This is an optimization exercise on Yosys and OpenROAD, whose aim is a short achievable clock period and few clock cycles, not a production implementation.
Function was checked by simulation only, so behaviour that the tests miss may differ from the original.
Not every run is shown, and edits may drop behaviour that the tests do not exercise.
No activity file was given, so power comes from the tool's default toggle rates.

==> run.sh <==
#!/bin/bash
# synth_recipe.tcl (not shown) runs the flow's synth.tcl, then flattens the netlist and writes it again
# the make line also repeats each setting of config.mk as NAME=value (left out here)
make -C /OpenROAD-flow-scripts/flow DESIGN_CONFIG=/design/flow/config.mk WORK_HOME=/design/flow/orfs CLKGATE_MAP_FILE= SYNTH_SCRIPT=/design/flow/synth_recipe.tcl finish
==> config.mk <==
export PLATFORM = sky130hd
export DESIGN_NAME = control_unit
export DESIGN_NICKNAME = control_unit
export VERILOG_FILES = /design/flow/design.v
export SDC_FILE = /design/flow/constraint.sdc
export NUM_CORES = 4
export LEC_CHECK = 0
export CAP_MARGIN = 20
export CORE_MARGIN = 2
export CORE_UTILIZATION = 40
export PLACE_DENSITY = 0.6
export SLEW_MARGIN = 20
==> constraint.sdc <==
create_clock -name core_clock -period 19.0 [get_ports {clk}]
set_input_delay 3.8000 -clock core_clock [delete_from_list [all_inputs] [get_ports {clk}]]
set_output_delay 3.8000 -clock core_clock [all_outputs]
set_load 0.01 [all_outputs]
==> design.v <==
module left_shift(in1,in2,enable,out);   
    input [31:0]in1,in2;
    input enable;
    output [31:0] out;
    wire [31:0] out;
    assign out=enable?((in2[0]==1'b1)?{in1[30:0],1'b0}:in1):32'b0; 
endmodule
module right_shift_logical(in1,in2,enable,out); 
    input [31:0]in1,in2;
    input enable;
    output [31:0] out;
    wire [31:0] out;
    wire temp;
    assign temp=0;
    assign out=enable?((in2[0]==1)?{temp,in1[31:1]}:in1):32'b0; 
endmodule
module right_shift_arithmetic(in1,in2,enable,out); 
    input [31:0]in1,in2;
    input enable;
    output [31:0] out;
    wire [31:0] out;
    assign out=enable?((in2[0]==1)?{in1[31],in1[31:1]}:in1):32'b0; 
endmodule
module and_op(in1,in2,enable,out);   
    input [31:0]in1,in2;
    input enable;
    output [31:0] out;
    wire [31:0] out;
    assign out=enable?in1&in2:32'b0; 
endmodule
module or_op(in1,in2,enable,out); 
    input [31:0]in1,in2;
    input enable;
    output [31:0] out;
    wire [31:0] out;
    assign out=enable?in1|in2:32'b0; 
endmodule
module not_op(in1,in2,enable,out);   
    input [31:0]in1,in2;
    input enable;
    output [31:0] out;
    wire [31:0] out;
    assign out=enable?~in1:32'b0; 
endmodule
module cla(in1,in2,carry_in,carry_out,enable,sum_output); 
    input [7:0] in1;
    input [7:0] in2;
    output carry_out;
    input enable;
    input carry_in;
    output [7:0] sum_output;
    wire [7:0] sum_output;
    wire carry_out;
    wire [7:0] p; 
    wire [7:0] g; 
    assign p=in1^in2;
    assign g=in1&in2;
    wire [8:0] c; 
    assign c[0]=carry_in; 
    assign c[1]=g[0]|p[0]&carry_in;
        assign c[2]=g[1]|p[1]&(g[0]|p[0]&carry_in);
        assign c[3]=g[2]|p[2]&(g[1]|p[1]&(g[0]|p[0]&carry_in));
        assign c[4]=g[3]|p[3]&(g[2]|p[2]&(g[1]|p[1]&(g[0]|p[0]&carry_in)));
        assign c[5]=g[4]|p[4]&(g[3]|p[3]&(g[2]|p[2]&(g[1]|p[1]&(g[0]|p[0]&carry_in))));
        assign c[6]=g[5]|p[5]&(g[4]|p[4]&(g[3]|p[3]&(g[2]|p[2]&(g[1]|p[1]&(g[0]|p[0]&carry_in)))));
        assign c[7]=g[6]|p[6]&(g[5]|p[5]&(g[4]|p[4]&(g[3]|p[3]&(g[2]|p[2]&(g[1]|p[1]&(g[0]|p[0]&carry_in))))));
        assign c[8]=g[7]|p[7]&(g[6]|p[6]&(g[5]|p[5]&(g[4]|p[4]&(g[3]|p[3]&(g[2]|p[2]&(g[1]|p[1]&(g[0]|p[0]&carry_in)))))));
    assign sum_output=enable?p^c[7:0]:8'b0;
    assign carry_out=enable?c[8]:1'b0;
endmodule
module large_adder(input [31:0] in1,input [31:0] in2,output wire [31:0] out,input carry_in,input enable);
    wire [5:0]carry;
    cla C1(in1[7:0],in2[7:0],carry_in,carry[1],enable,out[7:0]);
    cla C2(in1[15:8],in2[15:8],carry[1],carry[2],enable,out[15:8]);
    cla C3(in1[23:16],in2[23:16],carry[2],carry[3],enable,out[23:16]);
    cla C4(in1[31:24],in2[31:24],carry[3],carry[4],enable,out[31:24]);
endmodule
module subtractor(in1,in2,enable,diff_output); 
    input [31:0] in1;
    input [31:0] in2;
    input enable;
    output [31:0] diff_output;
    wire [31:0] diff_output;
    wire [31:0] temp;
    wire carry_in;
    assign carry_in=1'b1;
    assign temp=~in2;
    large_adder A1 (in1,temp,diff_output,carry_in,enable); 
endmodule
module xor_op(in1,in2,enable,out); 
    input [31:0]in1,in2;
    input enable;
    output [31:0] out;
    wire [31:0] out;
    assign out=enable?in1^in2:32'b0; 
endmodule
module my_decoder(inp,outp); 
    input [3:0] inp; 
    output [8:0] outp; 
    reg [8:0] outp;
    always @(inp)
    begin
        case (inp) 
            4'b0000: outp=9'b000000001;
            4'b0001: outp=9'b000000010;
            4'b0010: outp=9'b000000100;
            4'b0011: outp=9'b000001000;
            4'b0100: outp=9'b000010000;
            4'b0101: outp=9'b000100000;
            4'b0110: outp=9'b001000000;
            4'b0111: outp=9'b010000000;
            4'b1000: outp=9'b100000000;
            default: outp=9'b000000000;
    endcase
    end
endmodule
module ALU(in1,in2,sel,out);
    input [31:0]in1,in2;
    output [31:0] out;
    input [3:0] sel;
    wire [8:0] enable;
    wire carry_in;
    wire [31:0] o0,o1,o2,o3,o4,o5,o6,o7,o8;
    assign carry_in=1'b0;
    my_decoder M(sel,enable); 
    large_adder M1(in1,in2,o0,carry_in,enable[0]); 
    subtractor M2(in1,in2,enable[1],o1);
    right_shift_arithmetic M3(in1,in2,enable[2],o2);
    left_shift M4(in1,in2,enable[3],o3);
    right_shift_logical M5(in1,in2,enable[4],o4);
    and_op M6(in1,in2,enable[5],o5);
    not_op M7(in1,in2,enable[6],o6);
    or_op M8(in1,in2,enable[7],o7);
    xor_op M9(in1,in2,enable[8],o8);
    assign out=o0|o1|o2|o3|o4|o5|o6|o7|o8;
endmodule
module reg_bank(read_addr1, read_addr2, write_addr, write_data, write_enable, read_data1, read_data2, clk);
    input [3:0] read_addr1, read_addr2, write_addr;
    input [31:0] write_data;
    input write_enable;
    output [31:0] read_data1, read_data2;
    wire [31:0] read_data1, read_data2;
    reg [31:0] reg_bank [0:15];
    input clk;
    always @(posedge clk)
    begin
        if(write_enable)
            reg_bank[write_addr] <= write_data;
    end
    assign read_data1 = reg_bank[read_addr1];
    assign read_data2 = reg_bank[read_addr2];
endmodule
module pos_edge_det (input sig,  
                     input clk,  
                     input rst,
                     output pe);  
   reg sig_dly;  
   always @ (posedge clk) begin
      if (rst)
         sig_dly <= 1'b1;
      else
         sig_dly <= sig;
   end
   assign pe = sig & ~sig_dly;
endmodule
module two_to_one_mux(in1, in2, sel, out);
    input [31:0] in1;
    input[31:0] in2;
    input sel;
    output wire[31:0] out;
    assign out = sel?in2:in1;
endmodule
module two_to_one_mux_small(in1, in2, sel, out);
    input [3:0] in1;
    input [3:0] in2;
    input sel;
    output wire[3:0] out;
    assign out = sel?in2:in1;
endmodule
module three_to_one_mux(
    input [31:0] in1, in2, in3,
    input [1:0] sel,
    output reg [31:0] out
);
    always @(in1 or in2 or in3 or sel)
    begin
        case(sel)
        0: out=in1;
        1: out=in2;
        2: out=in3;
        3: out=0;
        endcase
    end
endmodule
module three_to_one_mux_small(
    input [9:0] in1, in2, in3,
    input [1:0] sel,
    output reg [9:0] out
);
    always @(in1 or in2 or in3 or sel)
    begin
        case(sel)
        0: out=in1;
        1: out=in2;
        2: out=in3;
        3: out=0;
        endcase
    end
endmodule
module four_to_one_mux(
    input [31:0] in1, in2, in3,in4,
    input [1:0] sel,
    output reg [31:0] out
);
    always @(in1 or in2 or in3 or sel or in4)
    begin
        case(sel)
        0: out=in1;
        1: out=in2;
        2: out=in3;
        3: out=in4;
        endcase
    end
endmodule
module datapath(
    input wire clk,
    input wire rst,
    output wire [9:0] addra,
    output wire [31:0] dina,
    input wire [31:0] douta,
    input wire [3:0] read_addr1,read_addr2,
    input wire write_enable,
    output wire [31:0] read_data1, read_data2,
    input wire [3:0] sel,
    output wire [31:0] out,
    input wire [31:0] pc,
    output reg [31:0] stackpointer,
    input wire [1:0] alusrc_1,alusrc_2,memsrc,
    input wire [31:0] instruction,
    input wire reg_addr_src,
    input wire [1:0] reg_write_src,
    input wire [1:0] mem_addr_src,
    input wire stack_addr,
    input wire update_sp,
    input [31:0] immediate
);
    wire [31:0] in1,in2;
    wire [31:0] write_data;
    wire [3:0] write_addr;
    wire [31:0] temp;
    assign temp = 32'd1;
    reg_bank M1(read_addr1, read_addr2, write_addr, write_data, write_enable, read_data1, read_data2, clk);
    wire [31:0] stack_temp;
    three_to_one_mux mux1(read_data1, stackpointer, pc, alusrc_1, in1);
    three_to_one_mux mux2(read_data2, immediate, temp, alusrc_2, in2);
    four_to_one_mux mux3(read_data1,read_data2,pc,stackpointer,memsrc,dina);
    two_to_one_mux_small mux4(instruction[14:11],instruction[19:16],reg_addr_src,write_addr);
    four_to_one_mux mux5(out,read_data1,douta,immediate, reg_write_src, write_data);
    three_to_one_mux_small mux6(out[9:0],stackpointer[9:0],pc[9:0],mem_addr_src,addra);
    two_to_one_mux mux7 (out,douta,stack_addr,stack_temp);
    ALU M2 (in1,in2,sel,out);
    always @(posedge clk)
    begin
        if (rst)
            stackpointer <= 32'd0;
        else if (update_sp)
            stackpointer <= stack_temp;
    end
endmodule
module control_unit(
    input  wire        clk,
    input  wire        rst,
    input  wire        button1,
    output wire        mem_en,
    output wire        mem_we,
    output wire [9:0]  mem_addr,
    output wire [31:0] mem_wdata,
    input  wire [31:0] mem_rdata,
    output wire        halted
);
    reg [3:0] counter;
    reg [31:0] instruction;
    reg halt;
    reg [31:0] pc;
    wire [31:0] read_data1, read_data2;
    wire [31:0] stackpointer;
    wire [31:0] out;
    wire p1;
    wire [5:0] opcode = instruction[31:26];
    wire [5:0] func = instruction[5:0];
    wire [31:0] immediate = { {16{instruction[15]}}, instruction[15:0] };
    wire [3:0] read_addr1 = instruction[24:21];
    wire [3:0] read_addr2 = instruction[19:16];
    wire op_r    = (opcode == 6'd0);
    wire r_alu   = op_r && (func <= 6'd8);
    wire r_move  = op_r && (func == 6'd10);
    wire r_push  = op_r && (func == 6'd11);
    wire r_pop   = op_r && (func == 6'd12);
    wire r_ret   = op_r && (func == 6'd13);
    wire i_alu   = (opcode >= 6'd1) && (opcode <= 6'd9);
    wire i_br    = (opcode >= 6'd10) && (opcode <= 6'd13);
    wire i_ld    = (opcode == 6'd14);
    wire i_st    = (opcode == 6'd15);
    wire i_ldsp  = (opcode == 6'd16);
    wire i_stsp  = (opcode == 6'd17);
    wire i_call  = (opcode == 6'd18);
    wire i_li    = (opcode == 6'd19);
    reg [3:0] sel;
    reg [1:0] alusrc_1, alusrc_2;
    always @(*)
    begin
        sel = 4'd0;
        alusrc_1 = 2'd0;
        alusrc_2 = 2'd0;
        if (r_alu)
            sel = func[3:0];
        if (r_push)
        begin
            sel = 4'd1;
            alusrc_1 = 2'd1;
            alusrc_2 = 2'd2;
        end
        if (r_pop || r_ret)
        begin
            alusrc_1 = 2'd1;
            alusrc_2 = 2'd2;
        end
        case (opcode)
            6'd2: sel = 4'd1;
            6'd3: sel = 4'd5;
            6'd4: sel = 4'd7;
            6'd5: sel = 4'd8;
            6'd6: sel = 4'd6;
            6'd7: sel = 4'd3;
            6'd8: sel = 4'd4;
            6'd9: sel = 4'd2;
            default: ;
        endcase
        if (i_alu || i_ld || i_st || i_ldsp || i_stsp)
        begin
            alusrc_1 = 2'd0;
            alusrc_2 = 2'd1;
        end
        if (i_br)
        begin
            alusrc_1 = 2'd2;
            alusrc_2 = 2'd1;
        end
        if (i_call)
        begin
            alusrc_1 = 2'd1;
            alusrc_2 = 2'd2;
            sel = 4'd1;
        end
    end
    wire st_fetch = (counter == 4'd1);
    wire st_mem   = (counter == 4'd5);
    wire st_wb    = (counter == 4'd6);
    wire mem_op   = r_push | r_pop | r_ret | i_ld | i_st | i_ldsp | i_stsp | i_call;
    wire mem_wr   = r_push | i_st | i_stsp | i_call;
    wire [1:0] mem_addr_src = st_fetch ? 2'd2 : ((r_pop | r_ret) ? 2'd1 : 2'd0);
    wire [1:0] memsrc = i_st ? 2'd1 : (i_stsp ? 2'd3 : (i_call ? 2'd2 : 2'd0));
    wire reg_addr_src = ~op_r;
    wire [1:0] reg_write_src = (r_alu | i_alu) ? 2'd0 :
                               r_move ? 2'd1 :
                               (r_pop | i_ld) ? 2'd2 : 2'd3;
    wire write_enable = st_wb & ~halt & (r_alu | r_move | r_pop | i_alu | i_ld | i_li);
    wire stack_addr = i_ldsp;
    wire update_sp = ~halt & ((st_mem & (r_push | r_pop | r_ret | i_call)) | (st_wb & i_ldsp));
    assign mem_en = ~halt & (st_fetch | (st_mem & mem_op));
    assign mem_we = ~halt & st_mem & mem_wr;
    assign halted = halt;
    datapath M10 (clk, rst, mem_addr, mem_wdata, mem_rdata, read_addr1, read_addr2, write_enable,
                  read_data1, read_data2, sel, out, pc, stackpointer, alusrc_1, alusrc_2, memsrc,
                  instruction, reg_addr_src, reg_write_src, mem_addr_src, stack_addr, update_sp,
                  immediate);
    pos_edge_det P1(button1, clk, rst, p1);
    wire taken = (opcode == 6'd10) ||
                 ((opcode == 6'd11) && $signed(read_data1) < 0) ||
                 ((opcode == 6'd12) && $signed(read_data1) > 0) ||
                 ((opcode == 6'd13) && (read_data1 == 32'd0));
    always @(posedge clk)
    begin
        if (rst)
        begin
            counter <= 4'd0;
            pc <= 32'd0;
            halt <= 1'b0;
        end
        else if (halt)
        begin
            if (p1)
                halt <= 1'b0;
        end
        else
        begin
            case (counter)
            4'd0: counter <= 4'd1;
            4'd1: counter <= 4'd2;
            4'd2:
            begin
                counter <= 4'd3;
                instruction <= mem_rdata;
                if (mem_rdata[31:26] == 6'd62)
                    halt <= 1'b1;
            end
            4'd3: counter <= 4'd4;
            4'd4:
            begin
                counter <= 4'd5;
                if (i_br && taken)
                    pc <= out;
                else
                    pc <= pc + 32'd1;
            end
            4'd5: counter <= 4'd6;
            4'd6:
            begin
                counter <= 4'd8;
                if (r_ret)
                    pc <= mem_rdata;
                if (i_call)
                    pc <= pc + immediate;
            end
            4'd8: counter <= 4'd9;
            4'd9: counter <= 4'd7;
            4'd7: counter <= 4'd0;
            default: counter <= 4'd0;
            endcase
        end
    end
endmodule
**Run 1: wires at chosen ports, followed through buffers**

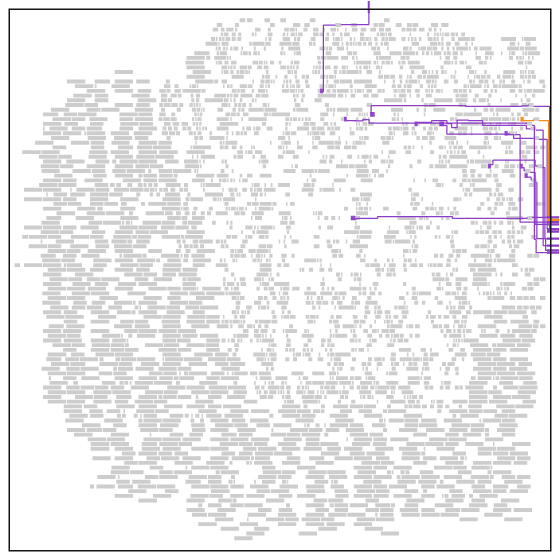
Key: orange = mem_we [bits 1, direction output, edge right, end cells 1, buffers 1, wire 72.0 µm]; purple = mem_addr [bits 10, direction output, edge 9 right, 1 top, end cells 10, buffers 10, wire 1070 µm]

**Run 1: ports around the boundary**

Pins as bars across the die edge, other pins in grey.
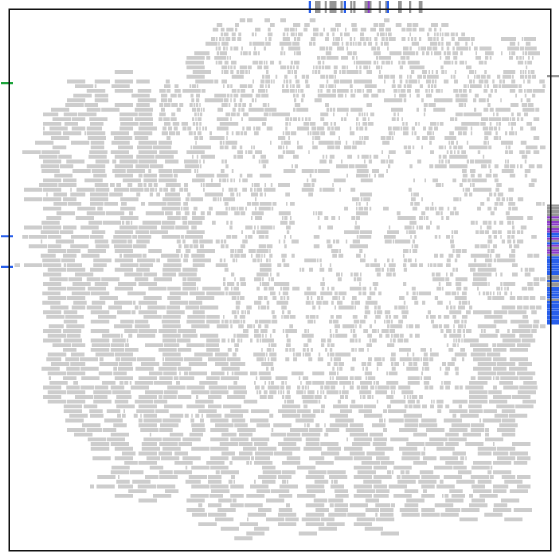
Key: blue = mem_wdata [pins 32, direction output, edge 27 right, 3 top, 2 left]; purple = mem_addr [pins 10, direction output, edge 9 right, 1 top]; green = clk [pins 1, direction input, edge left]

**Run 1: clock network drawn from the DEF**

The bar under the picture is 100 µm long.
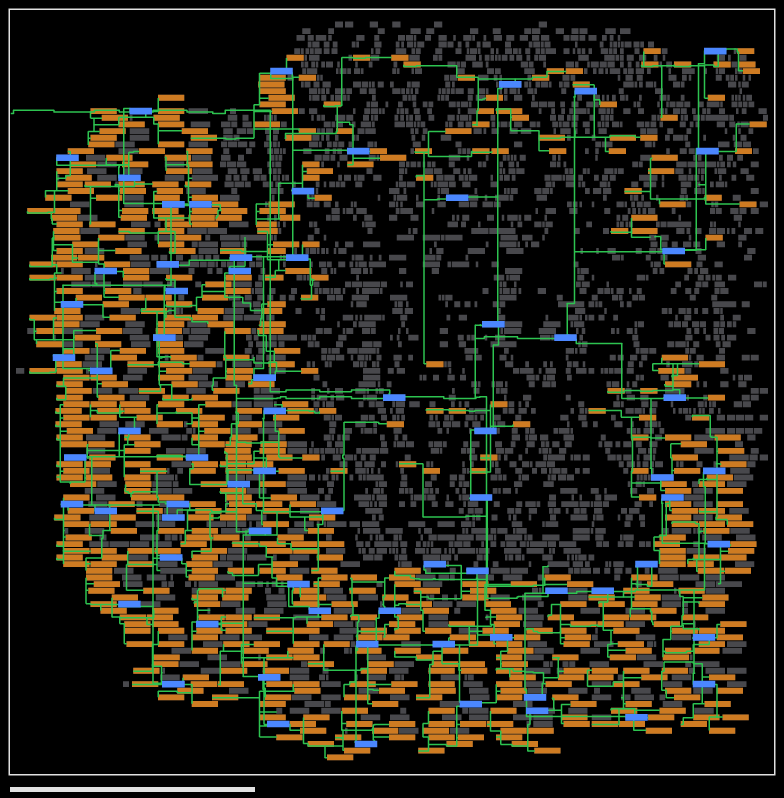
Key: orange = flip-flops [count 620]; blue = clock-net drivers [count 71]; green = clock wires [length 8380 µm]
Position of the flops: spread over the die.

==> run 1: worst paths after layout <==
| kind | endpoint | startpoint | slack [ps] | depth (start not counted) |
|---|---|---|---|---|
| worst max-delay path | M10.M1.reg_bank[6][30] | instruction[30] | 690 | 48 |
| worst min-delay path | flip-flop | instruction[24] | 450 | 2 |
| worst max register to register | M10.M1.reg_bank[6][30] | instruction[30] | 690 | 48 |
| worst min register to register | flip-flop | instruction[24] | 450 | 2 |
==> run 1: per-stage QoR <==
step / utilization / instances / area [µm²] / hold slack [ps] / power (mW)
floorplan: - / 2972 / 37900 / 415 / 2.16
global placement: 0.435 / 4218 / 40800 / 437 / 2.56
detailed placement: 0.436 / 4218 / 40800 / 431 / 2.58
CTS: 0.461 / 4347 / 43100 / 448 / 3.96
global route: 0.461 / 4349 / 43200 / 480 / 4.10
finish: 0.462 / 4353 / 43200 / 448 / 3.96
==> run 1: cells by family (layout without fill, tap and decap cells) <==
kind of cell / after synthesis / in the layout
AOI/OAI and AO/OA: 709 / 709
xor gates and xnor gates: 48 / 48
adders and majority gates: 159 / 159
buffers and inverters: 337 / 460
DFF: 620 / 620
muxes: 344 / 344
other: 0 / 4
and+or+nand+nor: 755 / 755
==> run 1: area by class of cell <==
| type | count | area share |
|---|---|---|
| antenna | 4 | 0.000232 |
| clock buffer | 82 | 0.0433 |
| clock inverter | 47 | 0.0111 |
| inverter | 102 | 0.00886 |
| multi-input combinational | 2015 | 0.442 |
| sequential | 620 | 0.413 |
| tap | 1254 | 0.0363 |
| timing repair buffer | 229 | 0.0448 |
==> run 1: worst max-delay path: cells and delay by family, from the launching register on <==
kind | cells | cell delay [ps]
AO/OA/AOI/OAI | 5 | 1140
adder cells (fa/ha/maj) | 31 | 13550
buffers and inverters | 5 | 630
flip-flops | 1 | 520
multiplexers | 1 | 130
AND/OR/NAND/NOR | 6 | 1940
==> run 1: power by group through the flow <==
stage / clock, mW / combinational, mW / sequential (mW)
3_3_place_gp: 0 / 1.00 / 1.56
5_1_grt: 1.46 / 1.10 / 1.53
2_1_floorplan: 0 / 0.614 / 1.54
3_5_place_dp: 0 / 1.02 / 1.56
6_report: 1.39 / 1.04 / 1.53
4_1_cts: 1.41 / 1.02 / 1.53
==> run 1: flip-flops by register name, indices dropped and copies added, names as in the netlist, named ones only <==
register,cells
counter,4
pc,32
M10.M1.reg_bank,512
M10.stackpointer,32
instruction,30
halt,1
P1.sig_dly,1
==> out/metrics.cfg, run 1 <==
[routing]
met3_length_um=15200
post_drt_wl_per_cell_um=34.3
dr.max_layer_used=met5
met1_length_um=56900
final_antenna_net_count=0
drt_iter0_drc=3988
totalWireLength_um=150000
first_pass_iters=8

[status]
status=timing/DRC/antenna clean

[global_routing]
gr-usage-met2=0.476
grt_pass1_wl_um=213000
met1_usage=0.405
overflow=0
grt.busiest_layer=met2
use_met3=0.0604
grt_max_degree=79
grt_pass1_vias=28536

[cts]
cts_tree=yes
clk_latency_ps=650
htreeDepth=3
cts_root_buffer=clkbuf_16
cts_repair_resize_count=0
path_clk_slew_ps=60
ctsLongestPathBuffers=3
postCtsSetupBuffers=0

[synthesis]
syn_area_per_cell_um2=12.8
synth_mux_area_frac=0.186
synthArstFlopShare=0
synth.most_common_cell=edfxtp_1
synth-simple-area-share=0.0951
synth.lib_cells_used.distinct=77
yosys.area_share.xor_xnor=0.0111
synth_area_um2=37900
synth_top_area_frac=0.429
synthCells=2972
synth-edff-count=542

[power]
switchingPower_mw=1.25
p_leak_nw=14.4

[worst_hold_path]
hold_path.class=flip-flop to flip-flop

[floorplanning]
num_rows=112
die_height_um=312
core_um2=93600
die_w_um=312
start_util=0.405
ios=80

[place]
dpl.hpwl_um=102000
port_buffers=79

[setup_path]
worstPathArrival_ps=18580
worst_setup_path_end_kind=flip-flop
slowest_stage=edfxtp_1
worstSetupPathType=flip-flop to flip-flop

[sta]
drv_slew=0
finClkSkew_ps=51.5
layout_min_cycle_time_ps=18310
rsz0062_at_grt=no
post-route-period-util=0.964

[finish]
final_cell_mix=542 x edfxtp_1, 287 x mux4_2, 232 x nand2_1
ff_latch_area_um2=17900
layout_commonest_cell=edfxtp_1
drive_above_1_share=0.202
multi_input_area_um2=19100

[job]
maxCapViolCount=0

Testbench counts for the RTL of run 1, summed over its fixed seeds: cycles 332,912.
## Run 2: files that changed since run 1, shown whole
==> design.v <==
module control_unit(
    input  wire        clk,
    input  wire        rst,
    input  wire        button1,
    output wire        mem_en,
    output wire        mem_we,
    output wire [9:0]  mem_addr,
    output wire [31:0] mem_wdata,
    input  wire [31:0] mem_rdata,
    output wire        halted
);
    reg        halt;
    reg        btn_dly;
    reg [31:0] sp;
    reg [31:0] R [0:15];
    reg [9:0]  flo;
    reg [21:0] fhi;
    reg        fpend;
    reg [5:0]  fimm6;
    reg        fc10;
    reg        fetch_ok;
    reg        f_valid;
    reg [31:0] f_pc;
    reg        qv0, qv1, qv2;
    reg [31:0] qw0, qw1, qw2;
    reg [31:0] qp0, qp1, qp2;
    reg        e_mem, e_we;
    reg [9:0]  e_addr;
    reg [31:0] e_wdata;
    reg        e_rwe, e_load, e_ldsp, e_ret;
    reg [3:0]  e_rd;
    reg [31:0] e_a, e_b;
    reg        e_cin;
    reg        e_add, e_and, e_or, e_xor, e_not, e_sra, e_sll, e_srl;
    reg        w_rwe, w_load, w_ldsp, w_ret;
    reg [3:0]  w_rd;
    reg [31:0] w_res;
    reg        ret_pending;
    wire fetch_issue = fetch_ok & ~e_mem;
    assign mem_en    = fetch_ok | e_mem;
    assign mem_we    = e_we;
    assign mem_addr  = e_mem ? e_addr : flo;
    assign mem_wdata = e_wdata;
    assign halted    = halt;
    wire p1 = button1 & ~btn_dly;
    wire [31:0] e_sum = e_a + e_b + {31'd0, e_cin};
    wire [31:0] e_res = ({32{e_add}} & e_sum) |
                        ({32{e_and}} & (e_a & e_b)) |
                        ({32{e_or}}  & (e_a | e_b)) |
                        ({32{e_xor}} & (e_a ^ e_b)) |
                        ({32{e_not}} & ~e_a) |
                        ({32{e_sra}} & {e_a[31], e_a[31:1]}) |
                        ({32{e_sll}} & {e_a[30:0], 1'b0}) |
                        ({32{e_srl}} & {1'b0, e_a[31:1]});
    wire e_fwd = e_rwe & ~e_load;
    wire [31:0] w_val = w_load ? mem_rdata : w_res;
    wire [31:0] dw  = qw0;
    wire [31:0] dpc = qp0;
    wire [5:0] d_op   = dw[31:26];
    wire [5:0] d_func = dw[5:0];
    wire [3:0] d_rs = dw[24:21];
    wire [3:0] d_rt = dw[19:16];
    wire [3:0] d_rdf = dw[14:11];
    wire [31:0] d_imm = {{16{dw[15]}}, dw[15:0]};
    wire d_opr   = (d_op == 6'd0);
    wire d_ralu  = d_opr & (d_func <= 6'd8);
    wire d_move  = d_opr & (d_func == 6'd10);
    wire d_push  = d_opr & (d_func == 6'd11);
    wire d_pop   = d_opr & (d_func == 6'd12);
    wire d_ret   = d_opr & (d_func == 6'd13);
    wire d_ialu  = (d_op >= 6'd1) & (d_op <= 6'd9);
    wire d_bc    = (d_op >= 6'd11) & (d_op <= 6'd13);
    wire d_ld    = (d_op == 6'd14);
    wire d_st    = (d_op == 6'd15);
    wire d_ldsp  = (d_op == 6'd16);
    wire d_stsp  = (d_op == 6'd17);
    wire d_call  = (d_op == 6'd18);
    wire d_li    = (d_op == 6'd19);
    wire d_halt  = (d_op == 6'd62);
    wire d_use_rs_data = d_ralu | d_ialu | d_move | d_push;
    wire d_use_rt_data = d_ralu | d_st;
    wire d_use_rs_addr = d_ld | d_st | d_ldsp | d_stsp | d_bc;
    wire d_use_sp      = d_push | d_pop | d_call | d_ret | d_stsp | d_ldsp;
    wire d_wr_rd = d_ralu | d_move | d_pop;
    wire d_wr_rt = d_ialu | d_ld | d_li;
    wire [3:0] d_dst = d_wr_rd ? d_rdf : d_rt;
    wire e_hit_rs = e_rwe & (e_rd == d_rs);
    wire e_hit_rt = e_rwe & (e_rd == d_rt);
    wire w_hit_rs = w_rwe & (w_rd == d_rs);
    wire w_hit_rt = w_rwe & (w_rd == d_rt);
    wire [31:0] r_rs = R[d_rs];
    wire [31:0] r_rt = R[d_rt];
    wire [31:0] v_rs = (e_hit_rs & ~e_load) ? e_res : w_hit_rs ? w_val : r_rs;
    wire [31:0] v_rt = (e_hit_rt & ~e_load) ? e_res : w_hit_rt ? w_val : r_rt;
    wire [31:0] a_rs = (e_hit_rs & ~e_load) ? e_res : (w_hit_rs & ~w_load) ? w_res : r_rs;
    wire sp_busy = e_ldsp | w_ldsp;
    wire d_stall_dep = (d_use_rs_data & e_hit_rs & e_load) |
                       (d_use_rt_data & e_hit_rt & e_load) |
                       (d_use_rs_addr & ((e_hit_rs & e_load) | (w_hit_rs & w_load))) |
                       (d_use_sp & sp_busy);
    wire d_stall = halt | ret_pending | d_stall_dep;
    wire d_fire  = qv0 & ~d_stall;
    wire a_neg  = a_rs[31];
    wire a_zero = (a_rs == 32'd0);
    wire d_taken = ((d_op == 6'd11) & a_neg) |
                   ((d_op == 6'd12) & ~a_neg & ~a_zero) |
                   ((d_op == 6'd13) & a_zero);
    wire d_pred  = dw[15];
    wire d_redirect = d_fire & d_bc & (d_taken != d_pred);
    wire [31:0] d_pc1 = dpc + 32'd1;
    wire [31:0] d_tgt = d_taken ? (dpc + d_imm) : d_pc1;
    wire [9:0] d_addr_rs = a_rs[9:0] + dw[9:0];
    wire [31:0] sp_m1 = sp - 32'd1;
    wire [31:0] sp_p1 = sp + 32'd1;
    wire [9:0] d_addr = (d_push | d_call) ? sp_m1[9:0] :
                        (d_pop | d_ret) ? sp[9:0] : d_addr_rs;
    wire d_mem = d_ld | d_st | d_ldsp | d_stsp | d_push | d_pop | d_call | d_ret;
    wire d_mwe = d_st | d_stsp | d_push | d_call;
    wire [31:0] d_wdata = d_st ? v_rt : d_stsp ? sp : d_call ? d_pc1 : v_rs;
    reg [3:0] d_k;
    always @(*) begin
        d_k = 4'd0;
        if (d_ralu) d_k = d_func[3:0];
        case (d_op)
            6'd2: d_k = 4'd1;
            6'd3: d_k = 4'd5;
            6'd4: d_k = 4'd7;
            6'd5: d_k = 4'd8;
            6'd6: d_k = 4'd6;
            6'd7: d_k = 4'd3;
            6'd8: d_k = 4'd4;
            6'd9: d_k = 4'd2;
            default: ;
        endcase
    end
    wire [31:0] d_A = d_li ? 32'd0 : v_rs;
    wire [31:0] d_B = d_ralu ? v_rt : (d_ialu | d_li) ? d_imm : 32'd0;
    wire d_alu = d_ralu | d_ialu;
    wire d_sh  = d_B[0];
    wire d_sub = d_alu & (d_k == 4'd1);
    wire d_is_add = ~d_alu | (d_k == 4'd0) | d_sub | (~d_sh & ((d_k == 4'd2) | (d_k == 4'd3) | (d_k == 4'd4)));
    wire d_shz = d_alu & ~d_sh & ((d_k == 4'd2) | (d_k == 4'd3) | (d_k == 4'd4));
    wire [31:0] iw = mem_rdata;
    wire [5:0] i_op = iw[31:26];
    wire i_call = (i_op == 6'd18);
    wire i_take = (i_op == 6'd10) | i_call |
                  (((i_op == 6'd11) | (i_op == 6'd12) | (i_op == 6'd13)) & iw[15]);
    wire i_pred = f_valid & i_take;
    wire [10:0] i_tlo = {1'b0, f_pc[9:0]} + {1'b0, iw[9:0]} + {10'd0, i_call};
    wire w_redirect = w_ret;
    wire squash_all = w_redirect | d_redirect;
    wire squash_f   = squash_all | i_pred;
    wire [21:0] fhi_eff = fpend ? (fhi + {{16{fimm6[5]}}, fimm6} + {21'd0, fc10}) : fhi;
    wire [31:0] fpc_eff = {fhi_eff, flo};
    reg        nv0, nv1, nv2;
    reg [31:0] nw0, nw1, nw2, np0, np1, np2;
    always @(*) begin
        if (d_fire) begin
            nv0 = qv1; nw0 = qw1; np0 = qp1;
            nv1 = qv2; nw1 = qw2; np1 = qp2;
            nv2 = 1'b0; nw2 = qw2; np2 = qp2;
        end else begin
            nv0 = qv0; nw0 = qw0; np0 = qp0;
            nv1 = qv1; nw1 = qw1; np1 = qp1;
            nv2 = qv2; nw2 = qw2; np2 = qp2;
        end
        if (f_valid) begin
            if (!nv0) begin nv0 = 1'b1; nw0 = iw; np0 = f_pc; end
            else if (!nv1) begin nv1 = 1'b1; nw1 = iw; np1 = f_pc; end
            else begin nv2 = 1'b1; nw2 = iw; np2 = f_pc; end
        end
        if (squash_all) begin
            nv0 = 1'b0; nv1 = 1'b0; nv2 = 1'b0;
        end
    end
    wire nf_valid = fetch_issue & ~squash_f;
    wire [1:0] ncnt = {1'b0, nv0} + {1'b0, nv1} + {1'b0, nv2};
    wire nfetch_ok = ({1'b0, ncnt} + {2'b0, nf_valid}) <= 3'd2;
    always @(posedge clk) begin
        if (rst) btn_dly <= 1'b1;
        else btn_dly <= button1;
    end
    always @(posedge clk) begin
        if (w_rwe)
            R[w_rd] <= w_val;
    end
    always @(posedge clk) begin
        if (rst) begin
            halt <= 1'b0;
            sp <= 32'd0;
            flo <= 10'd0; fhi <= 22'd0; fpend <= 1'b0;
            fetch_ok <= 1'b1;
            f_valid <= 1'b0;
            qv0 <= 1'b0; qv1 <= 1'b0; qv2 <= 1'b0;
            e_mem <= 1'b0; e_we <= 1'b0; e_rwe <= 1'b0; e_load <= 1'b0;
            e_ldsp <= 1'b0; e_ret <= 1'b0;
            w_rwe <= 1'b0; w_load <= 1'b0; w_ldsp <= 1'b0; w_ret <= 1'b0;
            ret_pending <= 1'b0;
        end else begin
            if (halt) begin
                if (p1) halt <= 1'b0;
            end else if (d_fire & d_halt)
                halt <= 1'b1;
            if (w_redirect) begin
                {fhi, flo} <= mem_rdata; fpend <= 1'b0;
            end else if (d_redirect) begin
                {fhi, flo} <= d_tgt; fpend <= 1'b0;
            end else if (i_pred) begin
                flo <= i_tlo[9:0];
                fhi <= f_pc[31:10];
                fimm6 <= iw[15:10];
                fc10 <= i_tlo[10];
                fpend <= 1'b1;
            end else if (fetch_issue) begin
                {fhi, flo} <= fpc_eff + 32'd1; fpend <= 1'b0;
            end else begin
                fhi <= fhi_eff; fpend <= 1'b0;
            end
            f_valid <= nf_valid;
            f_pc <= fpc_eff;
            fetch_ok <= nfetch_ok;
            qv0 <= nv0; qv1 <= nv1; qv2 <= nv2;
            qw0 <= nw0; qw1 <= nw1; qw2 <= nw2;
            qp0 <= np0; qp1 <= np1; qp2 <= np2;
            if (w_ldsp)
                sp <= mem_rdata;
            else if (d_fire & (d_push | d_call))
                sp <= sp_m1;
            else if (d_fire & (d_pop | d_ret))
                sp <= sp_p1;
            if (w_redirect)
                ret_pending <= 1'b0;
            else if (d_fire & d_ret)
                ret_pending <= 1'b1;
            e_mem  <= d_fire & d_mem;
            e_we   <= d_fire & d_mwe;
            e_rwe  <= d_fire & (d_wr_rd | d_wr_rt);
            e_load <= d_fire & (d_pop | d_ld);
            e_ldsp <= d_fire & d_ldsp;
            e_ret  <= d_fire & d_ret;
            e_rd   <= d_dst;
            e_addr <= d_addr;
            e_wdata <= d_wdata;
            e_a    <= d_A;
            e_b    <= d_sub ? ~d_B : (d_shz ? 32'd0 : d_B);
            e_cin  <= d_sub;
            e_add  <= d_is_add;
            e_and  <= d_alu & (d_k == 4'd5);
            e_or   <= d_alu & (d_k == 4'd7);
            e_xor  <= d_alu & (d_k == 4'd8);
            e_not  <= d_alu & (d_k == 4'd6);
            e_sra  <= d_alu & d_sh & (d_k == 4'd2);
            e_sll  <= d_alu & d_sh & (d_k == 4'd3);
            e_srl  <= d_alu & d_sh & (d_k == 4'd4);
            w_rwe  <= e_rwe;
            w_load <= e_load;
            w_ldsp <= e_ldsp;
            w_ret  <= e_ret;
            w_rd   <= e_rd;
            w_res  <= e_res;
        end
    end
endmodule
**Run 2: congestion heat map**

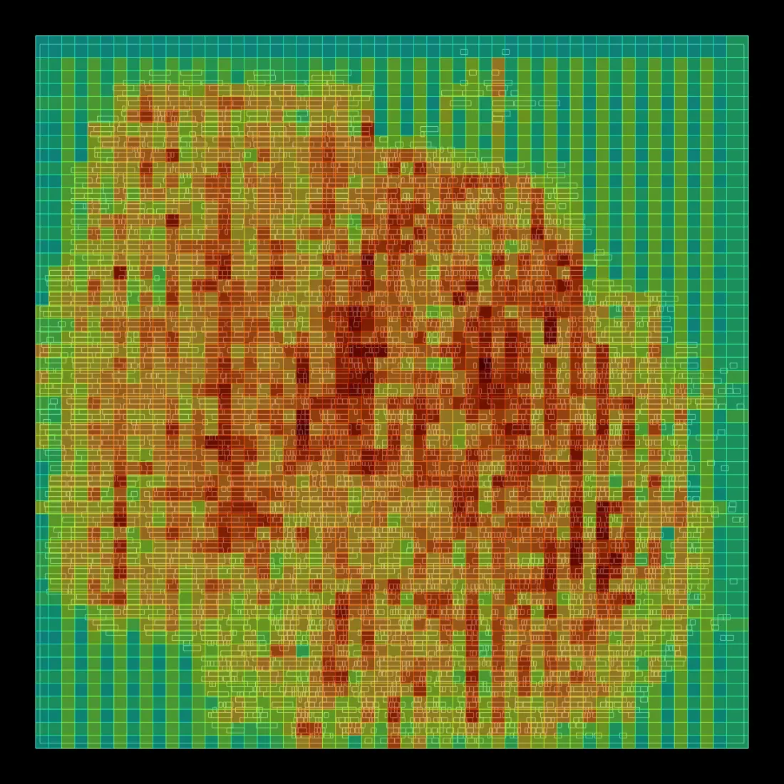
DR WL/cell: 29.5 µm
Layout Utilization: 0.451

**Run 2: ports around the boundary**

Pins as bars across the die edge, other pins in grey.
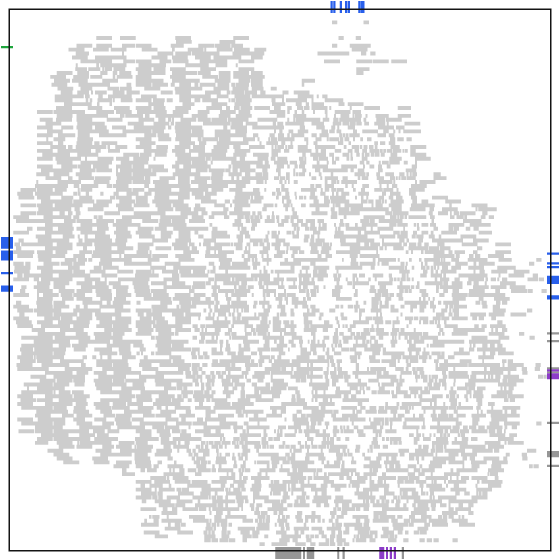
Key: blue = mem_wdata [pins 32, direction output, edge 15 left, 9 right, 8 top]; green = clk [pins 1, direction input, edge left]; purple = mem_addr [pins 10, direction output, edge 6 bottom, 4 right]
All pins by edge: 34 bottom, 22 right, 16 left, 8 top.

==> run 2 against run 1 <==
Largest power group is now combinational logic. Critical endpoint is now fetch_ok. Critical path depth down 27. Combinational power grew to 3.2 times the previous value. Sequential share of layout area up 4.7 points. Utilization shrank 1.0 points. Still clean on timing, DRC and antenna. Power increased by 120%.
==> out/metrics.cfg, run 2 <==
[place]
dpl.hpwl_um=127000  ; +25%
port_buffers=79  ; unchanged
placed_cells=6241  ; +48%
placed_area_um2=58500  ; +43%

[synthesis]
synth-edff-count=892  ; +65%
synth_top_area_frac=0.481  ; +0.0516
syn_area_per_cell_um2=12.2  ; -4.7%
synth.lib_cells_used.distinct=82  ; +6.5%
synth.most_common_cell=edfxtp_1
synthCells=4582  ; +54%
synth_area_um2=55700  ; +47%

[routing]
drt_iter0_drc=5900  ; +48%
final_antenna_net_count=0  ; unchanged
totalWireLength_um=190000  ; +27%
first_pass_iters=9  ; +1

[cts]
path_clk_slew_ps=70  ; about the same
ctsLongestPathBuffers=3  ; unchanged
htreeDepth=3  ; unchanged
cts_repair_resize_count=0  ; unchanged
clk_latency_ps=770  ; +120 ps
cts_tree=yes
postCtsSetupBuffers=0  ; unchanged
cts_root_buffer=clkbuf_16

[global_routing]
grt_pass1_vias=38883  ; +36%
overflow=0  ; unchanged
grt_max_degree=172  ; +120%

[worst_hold_path]
hold_path.class=flip-flop to flip-flop
worstHoldStart=e_ldsp

[setup_path]
slowest_stage=nor4_1
worstSetupPathType=flip-flop to flip-flop
worst_setup_path_end_kind=flip-flop

[floorplanning]
die_height_um=377  ; +21%
num_rows=136  ; +21%
ios=80  ; unchanged
core_um2=138000  ; +47%
die_w_um=377  ; +21%
start_util=0.404  ; -0.000901

[finish]
final_cell_mix=892 x edfxtp_1, 455 x nor2_1, 379 x a21oi_1
final_cells=6444  ; +48%
regMostFlops=R
drive_above_1_share=0.149  ; -0.0528
largest_register_ffs=512  ; unchanged

[job]
maxCapViolCount=0  ; unchanged

[sta]
post-route-period-util=0.472  ; -0.492
finClkSkew_ps=87.7  ; +36.2 ps

[power]
p_total_mw=8.53  ; +120%
switchingPower_mw=3.21  ; +160%
p_leak_nw=21.3  ; +48%
clockPowerShare=0.258

[status]
status=timing/DRC/antenna clean

Testbench counts for the RTL of run 2, summed over its fixed seeds: cycles 54,157.
run 2: layout make-up:
cell class                      count  area, µm²
Antenna cell                        2       5.00
Clock buffer                      149       3040
Clock inverter                     52        674
Fill cell                       12395      75600
Inverter                          171        649
Multi-Input combinational cell   3117      25400
Sequential cell                   983      28600
Tap cell                         1794       2240
Timing Repair Buffer              176       1540
run 2: worst paths after layout:
check,endpoint,slack [ps],depth (start not counted)
max,fetch_ok,10030,21
min,w_ldsp,460,1
max reg2reg,fetch_ok,10030,21
min reg2reg,w_ldsp,460,1
run 2: through the flow:
step           setup slack (ps)  hold WS, ps
6_report                  10030          457
5_1_grt                    9720          471
4_1_cts                   10100          458
3_5_place_dp              10160          448
3_3_place_gp              10200          423
2_1_floorplan              5260          406
run 2: kinds of logic (layout without fill, tap and decap cells):
kind of cell | after synthesis | after routing | share of synthesized area
adder cells (fa/ha/maj) | 149 | 149 | 0.0347
multiplexers | 595 | 595 | 0.175
flip-flops | 983 | 983 | 0.513
buffers and inverters | 482 | 548 | 0.0338
AND/OR/NAND/NOR | 1180 | 1180 | 0.0975
XOR/XNOR | 150 | 150 | 0.0236
other | 0 | 2 | 0
AO/OA/AOI/OAI | 1043 | 1043 | 0.122
run 2: power groups by stage:
stage                     combinational, mW  sequential, mW  clock (mW)
after floorplan                        2.21            2.91           0
after global placement                 3.19            3.08           0
after detailed placement               3.21            3.08           0
after CTS                              3.22            3.04        2.23
after global routing                   3.49            3.07        2.31
final                                  3.29            3.04        2.20
run 2: routing by layer:
metal  track usage  up-vias  part of all wire
li1              -    17774                 -
met1         0.369    20740              0.41
met2         0.395     2289              0.44
met3        0.0587      393              0.10
met4         0.114       10             0.048
met5             0        -           0.00060
run 2: worst max-delay path: cells and delay by family (launching register included):
family | cells | cell delay (ps)
and+or+nand+nor | 9 | 3810
DFF | 1 | 870
adders and majority gates | 3 | 990
buffers and inverters | 3 | 1180
muxes | 1 | 580
AOI/OAI and AO/OA | 5 | 1290
## Run 3: files that changed since run 2, shown whole
removed: run.sh
==> design.v <==
module control_unit #(parameter IK = 6) (
    input  wire        clk,
    input  wire        rst,
    input  wire        button1,
    output wire        mem_en,
    output wire        mem_we,
    output wire [9:0]  mem_addr,
    output wire [31:0] mem_wdata,
    input  wire [31:0] mem_rdata,
    output wire        halted
);
    reg        halt;
    reg        btn_dly;
    reg [31:0] sp;
    reg [31:0] R [0:15];
    reg [9:0]  flo;
    reg [21:0] fhi;
    reg        fpend;
    reg [5:0]  fimm6;
    reg        fc10;
    reg        fetch_ok;
    reg        f_valid;    
    reg        f_cache;    
    reg        f_fill;     
    reg [31:0] f_pc;
    reg [31:0] c_word;
    localparam IN = 1 << IK;
    reg [31:0]   ic_d [0:IN-1];
    reg [9-IK:0] ic_t [0:IN-1];
    reg [IN-1:0] ic_v;
    reg [31:0] ras [0:3];
    reg [1:0]  ras_p;
    reg        qv0, qv1, qv2;
    reg [31:0] qw0, qw1, qw2;
    reg [31:0] qp0, qp1, qp2;
    reg        e_mem, e_we, e_stk;
    reg [9:0]  e_addr;
    reg [31:0] e_wdata;
    reg        e_rwe, e_load, e_ldsp, e_ret;
    reg [3:0]  e_rd;
    reg [31:0] e_a, e_b;
    reg        e_cin;
    reg        e_add, e_and, e_or, e_xor, e_not, e_sra, e_sll, e_srl;
    reg        w_rwe, w_load, w_ldsp, w_ret;
    reg [3:0]  w_rd;
    reg [31:0] w_res;
    reg        ret_pending;    
    reg        exp_v;          
    reg [31:0] exp_pc;
    reg [31:0] sc_d [0:15];
    reg [5:0]  sc_t [0:15];
    reg [15:0] sc_v;
    wire [IK-1:0] ic_i = flo[IK-1:0];
    wire ic_hit = ic_v[ic_i] & (ic_t[ic_i] == flo[9:IK]);
    wire [31:0] ic_w = ic_d[ic_i];
    wire fetch_issue = fetch_ok & (ic_hit | ~e_mem);
    assign mem_en    = fetch_ok | e_mem;
    assign mem_we    = e_we;
    assign mem_addr  = e_mem ? e_addr : flo;
    assign mem_wdata = e_wdata;
    assign halted    = halt;
    wire p1 = button1 & ~btn_dly;
    wire [31:0] e_sum = e_a + e_b + {31'd0, e_cin};
    wire [31:0] e_res = ({32{e_add}} & e_sum) |
                        ({32{e_and}} & (e_a & e_b)) |
                        ({32{e_or}}  & (e_a | e_b)) |
                        ({32{e_xor}} & (e_a ^ e_b)) |
                        ({32{e_not}} & ~e_a) |
                        ({32{e_sra}} & {e_a[31], e_a[31:1]}) |
                        ({32{e_sll}} & {e_a[30:0], 1'b0}) |
                        ({32{e_srl}} & {1'b0, e_a[31:1]});
    wire [31:0] w_val = w_load ? mem_rdata : w_res;
    wire [31:0] dw  = qw0;
    wire [31:0] dpc = qp0;
    wire [5:0] d_op   = dw[31:26];
    wire [5:0] d_func = dw[5:0];
    wire [3:0] d_rs = dw[24:21];
    wire [3:0] d_rt = dw[19:16];
    wire [3:0] d_rdf = dw[14:11];
    wire [31:0] d_imm = {{16{dw[15]}}, dw[15:0]};
    wire d_opr   = (d_op == 6'd0);
    wire d_ralu  = d_opr & (d_func <= 6'd8);
    wire d_move  = d_opr & (d_func == 6'd10);
    wire d_push  = d_opr & (d_func == 6'd11);
    wire d_pop   = d_opr & (d_func == 6'd12);
    wire d_ret   = d_opr & (d_func == 6'd13);
    wire d_ialu  = (d_op >= 6'd1) & (d_op <= 6'd9);
    wire d_bc    = (d_op >= 6'd11) & (d_op <= 6'd13);
    wire d_ld    = (d_op == 6'd14);
    wire d_st    = (d_op == 6'd15);
    wire d_ldsp  = (d_op == 6'd16);
    wire d_stsp  = (d_op == 6'd17);
    wire d_call  = (d_op == 6'd18);
    wire d_li    = (d_op == 6'd19);
    wire d_halt  = (d_op == 6'd62);
    wire d_use_rs_data = d_ralu | d_ialu | d_move | d_push;
    wire d_use_rt_data = d_ralu | d_st;
    wire d_use_rs_addr = d_ld | d_st | d_ldsp | d_stsp | d_bc;
    wire d_use_sp      = d_push | d_pop | d_call | d_ret | d_stsp | d_ldsp;
    wire d_wr_rd = d_ralu | d_move | d_pop;
    wire d_wr_rt = d_ialu | d_ld | d_li;
    wire [3:0] d_dst = d_wr_rd ? d_rdf : d_rt;
    wire e_hit_rs = e_rwe & (e_rd == d_rs);
    wire e_hit_rt = e_rwe & (e_rd == d_rt);
    wire w_hit_rs = w_rwe & (w_rd == d_rs);
    wire w_hit_rt = w_rwe & (w_rd == d_rt);
    wire [31:0] r_rs = R[d_rs];
    wire [31:0] r_rt = R[d_rt];
    wire [31:0] v_rs = (e_hit_rs & ~e_load) ? e_res : w_hit_rs ? w_val : r_rs;
    wire [31:0] v_rt = (e_hit_rt & ~e_load) ? e_res : w_hit_rt ? w_val : r_rt;
    wire [31:0] a_rs = (e_hit_rs & ~e_load) ? e_res : (w_hit_rs & ~w_load) ? w_res : r_rs;
    wire sp_busy = e_ldsp | w_ldsp;
    wire d_stall_dep = (d_use_rs_data & e_hit_rs & e_load) |
                       (d_use_rt_data & e_hit_rt & e_load) |
                       (d_use_rs_addr & ((e_hit_rs & e_load) | (w_hit_rs & w_load))) |
                       (d_use_sp & sp_busy);
    wire d_badpc = exp_v & (dpc != exp_pc);
    wire d_stall = halt | ret_pending | d_stall_dep | d_badpc;
    wire d_fire  = qv0 & ~d_stall;
    wire d_fix   = qv0 & ~halt & ~ret_pending & d_badpc;
    wire [3:0]  sc_i   = sp[3:0];
    wire        sc_efw = e_we & (e_addr == sp[9:0]);
    wire        sc_hit = sc_efw | (sc_v[sc_i] & (sc_t[sc_i] == sp[9:4]));
    wire [31:0] sc_val = sc_efw ? e_wdata : sc_d[sc_i];
    wire a_neg  = a_rs[31];
    wire a_zero = (a_rs == 32'd0);
    wire d_taken = ((d_op == 6'd11) & a_neg) |
                   ((d_op == 6'd12) & ~a_neg & ~a_zero) |
                   ((d_op == 6'd13) & a_zero);
    wire d_pred  = dw[15];
    wire d_redirect = (d_fire & d_bc & (d_taken != d_pred)) | d_fix;
    wire [31:0] d_pc1 = dpc + 32'd1;
    wire [31:0] d_tgt = d_fix ? exp_pc : d_taken ? (dpc + d_imm) : d_pc1;
    wire [9:0] d_addr_rs = a_rs[9:0] + dw[9:0];
    wire [31:0] sp_m1 = sp - 32'd1;
    wire [31:0] sp_p1 = sp + 32'd1;
    wire [9:0] d_addr = (d_push | d_call) ? sp_m1[9:0] :
                        (d_pop | d_ret) ? sp[9:0] : d_addr_rs;
    wire d_mem = d_ld | d_st | d_ldsp | d_stsp | d_push | ((d_pop | d_ret) & ~sc_hit) | d_call;
    wire d_mwe = d_st | d_stsp | d_push | d_call;
    wire [31:0] d_wdata = d_st ? v_rt : d_stsp ? sp : d_call ? d_pc1 : v_rs;
    reg [3:0] d_k;
    always @(*) begin
        d_k = 4'd0;
        if (d_ralu) d_k = d_func[3:0];
        case (d_op)
            6'd2: d_k = 4'd1;
            6'd3: d_k = 4'd5;
            6'd4: d_k = 4'd7;
            6'd5: d_k = 4'd8;
            6'd6: d_k = 4'd6;
            6'd7: d_k = 4'd3;
            6'd8: d_k = 4'd4;
            6'd9: d_k = 4'd2;
            default: ;
        endcase
    end
    wire [31:0] d_A = d_li ? 32'd0 : d_pop ? sc_val : v_rs;
    wire [31:0] d_B = d_ralu ? v_rt : (d_ialu | d_li) ? d_imm : 32'd0;
    wire d_alu = d_ralu | d_ialu;
    wire d_sh  = d_B[0];
    wire d_sub = d_alu & (d_k == 4'd1);
    wire d_is_add = ~d_alu | (d_k == 4'd0) | d_sub | (~d_sh & ((d_k == 4'd2) | (d_k == 4'd3) | (d_k == 4'd4)));
    wire d_shz = d_alu & ~d_sh & ((d_k == 4'd2) | (d_k == 4'd3) | (d_k == 4'd4));
    wire [31:0] iw = f_cache ? c_word : mem_rdata;
    wire [5:0] i_op = mem_rdata[31:26];
    wire i_call = (i_op == 6'd18);
    wire i_ret  = (i_op == 6'd0) & (mem_rdata[5:0] == 6'd13);
    wire i_jmp  = (i_op == 6'd10) | i_call |
                  (((i_op == 6'd11) | (i_op == 6'd12) | (i_op == 6'd13)) & mem_rdata[15]);
    wire i_mem  = f_valid & ~f_cache;
    wire [10:0] i_tlo = {1'b0, f_pc[9:0]} + {1'b0, mem_rdata[9:0]} + {10'd0, i_call};
    wire [5:0] c_op = ic_w[31:26];
    wire c_call = (c_op == 6'd18);
    wire c_ret  = (c_op == 6'd0) & (ic_w[5:0] == 6'd13);
    wire c_jmp  = (c_op == 6'd10) | c_call |
                  (((c_op == 6'd11) | (c_op == 6'd12) | (c_op == 6'd13)) & ic_w[15]);
    wire [10:0] c_tlo = {1'b0, flo} + {1'b0, ic_w[9:0]} + {10'd0, c_call};
    wire w_redirect = w_ret;
    wire squash_all = w_redirect | d_redirect;
    wire i_predj = ~squash_all & i_mem & i_jmp;
    wire i_predr = ~squash_all & i_mem & i_ret;
    wire i_pred  = i_predj | i_predr;
    wire f_go    = ~squash_all & ~i_pred & fetch_issue & ic_hit;
    wire f_predj = f_go & c_jmp;
    wire f_predr = f_go & c_ret;
    wire squash_f = squash_all | i_pred;
    wire [21:0] fhi_eff = fpend ? (fhi + {{16{fimm6[5]}}, fimm6} + {21'd0, fc10}) : fhi;
    wire [31:0] fpc_eff = {fhi_eff, flo};
    wire [31:0] ras_top = ras[ras_p];
    wire [31:0] ras_tgt = ras_top + 32'd1;
    reg        nv0, nv1, nv2;
    reg [31:0] nw0, nw1, nw2, np0, np1, np2;
    always @(*) begin
        if (d_fire) begin
            nv0 = qv1; nw0 = qw1; np0 = qp1;
            nv1 = qv2; nw1 = qw2; np1 = qp2;
            nv2 = 1'b0; nw2 = qw2; np2 = qp2;
        end else begin
            nv0 = qv0; nw0 = qw0; np0 = qp0;
            nv1 = qv1; nw1 = qw1; np1 = qp1;
            nv2 = qv2; nw2 = qw2; np2 = qp2;
        end
        if (f_valid) begin
            if (!nv0) begin nv0 = 1'b1; nw0 = iw; np0 = f_pc; end
            else if (!nv1) begin nv1 = 1'b1; nw1 = iw; np1 = f_pc; end
            else begin nv2 = 1'b1; nw2 = iw; np2 = f_pc; end
        end
        if (squash_all) begin
            nv0 = 1'b0; nv1 = 1'b0; nv2 = 1'b0;
        end
    end
    wire nf_valid = fetch_issue & ~squash_f;
    wire [1:0] ncnt = {1'b0, nv0} + {1'b0, nv1} + {1'b0, nv2};
    wire nfetch_ok = ({1'b0, ncnt} + {2'b0, nf_valid}) <= 3'd2;
    always @(posedge clk) begin
        if (rst) btn_dly <= 1'b1;
        else btn_dly <= button1;
    end
    always @(posedge clk) begin
        if (w_rwe)
            R[w_rd] <= w_val;
    end
    always @(posedge clk) begin
        if (e_we & (e_stk | (sc_t[e_addr[3:0]] == e_addr[9:4]))) begin
            sc_d[e_addr[3:0]] <= e_wdata;
            sc_t[e_addr[3:0]] <= e_addr[9:4];
        end
    end
    always @(posedge clk) begin
        if (rst)
            sc_v <= 16'd0;
        else if (e_we & e_stk)
            sc_v[e_addr[3:0]] <= 1'b1;
    end
    wire [IK-1:0] fl_i = f_pc[IK-1:0];
    wire [IK-1:0] st_i = e_addr[IK-1:0];
    wire st_fill_same = f_fill & (e_addr == f_pc[9:0]);
    always @(posedge clk) begin
        if (f_fill) begin
            ic_d[fl_i] <= (e_we & st_fill_same) ? e_wdata : mem_rdata;
            ic_t[fl_i] <= f_pc[9:IK];
        end
        if (e_we & (ic_t[st_i] == e_addr[9:IK]) & ~(f_fill & (fl_i == st_i)))
            ic_d[st_i] <= e_wdata;
    end
    always @(posedge clk) begin
        if (rst)
            ic_v <= {IN{1'b0}};
        else if (f_fill)
            ic_v[fl_i] <= 1'b1;
    end
    always @(posedge clk) begin
        if (rst)
            ras_p <= 2'd0;
        else if ((i_predj & i_call) | (f_predj & c_call)) begin
            ras[ras_p + 2'd1] <= i_predj ? f_pc : fpc_eff;
            ras_p <= ras_p + 2'd1;
        end else if (i_predr | f_predr)
            ras_p <= ras_p - 2'd1;
    end
    always @(posedge clk) begin
        if (rst) begin
            halt <= 1'b0;
            sp <= 32'd0;
            flo <= 10'd0; fhi <= 22'd0; fpend <= 1'b0;
            fetch_ok <= 1'b1;
            f_valid <= 1'b0;
            f_cache <= 1'b0;
            f_fill <= 1'b0;
            qv0 <= 1'b0; qv1 <= 1'b0; qv2 <= 1'b0;
            e_mem <= 1'b0; e_we <= 1'b0; e_rwe <= 1'b0; e_load <= 1'b0;
            e_ldsp <= 1'b0; e_ret <= 1'b0;
            w_rwe <= 1'b0; w_load <= 1'b0; w_ldsp <= 1'b0; w_ret <= 1'b0;
            ret_pending <= 1'b0;
            exp_v <= 1'b0;
        end else begin
            if (halt) begin
                if (p1) halt <= 1'b0;
            end else if (d_fire & d_halt)
                halt <= 1'b1;
            if (w_redirect) begin
                {fhi, flo} <= mem_rdata; fpend <= 1'b0;
            end else if (d_redirect) begin
                {fhi, flo} <= d_tgt; fpend <= 1'b0;
            end else if (i_predr | f_predr) begin
                {fhi, flo} <= ras_tgt; fpend <= 1'b0;
            end else if (i_predj) begin
                flo <= i_tlo[9:0];
                fhi <= f_pc[31:10];
                fimm6 <= mem_rdata[15:10];
                fc10 <= i_tlo[10];
                fpend <= 1'b1;
            end else if (f_predj) begin
                flo <= c_tlo[9:0];
                fhi <= fhi_eff;
                fimm6 <= ic_w[15:10];
                fc10 <= c_tlo[10];
                fpend <= 1'b1;
            end else if (fetch_issue) begin
                {fhi, flo} <= fpc_eff + 32'd1; fpend <= 1'b0;
            end else begin
                fhi <= fhi_eff; fpend <= 1'b0;
            end
            f_valid <= nf_valid;
            f_cache <= ic_hit;
            f_fill  <= fetch_issue & ~ic_hit;
            f_pc <= fpc_eff;
            c_word <= ic_w;
            fetch_ok <= nfetch_ok;
            qv0 <= nv0; qv1 <= nv1; qv2 <= nv2;
            qw0 <= nw0; qw1 <= nw1; qw2 <= nw2;
            qp0 <= np0; qp1 <= np1; qp2 <= np2;
            if (w_ldsp)
                sp <= mem_rdata;
            else if (d_fire & (d_push | d_call))
                sp <= sp_m1;
            else if (d_fire & (d_pop | d_ret))
                sp <= sp_p1;
            if (w_redirect)
                ret_pending <= 1'b0;
            else if (d_fire & d_ret & ~sc_hit)
                ret_pending <= 1'b1;
            if (d_fire & d_ret & sc_hit) begin
                exp_v <= 1'b1;
                exp_pc <= sc_val;
            end else if (d_fire | d_fix)
                exp_v <= 1'b0;
            e_mem  <= d_fire & d_mem;
            e_we   <= d_fire & d_mwe;
            e_stk  <= d_push | d_call;
            e_rwe  <= d_fire & (d_wr_rd | d_wr_rt);
            e_load <= d_fire & ((d_pop & ~sc_hit) | d_ld);
            e_ldsp <= d_fire & d_ldsp;
            e_ret  <= d_fire & d_ret & ~sc_hit;
            e_rd   <= d_dst;
            e_addr <= d_addr;
            e_wdata <= d_wdata;
            e_a    <= d_A;
            e_b    <= d_sub ? ~d_B : (d_shz ? 32'd0 : d_B);
            e_cin  <= d_sub;
            e_add  <= d_is_add;
            e_and  <= d_alu & (d_k == 4'd5);
            e_or   <= d_alu & (d_k == 4'd7);
            e_xor  <= d_alu & (d_k == 4'd8);
            e_not  <= d_alu & (d_k == 4'd6);
            e_sra  <= d_alu & d_sh & (d_k == 4'd2);
            e_sll  <= d_alu & d_sh & (d_k == 4'd3);
            e_srl  <= d_alu & d_sh & (d_k == 4'd4);
            w_rwe  <= e_rwe;
            w_load <= e_load;
            w_ldsp <= e_ldsp;
            w_ret  <= e_ret;
            w_rd   <= e_rd;
            w_res  <= e_res;
        end
    end
endmodule
==> flow/run.sh <==
#!/bin/bash
# Own flow: the standard layout (standard synthesis, same SDC and
# period), with ORFS's timing repair asked to leave a larger setup margin.
set -euo pipefail
bash standard.sh SETUP_SLACK_MARGIN=12 finish > standard_run.log 2>&1
==> standard.sh <==
#!/bin/bash
# synth_recipe.tcl (not shown) runs the flow's synth.tcl, then flattens the netlist and writes it again
# the make line also repeats each setting of config.mk as NAME=value (left out here)
make -C /OpenROAD-flow-scripts/flow DESIGN_CONFIG=/design/flow/config.mk WORK_HOME=/design/flow/orfs CLKGATE_MAP_FILE= SYNTH_SCRIPT=/design/flow/synth_recipe.tcl "${@:-finish}"
**Run 3: congestion heat map**

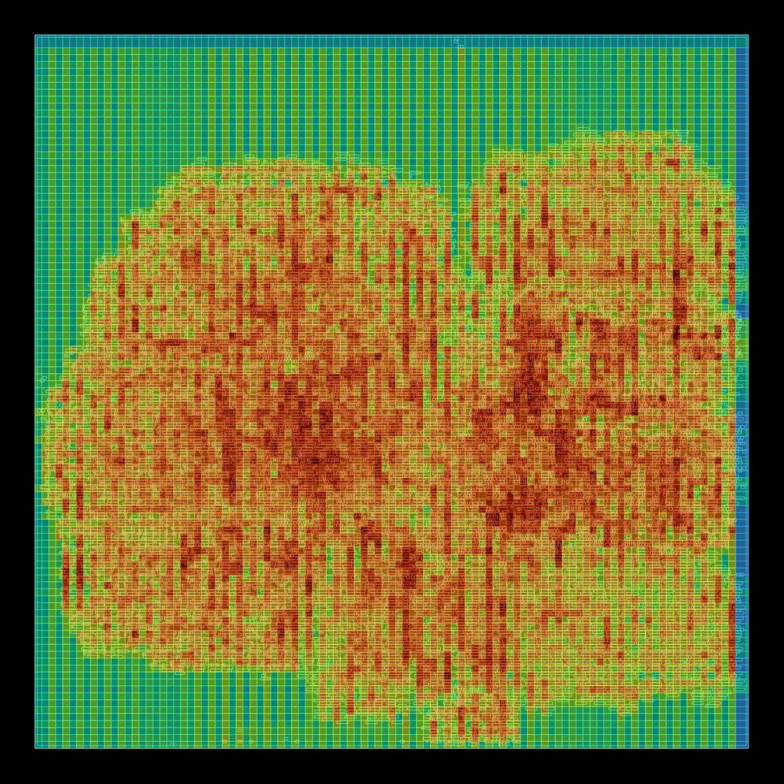
DR WL/cell: 32.5 µm
Global Route met2 Usage: 0.414
Global Route Usage Sum: 0.272
met3 usage: 0.0620
Layout Utilization: 0.447

**Run 3: clock network drawn from the DEF**

The bar under the picture is 200 µm long.
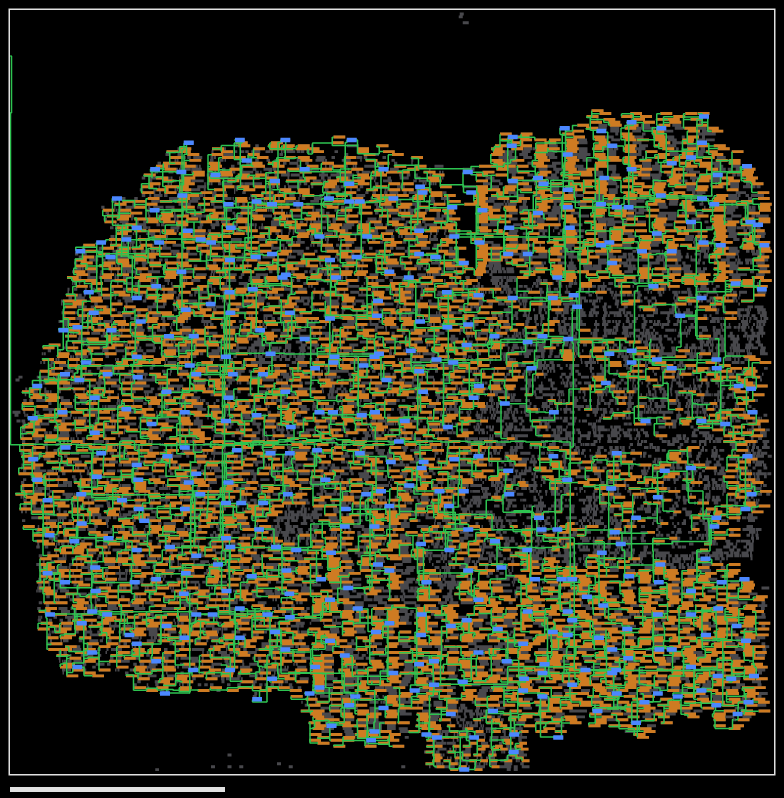
Key: orange = flip-flops [count 4061]; green = clock wires [length 52.2 mm]; blue = clock-net drivers [count 425]
Position of the flops: spread over the die. There are 426 routed clock nets.

==> run 3 against run 2 <==
Combinational power rose by 54%. First-iteration DRC count grew to 4.0 times the previous value. Largest cell class unchanged. Global-route usage is 0.80 points higher. Sequential cell count grew 3078. Critical path depth shrank 3. Area after synthesis rose to 3.6 times the previous value. Power rose to 2.8 times the previous value. Worst setup slack improved by 1900 ps. Non-clock buffer count is 408 higher. Critical endpoint is now fhi[20]. Sequential share of layout area is 8.0 points higher.
==> out/metrics.cfg, run 3 <==
[synthesis]
synth_top_cell_by_area=edfxtp_1
yosysSeqAreaShare=0.603
synth_top_area_frac=0.583  ; +0.102
yosys_register_bits=4061
synth-edff-count=3867  ; +330%
synth.top_cells.by_count=3867 x edfxtp_1, 2606 x nor2_1, 2245 x a21oi_1
yosys.area_share.xor_xnor=0.0107  ; -0.0129
yosys_warnings=1
synth-simple-area-share=0.0811  ; -0.0163
synth_area_um2=199000  ; +260%
synth_area_leaders=edfxtp_1 58%, mux4_2 15%, a21oi_1 5.6%, nor2_1 4.9%, clkbuf_1 2.2%
syn_nets=15183
synthCells=14974  ; +230%
synthArstFlopShare=0
synth_compound_area_frac=0.0926  ; -0.0297
synth.most_common_cell=edfxtp_1
yosys.area_share.adder=0.0113  ; -0.0233
syn_area_per_cell_um2=13.3  ; +9.3%
synth.lib_cells_used.distinct=94  ; +15%
synth_mux_area_frac=0.169  ; -0.00531
synth_top_family_by_area=multiplexers
synthFlopType=edfxtp_1

[job]
maxCapViolCount=0  ; unchanged

[finish]
largest_register_ffs=1920  ; +280%
area_growth_pct=11.6
final_cell_mix=3867 x edfxtp_1, 2578 x nor2_1, 2243 x a21oi_1
layout_commonest_cell=edfxtp_1
regMostFlops=ic_d
final_cells=21574  ; +230%
drive_above_1_share=0.196  ; +0.0472
nets=14746
final_cell_area_um2=222000

[sta]
hold_viol_final=0
finClkSkew_ps=54.2  ; -33.5 ps
tightest_slew_ps=1310
fin_ws_ps=11960  ; +1930 ps
post-route-period-util=0.370  ; -0.102
setup_viol_count_final=0
setup_tns_ps=0
max_freq_mhz=142
layout_min_cycle_time_ps=7040
rsz0062_at_grt=yes
drv_slew=0
max_slew_margin=0.104

[routing]
final_antenna_net_count=0  ; unchanged
drt_iter0_drc=23604  ; +300%
totalWireLength_um=702000  ; +270%
routed_via_density=6.31
first_pass_iters=10  ; +1
vias=136162
drcViolationCount=0

[cts]
path_clk_slew_ps=60  ; about the same
ctsLongestPathBuffers=4  ; +1
cts_root_buffer=clkbuf_16
htreeDepth=5  ; +2
cts_tree=yes
ctsHoldBuffers=0
cts_buffers=425
clock_sinks=4061
clk_latency_ps=1060  ; +290 ps

[floorplanning]
ios=80  ; unchanged
die_w_um=710  ; +88%
die_area_um2=503000
start_util=0.401  ; -0.00346
num_rows=259  ; +90%
die_height_um=710  ; +88%
core_um2=497000  ; +260%

[place]
dpl_worst_slack_ps=10480  ; +318 ps
placed_cells=20746  ; +230%
place_congestion=0.962
placed_area_um2=208000  ; +260%
dpl.hpwl_um=424000  ; +230%
port_buffers=79  ; unchanged

[power]
clockPowerShare=0.349  ; +0.091
pwr-share-comb=0.213
seq_power_share=0.438
p_per_area_nw_per_um2=107
max-vdd-ir-drop_uv=96.0
p_int_mw=16.6
p_leak_nw=72.4  ; +240%
switchingPower_mw=7.23  ; +130%
switching_share=0.304

[status]
status=timing/DRC/antenna clean

[worst_hold_path]
hold_path.class=flip-flop to flip-flop
worstHoldStart=e_ret

[global_routing]
overflow=0  ; unchanged
grt_pass1_vias=127520  ; +230%
antenna_found_initial=64
grt_max_degree=133  ; -23%
grt_pass1_wl_um=982000

[setup_path]
worstPathArrival_ps=7990
worstSetupPathType=flip-flop to flip-flop
cp_max_fo=35
cp.required_ps=19950
startpoint_type=flip-flop
worst_setup_path_end_kind=flip-flop

Testbench counts for the RTL of run 3, summed over its fixed seeds: cycles 46,218.
==> run 3: timing repair <==
item,in CTS,in global routing
pin swaps,3,2
setup buffers,12,2
endpoints found under the setup margin,788,381
gates cloned,4,0
resized for setup,72,20
==> run 3: layout make-up <==
type	count	area [µm²]
flip-flops and latches	4061	120000
diodes	25	62.6
clock buffers	542	11400
multi-input cells	9271	74500
clock inverters	242	2150
inverters	194	738
fillers	43817	275000
well taps	6655	8330
repair buffers	584	4990
==> run 3: power groups by stage <==
stage / clock (mW) / sequential (mW) / combinational, mW
final: 8.31 / 10.4 / 5.08
after global routing: 8.69 / 10.4 / 5.23
after CTS: 8.37 / 10.4 / 4.96
after detailed placement: 0 / 10.6 / 4.87
after global placement: 0 / 10.6 / 4.83
after floorplan: 0 / 10.5 / 2.94
==> run 3: critical path, stage by stage, from the launching register on <==
cell and delay, ps:
dfxtp_4 390, buf_16 260, buf_6 330, buf_6 390
buf_6 400, mux4_2 380, mux4_2 550, mux2i_2 460
mux2_2 320, nor3_1 70, o211ai_1 850, and2_1 320
o21ai_1 180, nand4_1 190, mux2_2 220, nand4_2 310
or4b_2 770, mux2i_1 140, a211oi_1 230
==> run 3: path summary, 6_finish.rpt <==
path,endpoint,slack (ps),depth (start not counted)
max,fhi[20],11960,18
min,w_ret,440,1
max reg2reg,fhi[20],11960,18
min reg2reg,w_ret,440,1
==> run 3: logic make-up (layout without fill, tap and decap cells) <==
group | count (synthesis) | after routing
xor gates and xnor gates | 243 | 243
AOI/OAI and AO/OA | 3269 | 3269
adders and majority gates | 174 | 174
muxes | 1671 | 1671
DFF | 4061 | 4061
buffers and inverters | 1643 | 1562
and+or+nand+nor | 3913 | 3914
other | 0 | 25
==> run 3: metal layers <==
layer / vias to the layer above / part of all wire / global-route usage
li1: 56431 / - / -
met1: 68747 / 0.37 / 0.370
met2: 9238 / 0.45 / 0.414
met3: 1708 / 0.12 / 0.0620
met4: 38 / 0.057 / 0.131
met5: - / 0.00036 / 0
==> run 3: through the flow <==
stage | hold WS (ps) | power (mW)
finish | 439 | 23.8
global route | 468 | 24.3
CTS | 437 | 23.7
detailed placement | 423 | 15.5
global placement | 425 | 15.5
floorplan | 414 | 13.4
==> run 4, diff against run 3 <==
==> run.sh (new file) <==
#!/bin/bash
# synth_recipe.tcl (not shown) runs the flow's synth.tcl, then flattens the netlist and writes it again
# the make line also repeats each setting of config.mk as NAME=value (left out here)
make -C /OpenROAD-flow-scripts/flow DESIGN_CONFIG=/design/flow/config.mk WORK_HOME=/design/flow/orfs CLKGATE_MAP_FILE= SYNTH_SCRIPT=/design/flow/synth_recipe.tcl finish
removed: flow/run.sh
removed: standard.sh
**Run 4: wires at chosen ports, followed through buffers**

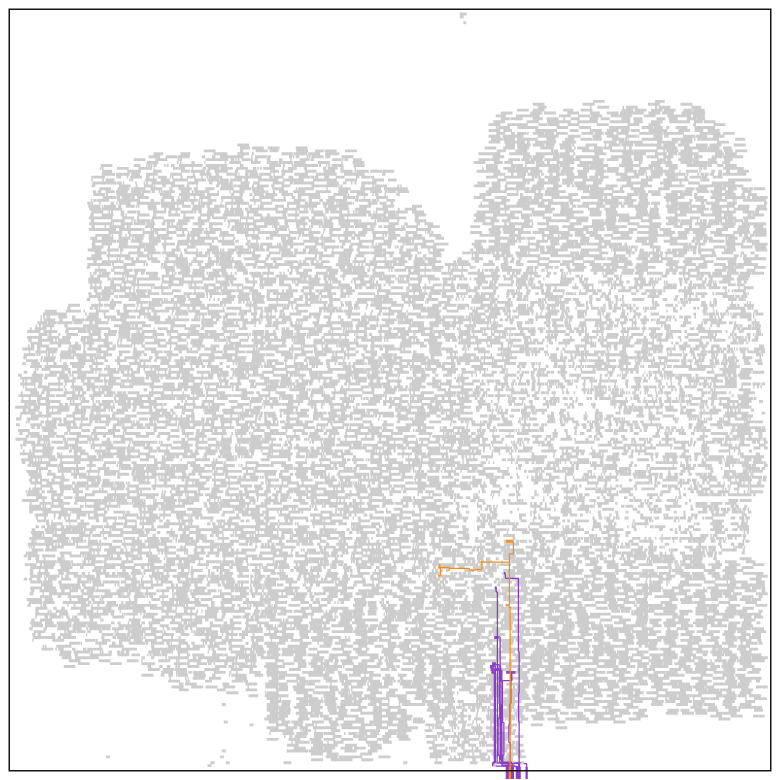
Key: purple = mem_addr [bits 10, direction output, edge bottom, end cells 10, buffers 10, wire 1290 µm]; orange = mem_we [bits 1, direction output, edge bottom, end cells 1, buffers 1, wire 315 µm]

**Run 4: congestion heat map**

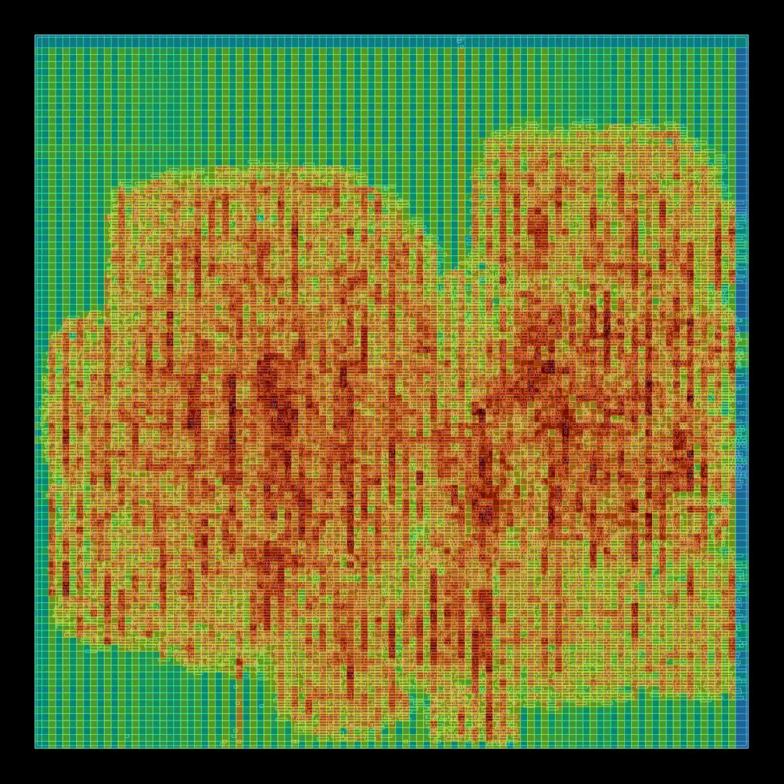
DR WL/cell: 32.4 µm
Layout Utilization: 0.447
Global Route met2 Usage: 0.410
Global Route Usage Sum: 0.271
met3 usage: 0.0523

==> run 4 against run 3 <==
Non-clock buffer count shrank 21. Global-route usage down 0.10 points. Area after synthesis unchanged. Cell area is 0.13% lower. Critical path depth is 3 higher. Largest cell class unchanged. Register-to-register slack lost 1700 ps. Sequential cell count unchanged. Synthesized cell count did not move. Sequential power barely moved. Routed wire length is 0.50% lower. Cell count is 0.13% lower. Combinational power shrank 2%.
==> out/metrics.cfg, run 4 <==
[status]
status=timing/DRC/antenna clean

[synthesis]
synthArstFlopShare=0  ; unchanged
synth.most_common_cell=edfxtp_1
synth_top_cell_by_area=edfxtp_1
synth_area_um2=199000  ; unchanged
syn_area_per_cell_um2=13.3  ; unchanged
synth_area_leaders=edfxtp_1 58%, mux4_2 15%, a21oi_1 5.6%, nor2_1 4.9%, clkbuf_1 2.2%
synth.top_cells.by_count=3867 x edfxtp_1, 2606 x nor2_1, 2245 x a21oi_1
synthFlopType=edfxtp_1
yosys_register_bits=4061  ; unchanged
yosys_warnings=1  ; unchanged
synth-edff-count=3867  ; unchanged
synth_top_area_frac=0.583  ; unchanged
yosysSeqAreaShare=0.603  ; unchanged
synthCells=14974  ; unchanged
syn_nets=15183  ; unchanged
synth.lib_cells_used.distinct=94  ; unchanged

[global_routing]
grt_max_degree=120  ; -9.8%
overflow=0  ; unchanged
grt_pass1_wl_um=979000  ; -0.27%
grt_pass1_vias=126940  ; -0.45%
antenna_found_initial=55  ; -14%

[routing]
drcViolationCount=0  ; unchanged
drt_iter0_drc=22071  ; -6.5%
final_antenna_net_count=0  ; unchanged
routed_via_density=6.28  ; -0.52%
totalWireLength_um=698000  ; -0.50%
first_pass_iters=7  ; -3
vias=135277  ; -0.65%

[floorplanning]
start_util=0.401  ; unchanged
die_w_um=710  ; unchanged
num_rows=259  ; unchanged
die_height_um=710  ; unchanged
die_area_um2=503000  ; unchanged
ios=80  ; unchanged
core_um2=497000  ; unchanged

[sta]
fin_ws_ps=10240  ; -1720 ps
setup_tns_ps=0  ; unchanged
layout_min_cycle_time_ps=8760  ; +1720 ps
finClkSkew_ps=56.0  ; +1.77 ps
post-route-period-util=0.461  ; +0.0906
max_freq_mhz=114  ; -20%
tightest_slew_ps=1400  ; +90.1 ps
max_slew_margin=0.0691  ; -0.0352
setup_viol_count_final=0  ; unchanged
drv_slew=0  ; unchanged
holdWs_ps=443  ; +4.18 ps
rsz0062_at_grt=no
hold_viol_final=0  ; unchanged

[setup_path]
cp.required_ps=19920  ; -30 ps
worst_setup_path_end_kind=flip-flop
worstPathArrival_ps=9680  ; +1690 ps
rrSetupSlack_ps=10240  ; -1720 ps
startpoint_type=flip-flop
reg2regPathDepth=21  ; +3
cp_max_fo=45  ; +29%
worstSetupPathType=flip-flop to flip-flop

[job]
maxCapViolCount=0  ; unchanged

[finish]
drive_above_1_share=0.194  ; -0.00239
area_growth_pct=11.5
final_cell_area_um2=222000  ; -0.13%
final_cells=21546  ; -0.13%
largest_register_ffs=1920  ; unchanged
regMostFlops=ic_d
fillCellCount=43669  ; -0.34%
layout_commonest_cell=edfxtp_1
nets=14723  ; -0.16%
final_cell_mix=3867 x edfxtp_1, 2579 x nor2_1, 2244 x a21oi_1

[place]
placed_cells=20743  ; -0.014%
port_buffers=79  ; unchanged
dpl.hpwl_um=430000  ; +1.5%
place_congestion=0.958  ; -0.46%
dpl_worst_slack_ps=10420  ; -61.0 ps
placed_area_um2=208000  ; about the same

[power]
p_per_area_nw_per_um2=108  ; +0.61%
p_total_mw=23.9  ; +0.48%
p_leak_nw=72.3  ; -0.15%
max-vdd-ir-drop_uv=87.9  ; -8.4%

[worst_hold_path]
whs_path_depth=1  ; unchanged
hold_path.class=flip-flop to flip-flop

[cts]
clk_latency_ps=1050  ; about the same
ctsLongestPathBuffers=4  ; unchanged
postCtsSetupBuffers=0  ; -12
htreeDepth=5  ; unchanged
cts_root_buffer=clkbuf_16
clock_sinks=4061  ; unchanged
cts_buffers=424  ; -0.24%
path_clk_slew_ps=70  ; about the same
cts_repair_resize_count=0  ; -100%
ctsHoldBuffers=0  ; unchanged
cts_tree=yes

-- run 4: changes by cell type in the layout (fill, tap and decap cells not counted), moves of 5 or more --
cell	previous run	this run
buf_12	15	9
buf_4	465	475
buf_6	13	0
buf_8	5	0
bufinv_16	29	43
clkbuf_1	94	84
clkbuf_8	16	11
diode_2	25	20
-- run 4: layer usage --
| metal | part of all wire | track usage |
|---|---|---|
| met3 | 0.11 | 0.0523 |
| met4 | 0.061 | 0.138 |
| met2 | 0.45 | 0.410 |
| met5 | 0.00016 | 0 |
| met1 | 0.38 | 0.374 |
-- run 4: logic make-up after synthesis --
kind of cell             count (synthesis)  synth area share
multiplexers                          1671             0.169
AO/OA/AOI/OAI                         3269            0.0926
XOR/XNOR                               243            0.0107
flip-flops                            4061             0.603
buffers and inverters                 1643            0.0320
adder cells (fa/ha/maj)                174            0.0113
AND/OR/NAND/NOR                       3913            0.0811
-- run 4: layout make-up --
cell class | count | area, µm² | share of cell area
flip-flops and latches | 4061 | 120000 | 0.541
multi-input cells | 9270 | 74300 | 0.335
clock buffers | 526 | 11200 | 0.0505
well taps | 6655 | 8330 | 0.0375
repair buffers | 563 | 4550 | 0.0205
clock inverters | 257 | 2670 | 0.0120
inverters | 194 | 738 | 0.00333
diodes | 20 | 50.0 | 0.000225
-- run 4: power by group --
part | internal, mW | switching, mW | total (mW)
sequential | 10.2 | 0.268 | 10.4
clock | 4.78 | 3.70 | 8.49
combinational | 1.75 | 3.25 | 5.00
-- run 4: worst paths after layout --
| check | end | from |
|---|---|---|
| hold reg to reg | w_ret | e_ret |
| hold / removal | w_ret | e_ret |
| setup / recovery | fetch_ok | flip-flop |
| setup reg to reg | fetch_ok | flip-flop |
-- run 4: worst max-delay path, cell delays in order, from the launching register on --
cell	delay [ps]
dfxtp_4	640
buf_4	800
buf_4	660
mux4_2	580
a22oi_1	200
o21ai_0	260
nor4_1	670
o21bai_1	150
nor4_1	240
o211a_1	320
a31oi_1	200
o21ai_4	400
a21boi_1	430
nor2_1	750
nand2_1	460
a211oi_1	430
fa_1	490
ha_1	210
inv_1	60
ha_1	210
nor3b_1	130
or3_1	290
## Run 5: files that changed since run 4, shown whole
removed: run.sh
==> design.v <==
module control_unit #(parameter IK = 6, parameter PW = 48) (
    input  wire        clk,
    input  wire        rst,
    input  wire        button1,
    output wire        mem_en,
    output wire        mem_we,
    output wire [9:0]  mem_addr,
    output wire [31:0] mem_wdata,
    input  wire [31:0] mem_rdata,
    output wire        halted
);
    reg        halt;
    reg        btn_dly;
    reg [31:0] sp;
    reg [31:0] R [0:15];
    reg [9:0]  flo;
    reg [21:0] fhi;
    reg        fpend;
    reg [5:0]  fimm6;
    reg        fc10;
    reg        fetch_ok;
    reg [9:0]  mem_addr_q;   
    reg        mem_en_q;     
    reg        f_valid;    
    reg [31:0] f_pc;
    reg [10:0] f_pc1;      
    reg [9:0]  pf;         
    reg [9:0]  fr;         
    reg        pf_mode;    
    reg        fill_v;     
    reg [9:0]  fill_a;
    reg        fw_v;       
    reg [9:0]  fw_a;
    reg [31:0] fw_d;
    localparam IN = 1 << IK;
    reg [31:0]   ic_d [0:IN-1];
    reg [9-IK:0] ic_t [0:IN-1];
    reg [IN-1:0] ic_v;
    reg [31:0] ras [0:3];
    reg [1:0]  ras_p;
    reg        ras_pv;     
    reg [31:0] ras_pd;
    reg        qv0, qv1, qv2;
    reg [31:0] qw0, qw1, qw2;
    reg [31:0] qp0, qp1, qp2;
    reg        e_mem, e_we, e_stk;
    reg [9:0]  e_addr;
    reg [31:0] e_wdata;
    reg [31:0] e_wd_i;     
    reg        e_we_i;     
    reg        e_rwe, e_load, e_ldsp, e_ret;
    reg [3:0]  e_rd;
    reg [31:0] e_a, e_b;
    reg        e_cin;
    reg        e_add, e_and, e_or, e_xor, e_not, e_sra, e_sll, e_srl;
    reg        e_bmi, e_bpl, e_bz, e_pred;
    reg [31:0] e_alt;      
    reg        w_rwe, w_load, w_ldsp, w_ret;
    reg [3:0]  w_rd;
    reg [31:0] w_res;
    reg        ret_pending;    
    reg        exp_v;          
    reg [31:0] exp_pc;
    reg [31:0] sc_d [0:15];
    reg [5:0]  sc_t [0:15];
    reg [15:0] sc_v;
    wire [IK-1:0] ic_i = flo[IK-1:0];
    wire ic_hit = ic_v[ic_i] & (ic_t[ic_i] == flo[9:IK]);
    wire [31:0] ic_w = ic_d[ic_i];
    wire fetch_mem   = fetch_ok & ~ic_hit & ~e_mem & ~pf_mode;
    wire fetch_issue = fetch_ok & (ic_hit | (~e_mem & ~pf_mode));
    wire pf_issue    = pf_mode & ~e_mem;
    assign mem_en    = mem_en_q;
    assign mem_we    = e_we;
    assign mem_addr  = mem_addr_q;
    assign mem_wdata = e_wdata;
    assign halted    = halt;
    wire p1 = button1 & ~btn_dly;
    wire [31:0] e_sum = e_a + e_b + {31'd0, e_cin};
    wire [31:0] e_res = ({32{e_add}} & e_sum) |
                        ({32{e_and}} & (e_a & e_b)) |
                        ({32{e_or}}  & (e_a | e_b)) |
                        ({32{e_xor}} & (e_a ^ e_b)) |
                        ({32{e_not}} & ~e_a) |
                        ({32{e_sra}} & {e_a[31], e_a[31:1]}) |
                        ({32{e_sll}} & {e_a[30:0], 1'b0}) |
                        ({32{e_srl}} & {1'b0, e_a[31:1]});
    wire e_zero  = (e_a == 32'd0);
    wire e_taken = (e_bmi & e_a[31]) | (e_bpl & ~e_a[31] & ~e_zero) | (e_bz & e_zero);
    wire e_redirect = (e_bmi | e_bpl | e_bz) & (e_taken != e_pred);
    wire [31:0] w_val = w_load ? mem_rdata : w_res;
    wire [31:0] dw  = qw0;
    wire [31:0] dpc = qp0;
    wire [5:0] d_op   = dw[31:26];
    wire [5:0] d_func = dw[5:0];
    wire [3:0] d_rs = dw[24:21];
    wire [3:0] d_rt = dw[19:16];
    wire [3:0] d_rdf = dw[14:11];
    wire [31:0] d_imm = {{16{dw[15]}}, dw[15:0]};
    wire d_opr   = (d_op == 6'd0);
    wire d_ralu  = d_opr & (d_func <= 6'd8);
    wire d_move  = d_opr & (d_func == 6'd10);
    wire d_push  = d_opr & (d_func == 6'd11);
    wire d_pop   = d_opr & (d_func == 6'd12);
    wire d_ret   = d_opr & (d_func == 6'd13);
    wire d_ialu  = (d_op >= 6'd1) & (d_op <= 6'd9);
    wire d_bc    = (d_op >= 6'd11) & (d_op <= 6'd13);
    wire d_ld    = (d_op == 6'd14);
    wire d_st    = (d_op == 6'd15);
    wire d_ldsp  = (d_op == 6'd16);
    wire d_stsp  = (d_op == 6'd17);
    wire d_call  = (d_op == 6'd18);
    wire d_li    = (d_op == 6'd19);
    wire d_halt  = (d_op == 6'd62);
    wire d_use_rs_data = d_ralu | d_ialu | d_move | d_push | d_bc;
    wire d_use_rt_data = d_ralu | d_st;
    wire d_use_rs_addr = d_ld | d_st | d_ldsp | d_stsp;
    wire d_use_sp      = d_push | d_pop | d_call | d_ret | d_stsp | d_ldsp;
    wire d_wr_rd = d_ralu | d_move | d_pop;
    wire d_wr_rt = d_ialu | d_ld | d_li;
    wire [3:0] d_dst = d_wr_rd ? d_rdf : d_rt;
    wire e_hit_rs = e_rwe & (e_rd == d_rs);
    wire e_hit_rt = e_rwe & (e_rd == d_rt);
    wire w_hit_rs = w_rwe & (w_rd == d_rs);
    wire w_hit_rt = w_rwe & (w_rd == d_rt);
    wire [31:0] r_rs = R[d_rs];
    wire [31:0] r_rt = R[d_rt];
    wire [31:0] v_rs = (e_hit_rs & ~e_load) ? e_res : w_hit_rs ? w_val : r_rs;
    wire [31:0] v_rt = (e_hit_rt & ~e_load) ? e_res : w_hit_rt ? w_val : r_rt;
    wire [31:0] a_rs = (w_hit_rs & ~w_load) ? w_res : r_rs;
    wire sp_busy = e_ldsp | w_ldsp;
    wire d_stall_dep = (d_use_rs_data & e_hit_rs & e_load) |
                       (d_use_rt_data & e_hit_rt & e_load) |
                       (d_use_rs_addr & (e_hit_rs | (w_hit_rs & w_load))) |
                       (d_use_sp & sp_busy);
    wire d_badpc = exp_v & (dpc != exp_pc);
    wire d_hold  = halt | ret_pending | e_redirect;
    wire d_fire  = qv0 & ~d_hold & ~d_stall_dep & ~d_badpc;
    wire d_fix   = qv0 & ~d_hold & d_badpc;
    wire [3:0]  sc_i   = sp[3:0];
    wire        sc_efw = e_we & (e_addr == sp[9:0]);
    wire        sc_hit = sc_efw | (sc_v[sc_i] & (sc_t[sc_i] == sp[9:4]));
    wire [31:0] sc_val = sc_efw ? e_wd_i : sc_d[sc_i];
    wire [31:0] d_pc1 = dpc + 32'd1;
    wire [31:0] d_pcimm = dpc + d_imm;
    wire [9:0] d_addr_rs = a_rs[9:0] + dw[9:0];
    wire [31:0] sp_m1 = sp - 32'd1;
    wire [31:0] sp_p1 = sp + 32'd1;
    wire [9:0] d_addr = (d_push | d_call) ? sp_m1[9:0] :
                        (d_pop | d_ret) ? sp[9:0] : d_addr_rs;
    wire d_mem = d_ld | d_st | d_ldsp | d_stsp | d_push | ((d_pop | d_ret) & ~sc_hit) | d_call;
    wire d_mwe = d_st | d_stsp | d_push | d_call;
    wire [31:0] d_wdata = d_st ? v_rt : d_stsp ? sp : d_call ? d_pc1 : v_rs;
    reg [3:0] d_k;
    always @(*) begin
        d_k = 4'd0;
        if (d_ralu) d_k = d_func[3:0];
        case (d_op)
            6'd2: d_k = 4'd1;
            6'd3: d_k = 4'd5;
            6'd4: d_k = 4'd7;
            6'd5: d_k = 4'd8;
            6'd6: d_k = 4'd6;
            6'd7: d_k = 4'd3;
            6'd8: d_k = 4'd4;
            6'd9: d_k = 4'd2;
            default: ;
        endcase
    end
    wire [31:0] d_A = d_li ? 32'd0 : d_pop ? sc_val : v_rs;
    wire [31:0] d_B = d_ralu ? v_rt : (d_ialu | d_li) ? d_imm : 32'd0;
    wire d_alu = d_ralu | d_ialu;
    wire d_sh  = d_B[0];
    wire d_sub = d_alu & (d_k == 4'd1);
    wire d_is_add = ~d_alu | (d_k == 4'd0) | d_sub | (~d_sh & ((d_k == 4'd2) | (d_k == 4'd3) | (d_k == 4'd4)));
    wire d_shz = d_alu & ~d_sh & ((d_k == 4'd2) | (d_k == 4'd3) | (d_k == 4'd4));
    wire [31:0] iw = mem_rdata;
    wire [5:0] i_op = mem_rdata[31:26];
    wire i_call = (i_op == 6'd18);
    wire i_ret  = (i_op == 6'd0) & (mem_rdata[5:0] == 6'd13);
    wire i_jmp  = (i_op == 6'd10) | i_call |
                  (((i_op == 6'd11) | (i_op == 6'd12) | (i_op == 6'd13)) & mem_rdata[15]);
    wire i_mem  = f_valid;
    wire [10:0] i_tlo0 = {1'b0, f_pc[9:0]} + {1'b0, mem_rdata[9:0]};
    wire [10:0] i_tlo1 = {1'b0, f_pc1} + {1'b0, mem_rdata[9:0]};
    wire [10:0] i_tlo = ({11{i_call}} & i_tlo1) | ({11{~i_call}} & i_tlo0);
    wire [5:0] c_op = ic_w[31:26];
    wire c_call = (c_op == 6'd18);
    wire c_ret  = (c_op == 6'd0) & (ic_w[5:0] == 6'd13);
    wire c_jmp  = (c_op == 6'd10) | c_call |
                  (((c_op == 6'd11) | (c_op == 6'd12) | (c_op == 6'd13)) & ic_w[15]);
    wire [10:0] c_tlo0 = {1'b0, flo} + {1'b0, ic_w[9:0]};
    wire [10:0] c_tlo1 = {1'b0, flo} + {1'b0, ic_w[9:0]} + 11'd1;
    wire [10:0] c_tlo = ({11{c_call}} & c_tlo1) | ({11{~c_call}} & c_tlo0);
    wire w_redirect = w_ret;
    wire squash_all = w_redirect | e_redirect | d_fix;
    wire i_predj = ~squash_all & i_mem & i_jmp;
    wire i_predr = ~squash_all & i_mem & i_ret;
    wire i_pred  = i_predj | i_predr;
    wire f_hit   = fetch_issue & ic_hit;
    wire f_go    = ~squash_all & ~i_pred & f_hit;
    wire f_predj = f_go & c_jmp;
    wire f_predr = f_go & c_ret;
    wire squash_f = squash_all | i_pred;
    wire [21:0] fhi_eff = fpend ? (fhi + {{16{fimm6[5]}}, fimm6} + {21'd0, fc10}) : fhi;
    wire [31:0] fpc_eff = {fhi_eff, flo};
    wire [31:0] ras_top = ras_pv ? ras_pd : ras[ras_p];
    wire [31:0] ras_tgt = ras_top + 32'd1;
    reg        nv0, nv1, nv2;
    reg [31:0] nw0, nw1, nw2, np0, np1, np2;
    always @(*) begin
        if (d_fire) begin
            nv0 = qv1; nw0 = qw1; np0 = qp1;
            nv1 = qv2; nw1 = qw2; np1 = qp2;
            nv2 = 1'b0; nw2 = qw2; np2 = qp2;
        end else begin
            nv0 = qv0; nw0 = qw0; np0 = qp0;
            nv1 = qv1; nw1 = qw1; np1 = qp1;
            nv2 = qv2; nw2 = qw2; np2 = qp2;
        end
        if (f_valid) begin
            if (!nv0) begin nv0 = 1'b1; nw0 = iw; np0 = f_pc; end
            else if (!nv1) begin nv1 = 1'b1; nw1 = iw; np1 = f_pc; end
            else begin nv2 = 1'b1; nw2 = iw; np2 = f_pc; end
        end
        if (f_hit) begin
            if (!nv0) begin nv0 = f_go; nw0 = ic_w; np0 = fpc_eff; end
            else if (!nv1) begin nv1 = f_go; nw1 = ic_w; np1 = fpc_eff; end
            else begin nv2 = f_go; nw2 = ic_w; np2 = fpc_eff; end
        end
        if (squash_all) begin
            nv0 = 1'b0; nv1 = 1'b0; nv2 = 1'b0;
        end
    end
    wire nf_valid = fetch_mem & ~squash_f;
    wire [1:0] cnt_now = {1'b0, qv0} + {1'b0, qv1} + {1'b0, qv2};
    wire [2:0] ncnt_b = {1'b0, cnt_now} - {2'b0, d_fire} + {2'b0, f_valid};
    wire nfetch_ok = squash_all | (fetch_issue ? (ncnt_b <= 3'd1) : (ncnt_b <= 3'd2));
    wire [9:0] flo_p1 = flo + 10'd1;
    wire [IK-1:0] ic_i1 = flo_p1[IK-1:0];
    wire hit_p1 = ic_v[ic_i1] & (ic_t[ic_i1] == flo_p1[9:IK]);
    wire [IK-1:0] ic_ip = pf[IK-1:0];
    wire hit_pf = ic_v[ic_ip] & (ic_t[ic_ip] == pf[9:IK]);
    wire f_seq  = ~squash_all & ~i_mem & ~f_predj & ~f_predr;
    wire n_dhit = f_seq & (fetch_issue ? hit_p1 : ic_hit);
    wire [9:0] pf_d = pf - flo;
    wire pf_inw = (pf_d != 10'd0) & (pf_d <= PW);
    wire [9:0] n_pf = fetch_mem ? (pf_inw ? pf : flo_p1) :
                      (pf_issue | hit_pf) ? pf + 10'd1 : pf;
    wire [9:0] n_fr = fetch_mem ? flo : fr;
    wire [9:0] pf_dh = pf - fr;
    wire [9:0] pf_da = pf + 10'd1 - fr;
    wire ok_hold = (pf_dh != 10'd0) & (pf_dh <= PW);
    wire ok_adv  = (pf_da != 10'd0) & (pf_da <= PW);
    wire n_pf_ok = fetch_mem | ((pf_issue | hit_pf) ? ok_adv : ok_hold);
    wire n_pf_mode = n_pf_ok & ~(nfetch_ok & ~n_dhit);
    reg [9:0]  n_flo;
    reg [21:0] n_fhi;
    reg        n_fpend, n_fc10;
    reg [5:0]  n_fimm6;
    always @(*) begin
        n_fpend = 1'b0;
        n_fimm6 = fimm6;
        n_fc10 = fc10;
        if (i_sel & ~hi_pri) begin
            if (i_ret)
                {n_fhi, n_flo} = ras_tgt;
            else begin
                n_flo = i_tlo[9:0];
                n_fhi = f_pc[31:10];
                n_fimm6 = mem_rdata[15:10];
                n_fc10 = i_tlo[10];
                n_fpend = 1'b1;
            end
        end else if (hi_pri)
            {n_fhi, n_flo} = hi_val;
        else
            {n_fhi, n_flo, n_fimm6, n_fc10, n_fpend} = {l_fhi, l_flo, l_fimm6, l_fc10, l_fpend};
    end
    wire        hi_pri = w_redirect | e_redirect | d_fix;
    wire [31:0] hi_val = w_redirect ? mem_rdata : e_redirect ? e_alt : exp_pc;
    wire        i_sel  = i_mem & (i_jmp | i_ret);
    wire [9:0]  i_val  = i_ret ? ras_tgt[9:0] : i_tlo[9:0];
    wire        ma_oth = (d_fire & d_mem) | n_pf_mode;
    wire [9:0]  ma_base = ma_oth ? ((d_fire & d_mem) ? d_addr : n_pf) : hi_pri ? hi_val[9:0] : l_flo;
    wire        ma_i   = i_sel & ~hi_pri & ~ma_oth;
    reg [9:0]  l_flo;
    reg [21:0] l_fhi;
    reg        l_fpend, l_fc10;
    reg [5:0]  l_fimm6;
    always @(*) begin
        l_fpend = 1'b0;
        l_fimm6 = fimm6;
        l_fc10 = fc10;
        if (f_hit & c_ret)
            {l_fhi, l_flo} = ras_tgt;
        else if (f_hit & c_jmp) begin
            l_flo = c_tlo[9:0];
            l_fhi = fhi_eff;
            l_fimm6 = ic_w[15:10];
            l_fc10 = c_tlo[10];
            l_fpend = 1'b1;
        end else if (fetch_issue)
            {l_fhi, l_flo} = fpc_eff + 32'd1;
        else
            {l_fhi, l_flo} = {fhi_eff, flo};
    end
    always @(posedge clk) begin
        e_wd_i <= d_wdata;
        e_we_i <= d_fire & d_mwe;
    end
    always @(posedge clk) begin
        if (rst) btn_dly <= 1'b1;
        else btn_dly <= button1;
    end
    always @(posedge clk) begin
        if (w_rwe)
            R[w_rd] <= w_val;
    end
    always @(posedge clk) begin
        if (e_we_i & (e_stk | (sc_t[e_addr[3:0]] == e_addr[9:4]))) begin
            sc_d[e_addr[3:0]] <= e_wd_i;
            sc_t[e_addr[3:0]] <= e_addr[9:4];
        end
    end
    always @(posedge clk) begin
        if (rst)
            sc_v <= 16'd0;
        else if (e_we & e_stk)
            sc_v[e_addr[3:0]] <= 1'b1;
    end
    wire [IK-1:0] fl_i = fw_a[IK-1:0];
    wire [IK-1:0] st_i = e_addr[IK-1:0];
    always @(posedge clk) begin
        fw_d <= (e_we_i & (e_addr == fill_a)) ? e_wd_i : mem_rdata;
        fw_a <= fill_a;
        if (fw_v) begin
            ic_d[fl_i] <= (e_we_i & (e_addr == fw_a)) ? e_wd_i : fw_d;
            ic_t[fl_i] <= fw_a[9:IK];
        end
        if (e_we_i & (ic_t[st_i] == e_addr[9:IK]) & ~(fw_v & (fl_i == st_i)))
            ic_d[st_i] <= e_wd_i;
    end
    always @(posedge clk) begin
        if (rst) begin
            ic_v <= {IN{1'b0}};
            fw_v <= 1'b0;
        end else begin
            fw_v <= fill_v;
            if (fw_v)
                ic_v[fl_i] <= 1'b1;
        end
    end
    wire ras_push = (i_predj & i_call) | (f_predj & c_call);
    wire ras_pop  = i_predr | f_predr;
    always @(posedge clk) begin
        if (ras_pv)
            ras[ras_p] <= ras_pd;
        ras_pd <= i_predj ? f_pc : fpc_eff;
    end
    always @(posedge clk) begin
        if (rst) begin
            ras_p <= 2'd0;
            ras_pv <= 1'b0;
        end else begin
            ras_pv <= ras_push;
            if (ras_push)
                ras_p <= ras_p + 2'd1;
            else if (ras_pop)
                ras_p <= ras_p - 2'd1;
        end
    end
    always @(posedge clk) begin
        if (rst) begin
            halt <= 1'b0;
            sp <= 32'd0;
            flo <= 10'd0; fhi <= 22'd0; fpend <= 1'b0;
            fetch_ok <= 1'b1;
            mem_addr_q <= 10'd0;
            mem_en_q <= 1'b1;
            f_valid <= 1'b0;
            fill_v <= 1'b0;
            pf <= 10'd1; fr <= 10'd0; pf_mode <= 1'b0;
            qv0 <= 1'b0; qv1 <= 1'b0; qv2 <= 1'b0;
            e_mem <= 1'b0; e_we <= 1'b0; e_rwe <= 1'b0; e_load <= 1'b0;
            e_ldsp <= 1'b0; e_ret <= 1'b0;
            e_bmi <= 1'b0; e_bpl <= 1'b0; e_bz <= 1'b0;
            w_rwe <= 1'b0; w_load <= 1'b0; w_ldsp <= 1'b0; w_ret <= 1'b0;
            ret_pending <= 1'b0;
            exp_v <= 1'b0;
        end else begin
            if (halt) begin
                if (p1) halt <= 1'b0;
            end else if (d_fire & d_halt)
                halt <= 1'b1;
            flo <= n_flo;
            fhi <= n_fhi;
            fpend <= n_fpend;
            fimm6 <= n_fimm6;
            fc10 <= n_fc10;
            mem_addr_q <= ma_i ? i_val : ma_base;
            mem_en_q <= nfetch_ok | (d_fire & d_mem) | n_pf_mode;
            f_valid <= nf_valid;
            f_pc <= fpc_eff;
            f_pc1 <= {1'b0, flo} + 11'd1;
            fetch_ok <= nfetch_ok;
            fill_v <= fetch_mem | pf_issue;
            fill_a <= pf_issue ? pf : flo;
            pf <= n_pf;
            fr <= n_fr;
            pf_mode <= n_pf_mode;
            qv0 <= nv0; qv1 <= nv1; qv2 <= nv2;
            qw0 <= nw0; qw1 <= nw1; qw2 <= nw2;
            qp0 <= np0; qp1 <= np1; qp2 <= np2;
            if (w_ldsp)
                sp <= mem_rdata;
            else if (d_fire & (d_push | d_call))
                sp <= sp_m1;
            else if (d_fire & (d_pop | d_ret))
                sp <= sp_p1;
            if (w_redirect)
                ret_pending <= 1'b0;
            else if (d_fire & d_ret & ~sc_hit)
                ret_pending <= 1'b1;
            if (d_fire & d_ret & sc_hit) begin
                exp_v <= 1'b1;
                exp_pc <= sc_val;
            end else if (d_fire | d_fix)
                exp_v <= 1'b0;
            e_mem  <= d_fire & d_mem;
            e_we   <= d_fire & d_mwe;
            e_stk  <= d_push | d_call;
            e_rwe  <= d_fire & (d_wr_rd | d_wr_rt);
            e_load <= d_fire & ((d_pop & ~sc_hit) | d_ld);
            e_ldsp <= d_fire & d_ldsp;
            e_ret  <= d_fire & d_ret & ~sc_hit;
            e_bmi  <= d_fire & (d_op == 6'd11);
            e_bpl  <= d_fire & (d_op == 6'd12);
            e_bz   <= d_fire & (d_op == 6'd13);
            e_pred <= dw[15];
            e_alt  <= dw[15] ? d_pc1 : d_pcimm;
            e_rd   <= d_dst;
            e_addr <= d_addr;
            e_wdata <= d_wdata;
            e_a    <= d_A;
            e_b    <= d_sub ? ~d_B : (d_shz ? 32'd0 : d_B);
            e_cin  <= d_sub;
            e_add  <= d_is_add;
            e_and  <= d_alu & (d_k == 4'd5);
            e_or   <= d_alu & (d_k == 4'd7);
            e_xor  <= d_alu & (d_k == 4'd8);
            e_not  <= d_alu & (d_k == 4'd6);
            e_sra  <= d_alu & d_sh & (d_k == 4'd2);
            e_sll  <= d_alu & d_sh & (d_k == 4'd3);
            e_srl  <= d_alu & d_sh & (d_k == 4'd4);
            w_rwe  <= e_rwe;
            w_load <= e_load;
            w_ldsp <= e_ldsp;
            w_ret  <= e_ret;
            w_rd   <= e_rd;
            w_res  <= e_res;
        end
    end
endmodule
==> flow/run.sh <==
#!/bin/bash
# Own flow: the standard layout (the standard synthesis, unchanged, and
# the same SDC and period). Two changes after synthesis: ORFS's timing repair
# aims for a larger setup margin, and the port buffers start as buf_4.
set -euo pipefail
bash standard.sh synth > synth_run.log 2>&1
bash standard.sh SETUP_SLACK_MARGIN=14 'BUFFER_PORTS_ARGS=-buffer_cell sky130_fd_sc_hd__buf_4' finish > layout_run.log 2>&1
==> standard.sh <==
#!/bin/bash
# synth_recipe.tcl (not shown) runs the flow's synth.tcl, then flattens the netlist and writes it again
# the make line also repeats each setting of config.mk as NAME=value (left out here)
make -C /OpenROAD-flow-scripts/flow DESIGN_CONFIG=/design/flow/config.mk WORK_HOME=/design/flow/orfs CLKGATE_MAP_FILE= SYNTH_SCRIPT=/design/flow/synth_recipe.tcl "${@:-finish}"
**Run 5: clock network drawn from the DEF**

The bar under the picture is 200 µm long.
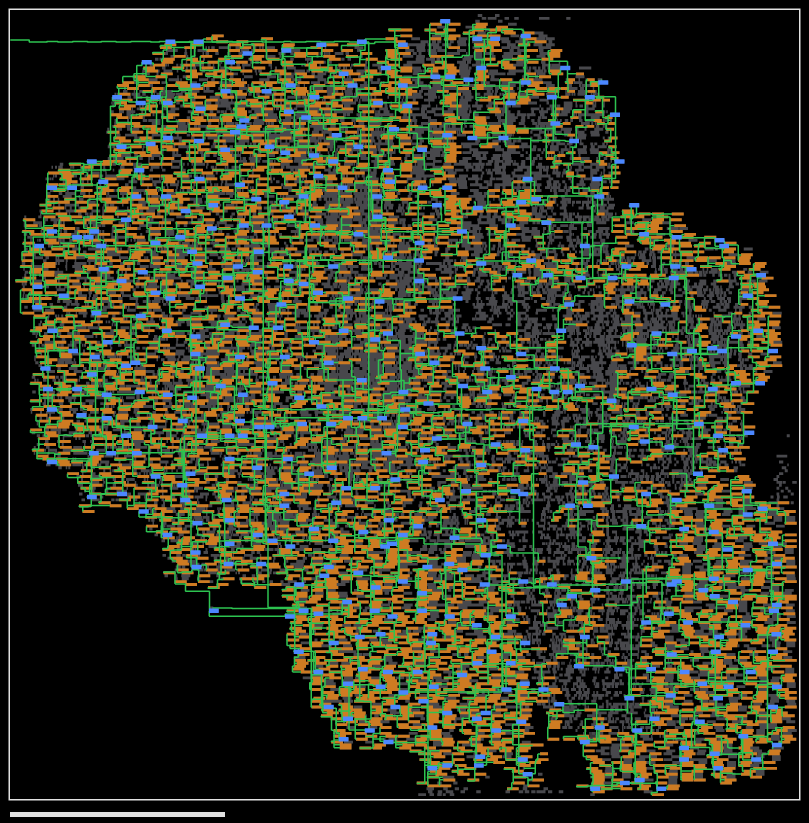
Key: green = clock wires [length 55.0 mm]; orange = flip-flops [count 4220]; blue = clock-net drivers [count 452]
There are 453 routed clock nets.

**Run 5: ports around the boundary**

Pins as bars across the die edge, other pins in grey.
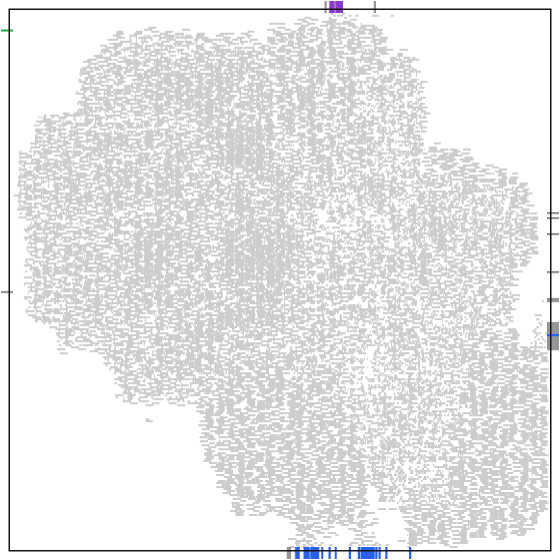
Key: green = clk [pins 1, direction input, edge left]; purple = mem_addr [pins 10, direction output, edge top]; blue = mem_wdata [pins 32, direction output, edge 31 bottom, 1 right]
All pins by edge: 34 bottom, 32 right, 12 top, 2 left.

==> run 5 against run 4 <==
Now fails the layout checks on max-capacitance violations, max-slew violations. Synthesized cell count is 11% higher. Fmax is 58% higher. Cell count is 12% higher. Sequential share of layout area is 5.4 points lower. Register-to-register slack better by 3300 ps. Critical path depth is 5 lower. Combinational power is 140% higher. Non-clock buffer count is 653 higher. Clock power is 6.0% higher. Die area is 7.4% higher. Utilization is 3.0 points higher. Clock skew is 85 ps higher. Highest routed layer unchanged.
==> out/metrics.cfg, run 5 <==
[status]
status=finished with violations
violations=max-capacitance violations, max-slew violations

[sta]
max_freq_mhz=180  ; +58%
layout_min_cycle_time_ps=5560  ; -3200 ps
drv_slew=13  ; +13
finClkSkew_ps=141  ; +84.8 ps
max_slew_margin=-0.0743  ; -0.143
fin_ws_ps=13440  ; +3200 ps
tightest_slew_ps=1610  ; +213 ps
setup_tns_ps=0  ; unchanged
rsz0062_at_grt=yes
setup_viol_count_final=0  ; unchanged

[synthesis]
yosys.area_share.xor_xnor=0.0130  ; +0.00233
synth_compound_area_frac=0.0998  ; +0.00718
synth_top_family_by_area=multiplexers
synth.lib_cells_used.distinct=105  ; +12%
synth-simple-area-share=0.0832  ; +0.00206
synth_area_um2=214000  ; +7.5%
synth_top_area_frac=0.546  ; -0.0372
synthFlopType=edfxtp_1
synthArstFlopShare=0  ; unchanged
yosysSeqAreaShare=0.577  ; -0.0260
yosys_warnings=1  ; unchanged
synth_mux_area_frac=0.181  ; +0.0111
yosys.area_share.adder=0.0128  ; +0.00145

[place]
port_buffers=79  ; unchanged
place_congestion=0.956  ; -0.18%
dpl.hpwl_um=479000  ; +11%
placed_cells=22601  ; +9.0%
placed_area_um2=223000  ; +7.3%

[finish]
largest_register_ffs=1920  ; unchanged
nets=16967  ; +15%
layout_commonest_cell=edfxtp_1
final_cells=24194  ; +12%
area_growth_pct=18.7
drive_above_1_share=0.254  ; +0.0597
final_cell_area_um2=254000  ; +14%
regMostFlops=ic_d

[power]
p_leak_nw=85.3  ; +18%
switching_share=0.371  ; +0.0692
clockPowerShare=0.273  ; -0.082
switchingPower_mw=12.2  ; +70%

[setup_path]
slowest_delay_ps=330  ; -470 ps
worstPathArrival_ps=6490  ; -3190 ps
cp_max_fo=3  ; -93%
cp.required_ps=19930  ; about the same
worstSetupPathType=input port to flip-flop
slowest_stage=a211o_1
worst_setup_path_end_kind=flip-flop

[floorplanning]
num_rows=268  ; +3.5%
core_um2=533000  ; +7.3%

[cts]
htreeDepth=5  ; unchanged
ctsHoldBuffers=0  ; unchanged
cts_tree=yes
clk_latency_ps=1100  ; +50 ps
cts_buffers=452  ; +6.6%

[global_routing]
antenna_found_initial=62  ; +13%
grt_pass1_vias=143256  ; +13%
grt_usage=0.291  ; +0.0201
overflow=0  ; unchanged
grt_pass1_wl_um=1130000  ; +15%

[routing]
totalWireLength_um=876000  ; +26%
drcViolationCount=0  ; unchanged
final_antenna_net_count=0  ; unchanged
first_pass_iters=17  ; +10
vias=160904  ; +19%

[job]
maxCapViolCount=1  ; +1

Testbench counts for the RTL of run 5, summed over its fixed seeds: cycles 44,592.
run 5: cell types whose count changed in the layout (fill, tap and decap cells not counted), sizes merged, moves of 139 or more:
cell and change:
mux2i +235, nand2 +139, o21ai +236, a21oi +199, buf +590, clkbuf +185
run 5: layout make-up:
cell class              count  area [µm²]
diodes                     63         158
clock buffers             600       12200
clock inverters           244        2610
fillers                 45588      279000
inverters                 227         947
multi-input cells       10602       88800
flip-flops and latches   4220      124000
well taps                7020        8780
repair buffers           1216       16800
repair inverters            2        25.0
run 5: through the flow:
stage | utilization | hold slack, ps | total power [mW]
floorplan | - | 369 | 18.2
global placement | 0.419 | 373 | 22.2
detailed placement | 0.419 | 375 | 22.3
CTS | 0.460 | 314 | 32.2
global route | 0.476 | 327 | 33.6
finish | 0.477 | 306 | 33.0
run 5: what timing repair did:
item,in CTS,in global routing
setup endpoints to repair,4605,2097
setup buffers,229,231
pin swaps,71,118
resized for setup,679,800
cloned,87,137
run 5: critical path: cells and delay by family:
kind / cells / cell delay (ps)
compound gates: 10 / 1600
xor+xnor: 1 / 180
buf+inv: 3 / 420
fa+ha+maj: 1 / 200
mux: 1 / 270
run 5: worst paths after layout:
kind                        end    startpoint  depth (start not counted)
hold reg to reg         fw_a[7]     fill_a[7]                          0
hold / removal          fw_a[7]     fill_a[7]                          0
setup / recovery  mem_addr_q[7]  mem_rdata[1]                         16
setup reg to reg  mem_addr_q[8]        flo[2]                         20
run 5: power groups by stage:
stage	clock, mW	sequential [mW]	combinational, mW
2_1_floorplan	0	11.4	6.78
3_5_place_dp	0	12.0	10.3
3_3_place_gp	0	12.0	10.2
5_1_grt	9.35	11.8	12.5
6_report	9.00	11.8	12.2
4_1_cts	9.01	11.8	11.4
run 5: logic make-up (layout without fill, tap and decap cells):
| logic type | Yosys count | in the layout |
|---|---|---|
| xor gates and xnor gates | 315 | 315 |
| other | 0 | 63 |
| AOI/OAI and AO/OA | 3793 | 3794 |
| and+or+nand+nor | 4246 | 4265 |
| buffers and inverters | 1781 | 2289 |
| adders and majority gates | 212 | 212 |
| muxes | 2016 | 2016 |
| DFF | 4220 | 4220 |
run 5: layer usage:
layer  GRT usage  vias to the layer above  share of wire
li1            -                    63871              -
met1       0.390                    80454           0.35
met2       0.431                    13651           0.42
met3      0.0765                     2878           0.15
met4       0.165                       50          0.075
met5           0                        -        0.00099
==> run 6, diff against run 5 <==
==> flow/run.sh (replaced) <==
#!/bin/bash
# Own flow: the standard layout (the standard synthesis, unchanged, and
# the same SDC and period). Changes after synthesis: ORFS's timing repair
# aims for a larger setup margin (without gate cloning), and the port
# buffers start as buf_4.
set -euo pipefail
bash standard.sh synth > synth_run.log 2>&1
bash standard.sh SETUP_SLACK_MARGIN=14 SKIP_GATE_CLONING=1 CAP_MARGIN=30 SLEW_MARGIN=30 'BUFFER_PORTS_ARGS=-buffer_cell sky130_fd_sc_hd__buf_4' finish > layout_run.log 2>&1
==> config.mk (replaced) <==
export PLATFORM = sky130hd
export DESIGN_NAME = control_unit
export DESIGN_NICKNAME = control_unit
export VERILOG_FILES = /design/flow/design.v
export SDC_FILE = /design/flow/constraint.sdc
export NUM_CORES = 4
export LEC_CHECK = 0
export CAP_MARGIN = 30
export CORE_MARGIN = 2
export CORE_UTILIZATION = 50
export PLACE_DENSITY = 0.65
export SLEW_MARGIN = 30
**Run 6: clock network drawn from the DEF**

The bar under the picture is 200 µm long.
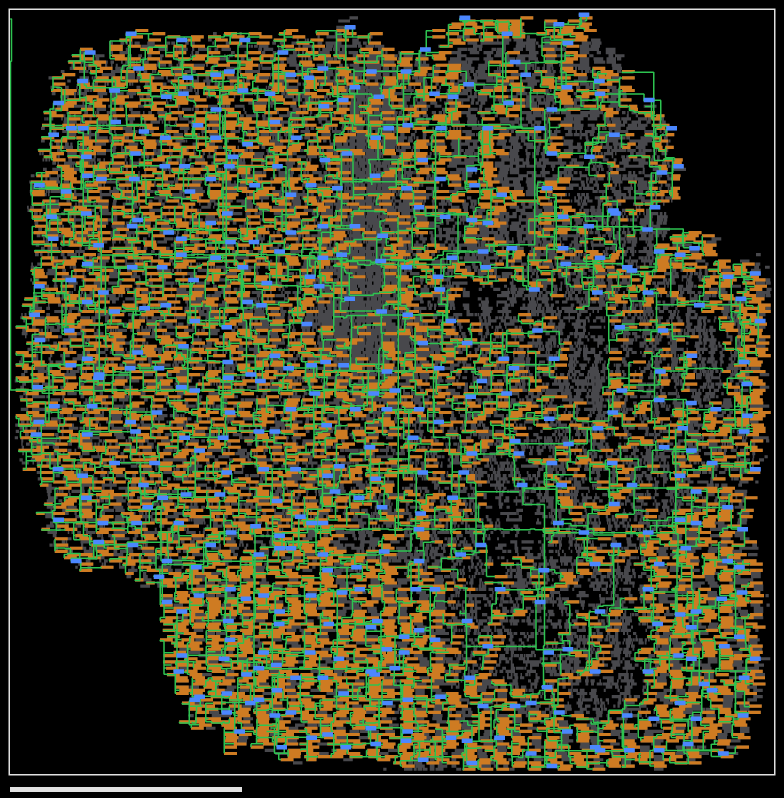
Key: orange = flip-flops [count 4220]; blue = clock-net drivers [count 439]; green = clock wires [length 52.7 mm]
There are 440 routed clock nets.

**Run 6: congestion heat map**

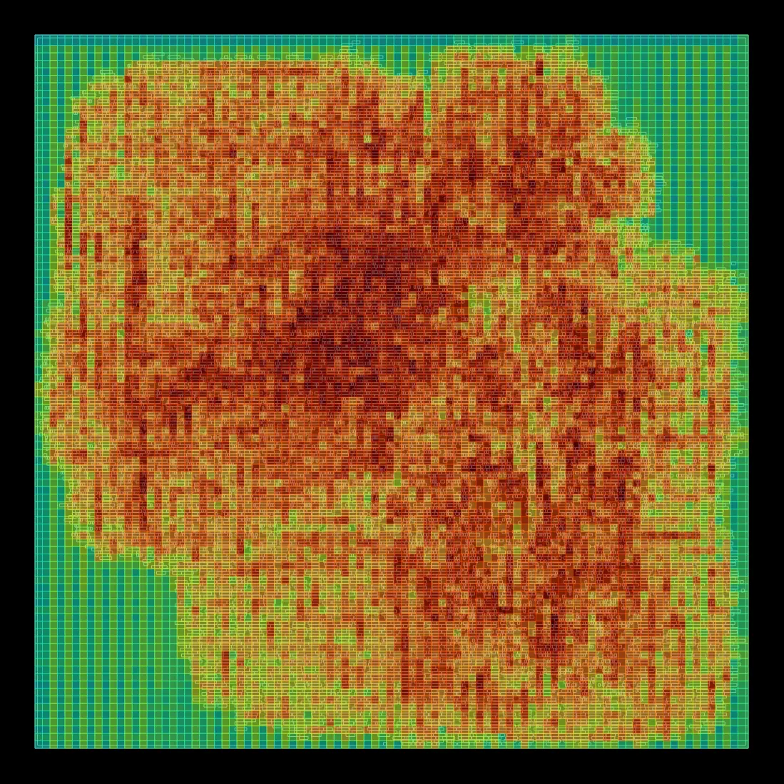
Global Route Usage Sum: 0.363
M1 GR Usage: 0.485
DR WL/cell: 37.2 µm
Layout Utilization: 0.584

==> run 6 against run 5 <==
The run now finishes clean. Via count increased by 0.43%. Combinational power barely moved. Count of clock-buffer cells in the layout is 43 lower. Utilization up 11 points. First-iteration DRC count increased by 5.4%. Fmax grew 0.31%. Critical path depth stayed put.
==> out/metrics.cfg, run 6 <==
[status]
status=timing/DRC/antenna clean

[setup_path]
worst_setup_path_end_kind=flip-flop
cpLargestDelayFamily=compound AO/OA/AOI/OAI gates
worstSetupPathType=flip-flop to flip-flop
slowest_stage=a221oi_2
cp_max_fo=20  ; +17
worstPathArrival_ps=6510  ; +20 ps
critPathBufInv=4  ; +1
slowest_delay_ps=780  ; +450 ps
cp.required_ps=19970  ; +40 ps

[routing]
drcViolationCount=0  ; unchanged
totalWireLength_um=847000  ; -3.4%
final_antenna_net_count=0  ; unchanged
vias=161601  ; +0.43%
first_pass_iters=17  ; unchanged

[synthesis]
synth_top_area_frac=0.546  ; unchanged
yosys_warnings=1  ; unchanged
synthArstFlopShare=0  ; unchanged
synth.lib_cells_used.distinct=105  ; unchanged
synth_area_um2=214000  ; unchanged
yosysSeqAreaShare=0.577  ; unchanged
synthFlopType=edfxtp_1
synth_area_leaders=edfxtp_1 55%, mux4_2 15%, a21oi_1 5.7%, nor2_1 4.6%, dfxtp_1 3.1%
yosys_register_bits=4220

[finish]
nets=16905  ; -0.37%
area_growth_pct=16.5
layout_commonest_cell=edfxtp_1
drive_above_1_share=0.246  ; -0.00786
regMostFlops=ic_d
largest_register_ffs=1920  ; unchanged

[power]
p_leak_nw=84.4  ; -1.1%
max-vdd-ir-drop_uv=99.3
p_per_area_nw_per_um2=130

[global_routing]
grt_pass1_vias=145603  ; +1.6%
grt_pass1_wl_um=1120000  ; -0.89%
overflow=0  ; unchanged
antenna_found_initial=85  ; +37%

[sta]
max_slew_margin=0.197  ; +0.271
setup_tns_ps=0  ; unchanged
setup_viol_count_final=0  ; unchanged
rsz0062_at_grt=yes
layout_min_cycle_time_ps=5540  ; -17.4 ps
tightest_slew_ps=1200  ; -412 ps
hold_viol_final=0
max_freq_mhz=180  ; +0.31%
post-route-period-util=0.292
finClkSkew_ps=114  ; -26.5 ps
fin_ws_ps=13460  ; +17.4 ps
drv_slew=0  ; -13

[cts]
cts_tree=yes
clk_latency_ps=1100  ; about the same
cts_buffers=439  ; -2.9%
clock_sinks=4220
cts_root_buffer=clkbuf_16
ctsHoldBuffers=0  ; unchanged
htreeDepth=5  ; unchanged

[floorplanning]
num_rows=240  ; -10%
core_um2=427000  ; -20%

[place]
place_congestion=0.987  ; +3.3%
port_buffers=79  ; unchanged
dpl.hpwl_um=471000  ; -1.6%

[worst_hold_path]
hold_path.class=flip-flop to flip-flop

[job]
maxCapViolCount=0  ; -1

## run 6: layout make-up
type	instances	area, µm²
fill	32674	177000
sequential	4220	124000
multi-input combinational	10582	87700
timing repair buffer	1189	15500
clock buffer	557	11700
tap	5687	7120
clock inverter	261	2600
inverter	227	932
antenna	49	123
## run 6: per-layer routing
layer | wire length (µm) | share of wire | vias up | GRT usage
met2 | 355000 | 0.42 | 14626 | 0.524
met1 | 285000 | 0.34 | 79913 | 0.485
met4 | 66800 | 0.079 | 76 | 0.212
met3 | 139000 | 0.16 | 3364 | 0.113
met5 | 1150 | 0.0014 | - | 0.000665
li1 | - | - | 63622 | -
## run 6: logic make-up (layout without fill, tap and decap cells)
family,count (synthesis),count (layout),synth area share
xor gates and xnor gates,315,315,0.0130
other,0,49,0
and+or+nand+nor,4246,4246,0.0832
buffers and inverters,1781,2234,0.0339
adders and majority gates,212,212,0.0128
AOI/OAI and AO/OA,3793,3793,0.0998
DFF,4220,4220,0.577
muxes,2016,2016,0.181
## run 6: final timing paths
kind	start	endpoint	slack (ps)	cells past startpoint
worst max-delay path	flo[0]	mem_addr_q[7]	13460	16
worst min-delay path	fill_a[9]	fw_a[9]	400	0
worst max register to register	flo[0]	mem_addr_q[7]	13460	16
worst min register to register	fill_a[9]	fw_a[9]	400	0
## run 6: report_power, final
| group | internal, mW | leakage (nW) | switching, mW |
|---|---|---|---|
| sequential | 11.0 | 38.0 | 0.747 |
| clock | 4.89 | 6.96 | 3.87 |
| combinational | 4.63 | 39.4 | 7.23 |
| total | 20.5 | 84.4 | 11.9 |
## run 6: timing repair
| item | in CTS | in global routing |
|---|---|---|
| gates cloned | 0 | 0 |
| buffers inserted | 292 | 333 |
| resized for setup | 649 | 533 |
| pin swaps | 76 | 101 |
| endpoints found under the setup margin | 4509 | 2490 |
## run 6: through the flow
| stage | cells | area (µm²) | total power [mW] | util | hold slack, ps |
|---|---|---|---|---|---|
| floorplan | 16583 | 215000 | 18.2 | - | 369 |
| global placement | 21269 | 221000 | 21.9 | 0.519 | 375 |
| detailed placement | 21279 | 222000 | 22.0 | 0.519 | 388 |
| CTS | 22389 | 243000 | 31.5 | 0.569 | 397 |
| global route | 22732 | 249000 | 33.0 | 0.584 | 412 |
| finish | 22772 | 249000 | 32.3 | 0.584 | 396 |

==> screenshots <==
Wires at chosen ports, followed through buffers.
shot_01.png
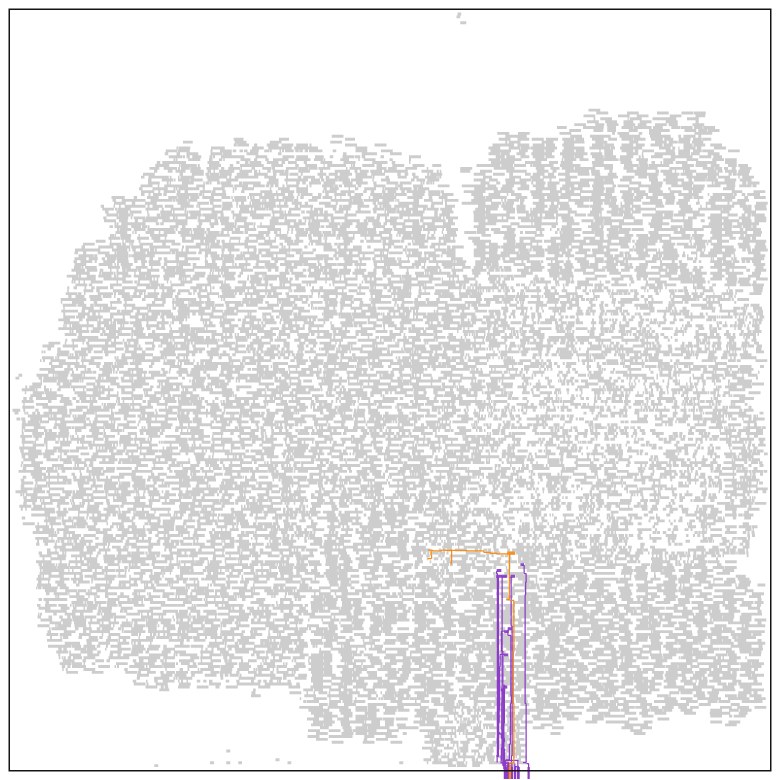
shot_02.png
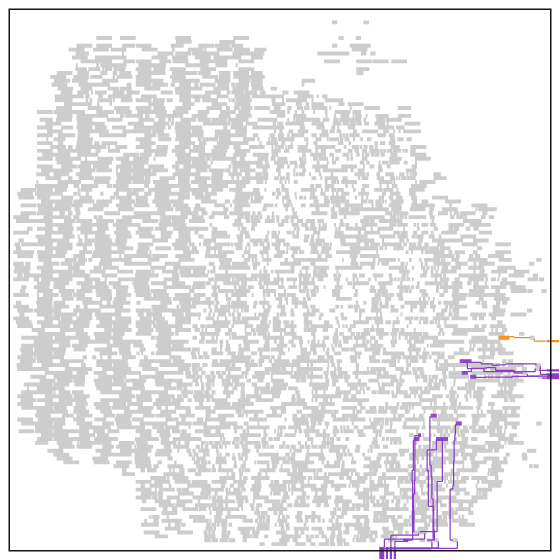
shot_03.png
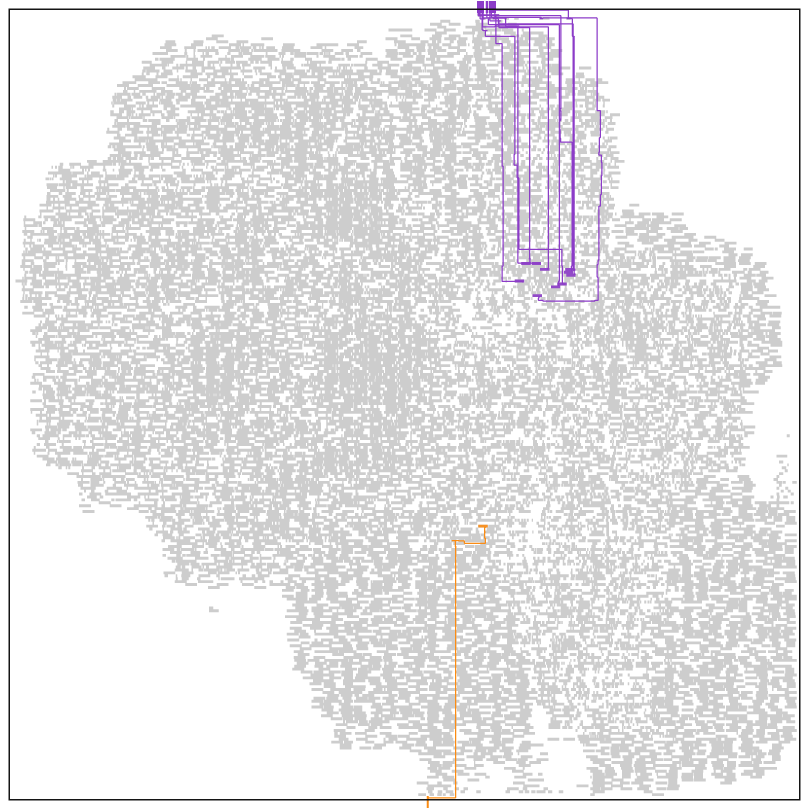
shot_04.png
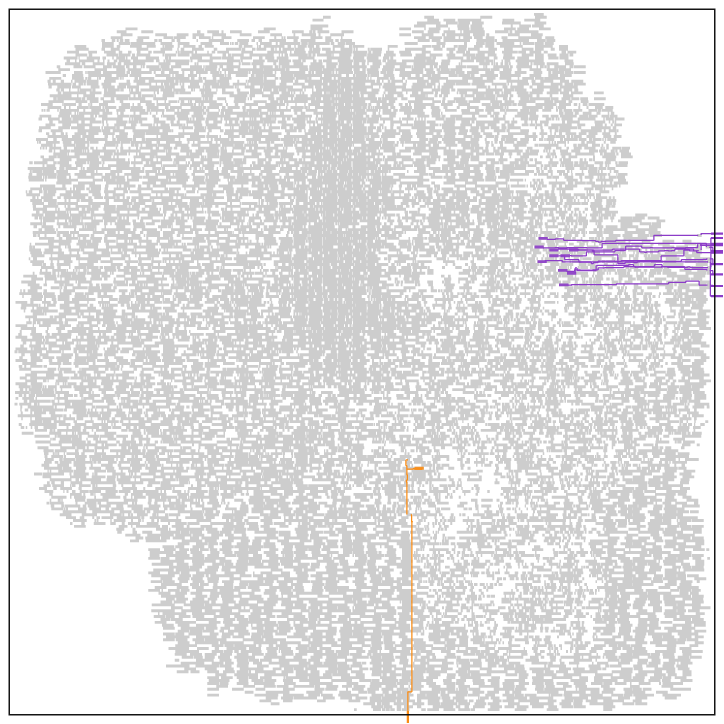
| from | picture |
|---|---|
| run 5 | shot_03.png |
| run 6 | shot_04.png |
| run 2 | shot_02.png |
| run 3 | shot_01.png |
The one with the fewest cells is shot_02.png.

Key to shot_01.png:
Key: orange = mem_we [bits 1, direction output, edge bottom, end cells 1, buffers 1, wire 324 µm]; purple = mem_addr [bits 10, direction output, edge bottom, end cells 10, buffers 10, wire 1530 µm]


==> screenshots <==
Ports around the boundary.
Pins as bars across the die edge, other pins in grey.
image #1
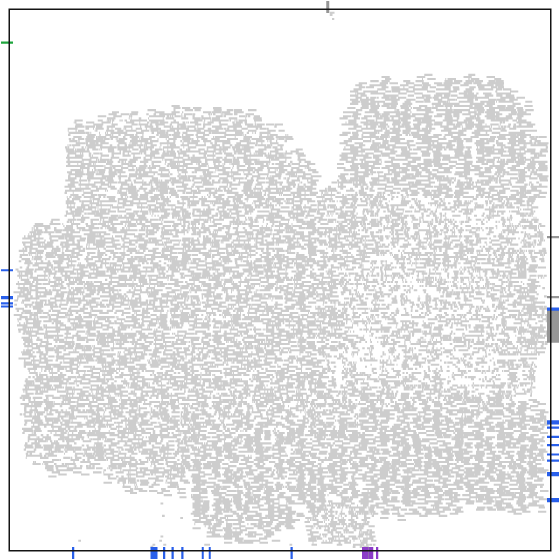
image #2
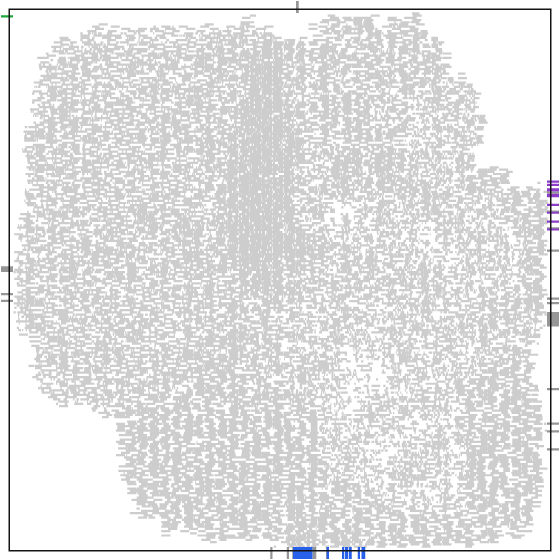
image #1 -> run 4
image #2 -> run 6

## static timing again, ports no longer ideal
No port has a modelled driver above. Below, the same layouts with a new extraction and two added sets of constraints. Step 1 sets driving cells, clkbuf_16 on the clock port and buf_2 on the other inputs (assumed; they add their load-dependent delay and slew). Step 2 adds t to the input delays and takes it off the output delays; t is the mean of the earliest and latest rising clock arrival at the registers after step 1. Input paths then give back, and output paths get back, about the clock's delay inside the block. a / b / c = ideal / step 1 / step 2; a / b = the first two.
run | t, ns | setup WS [ns] | slew at the worst register clock pin (ns) | worst data-port slew with drivers (ns)
run 1 | 0.696 | 0.690 / 0.690 / 0.690 | 0.07 / 0.07 | 0.08
run 2 | 0.805 | 10.028 / 10.028 / 10.028 | 0.07 / 0.07 | 0.05
run 3 | 1.156 | 11.961 / 11.890 / 10.820 | 0.07 / 0.07 | 0.28
run 4 | 1.144 | 10.240 / 10.240 / 10.155 | 0.07 / 0.07 | 0.24
run 5 | 1.166 | 13.441 / 13.404 / 12.277 | 0.08 / 0.08 | 0.36
run 6 | 1.158 | 13.459 / 13.415 / 12.457 | 0.08 / 0.08 | 0.37
For run 5, which loses most, drivers alone change the setup slack by -0.037 ns; drivers and shift together by -1.164 ns.
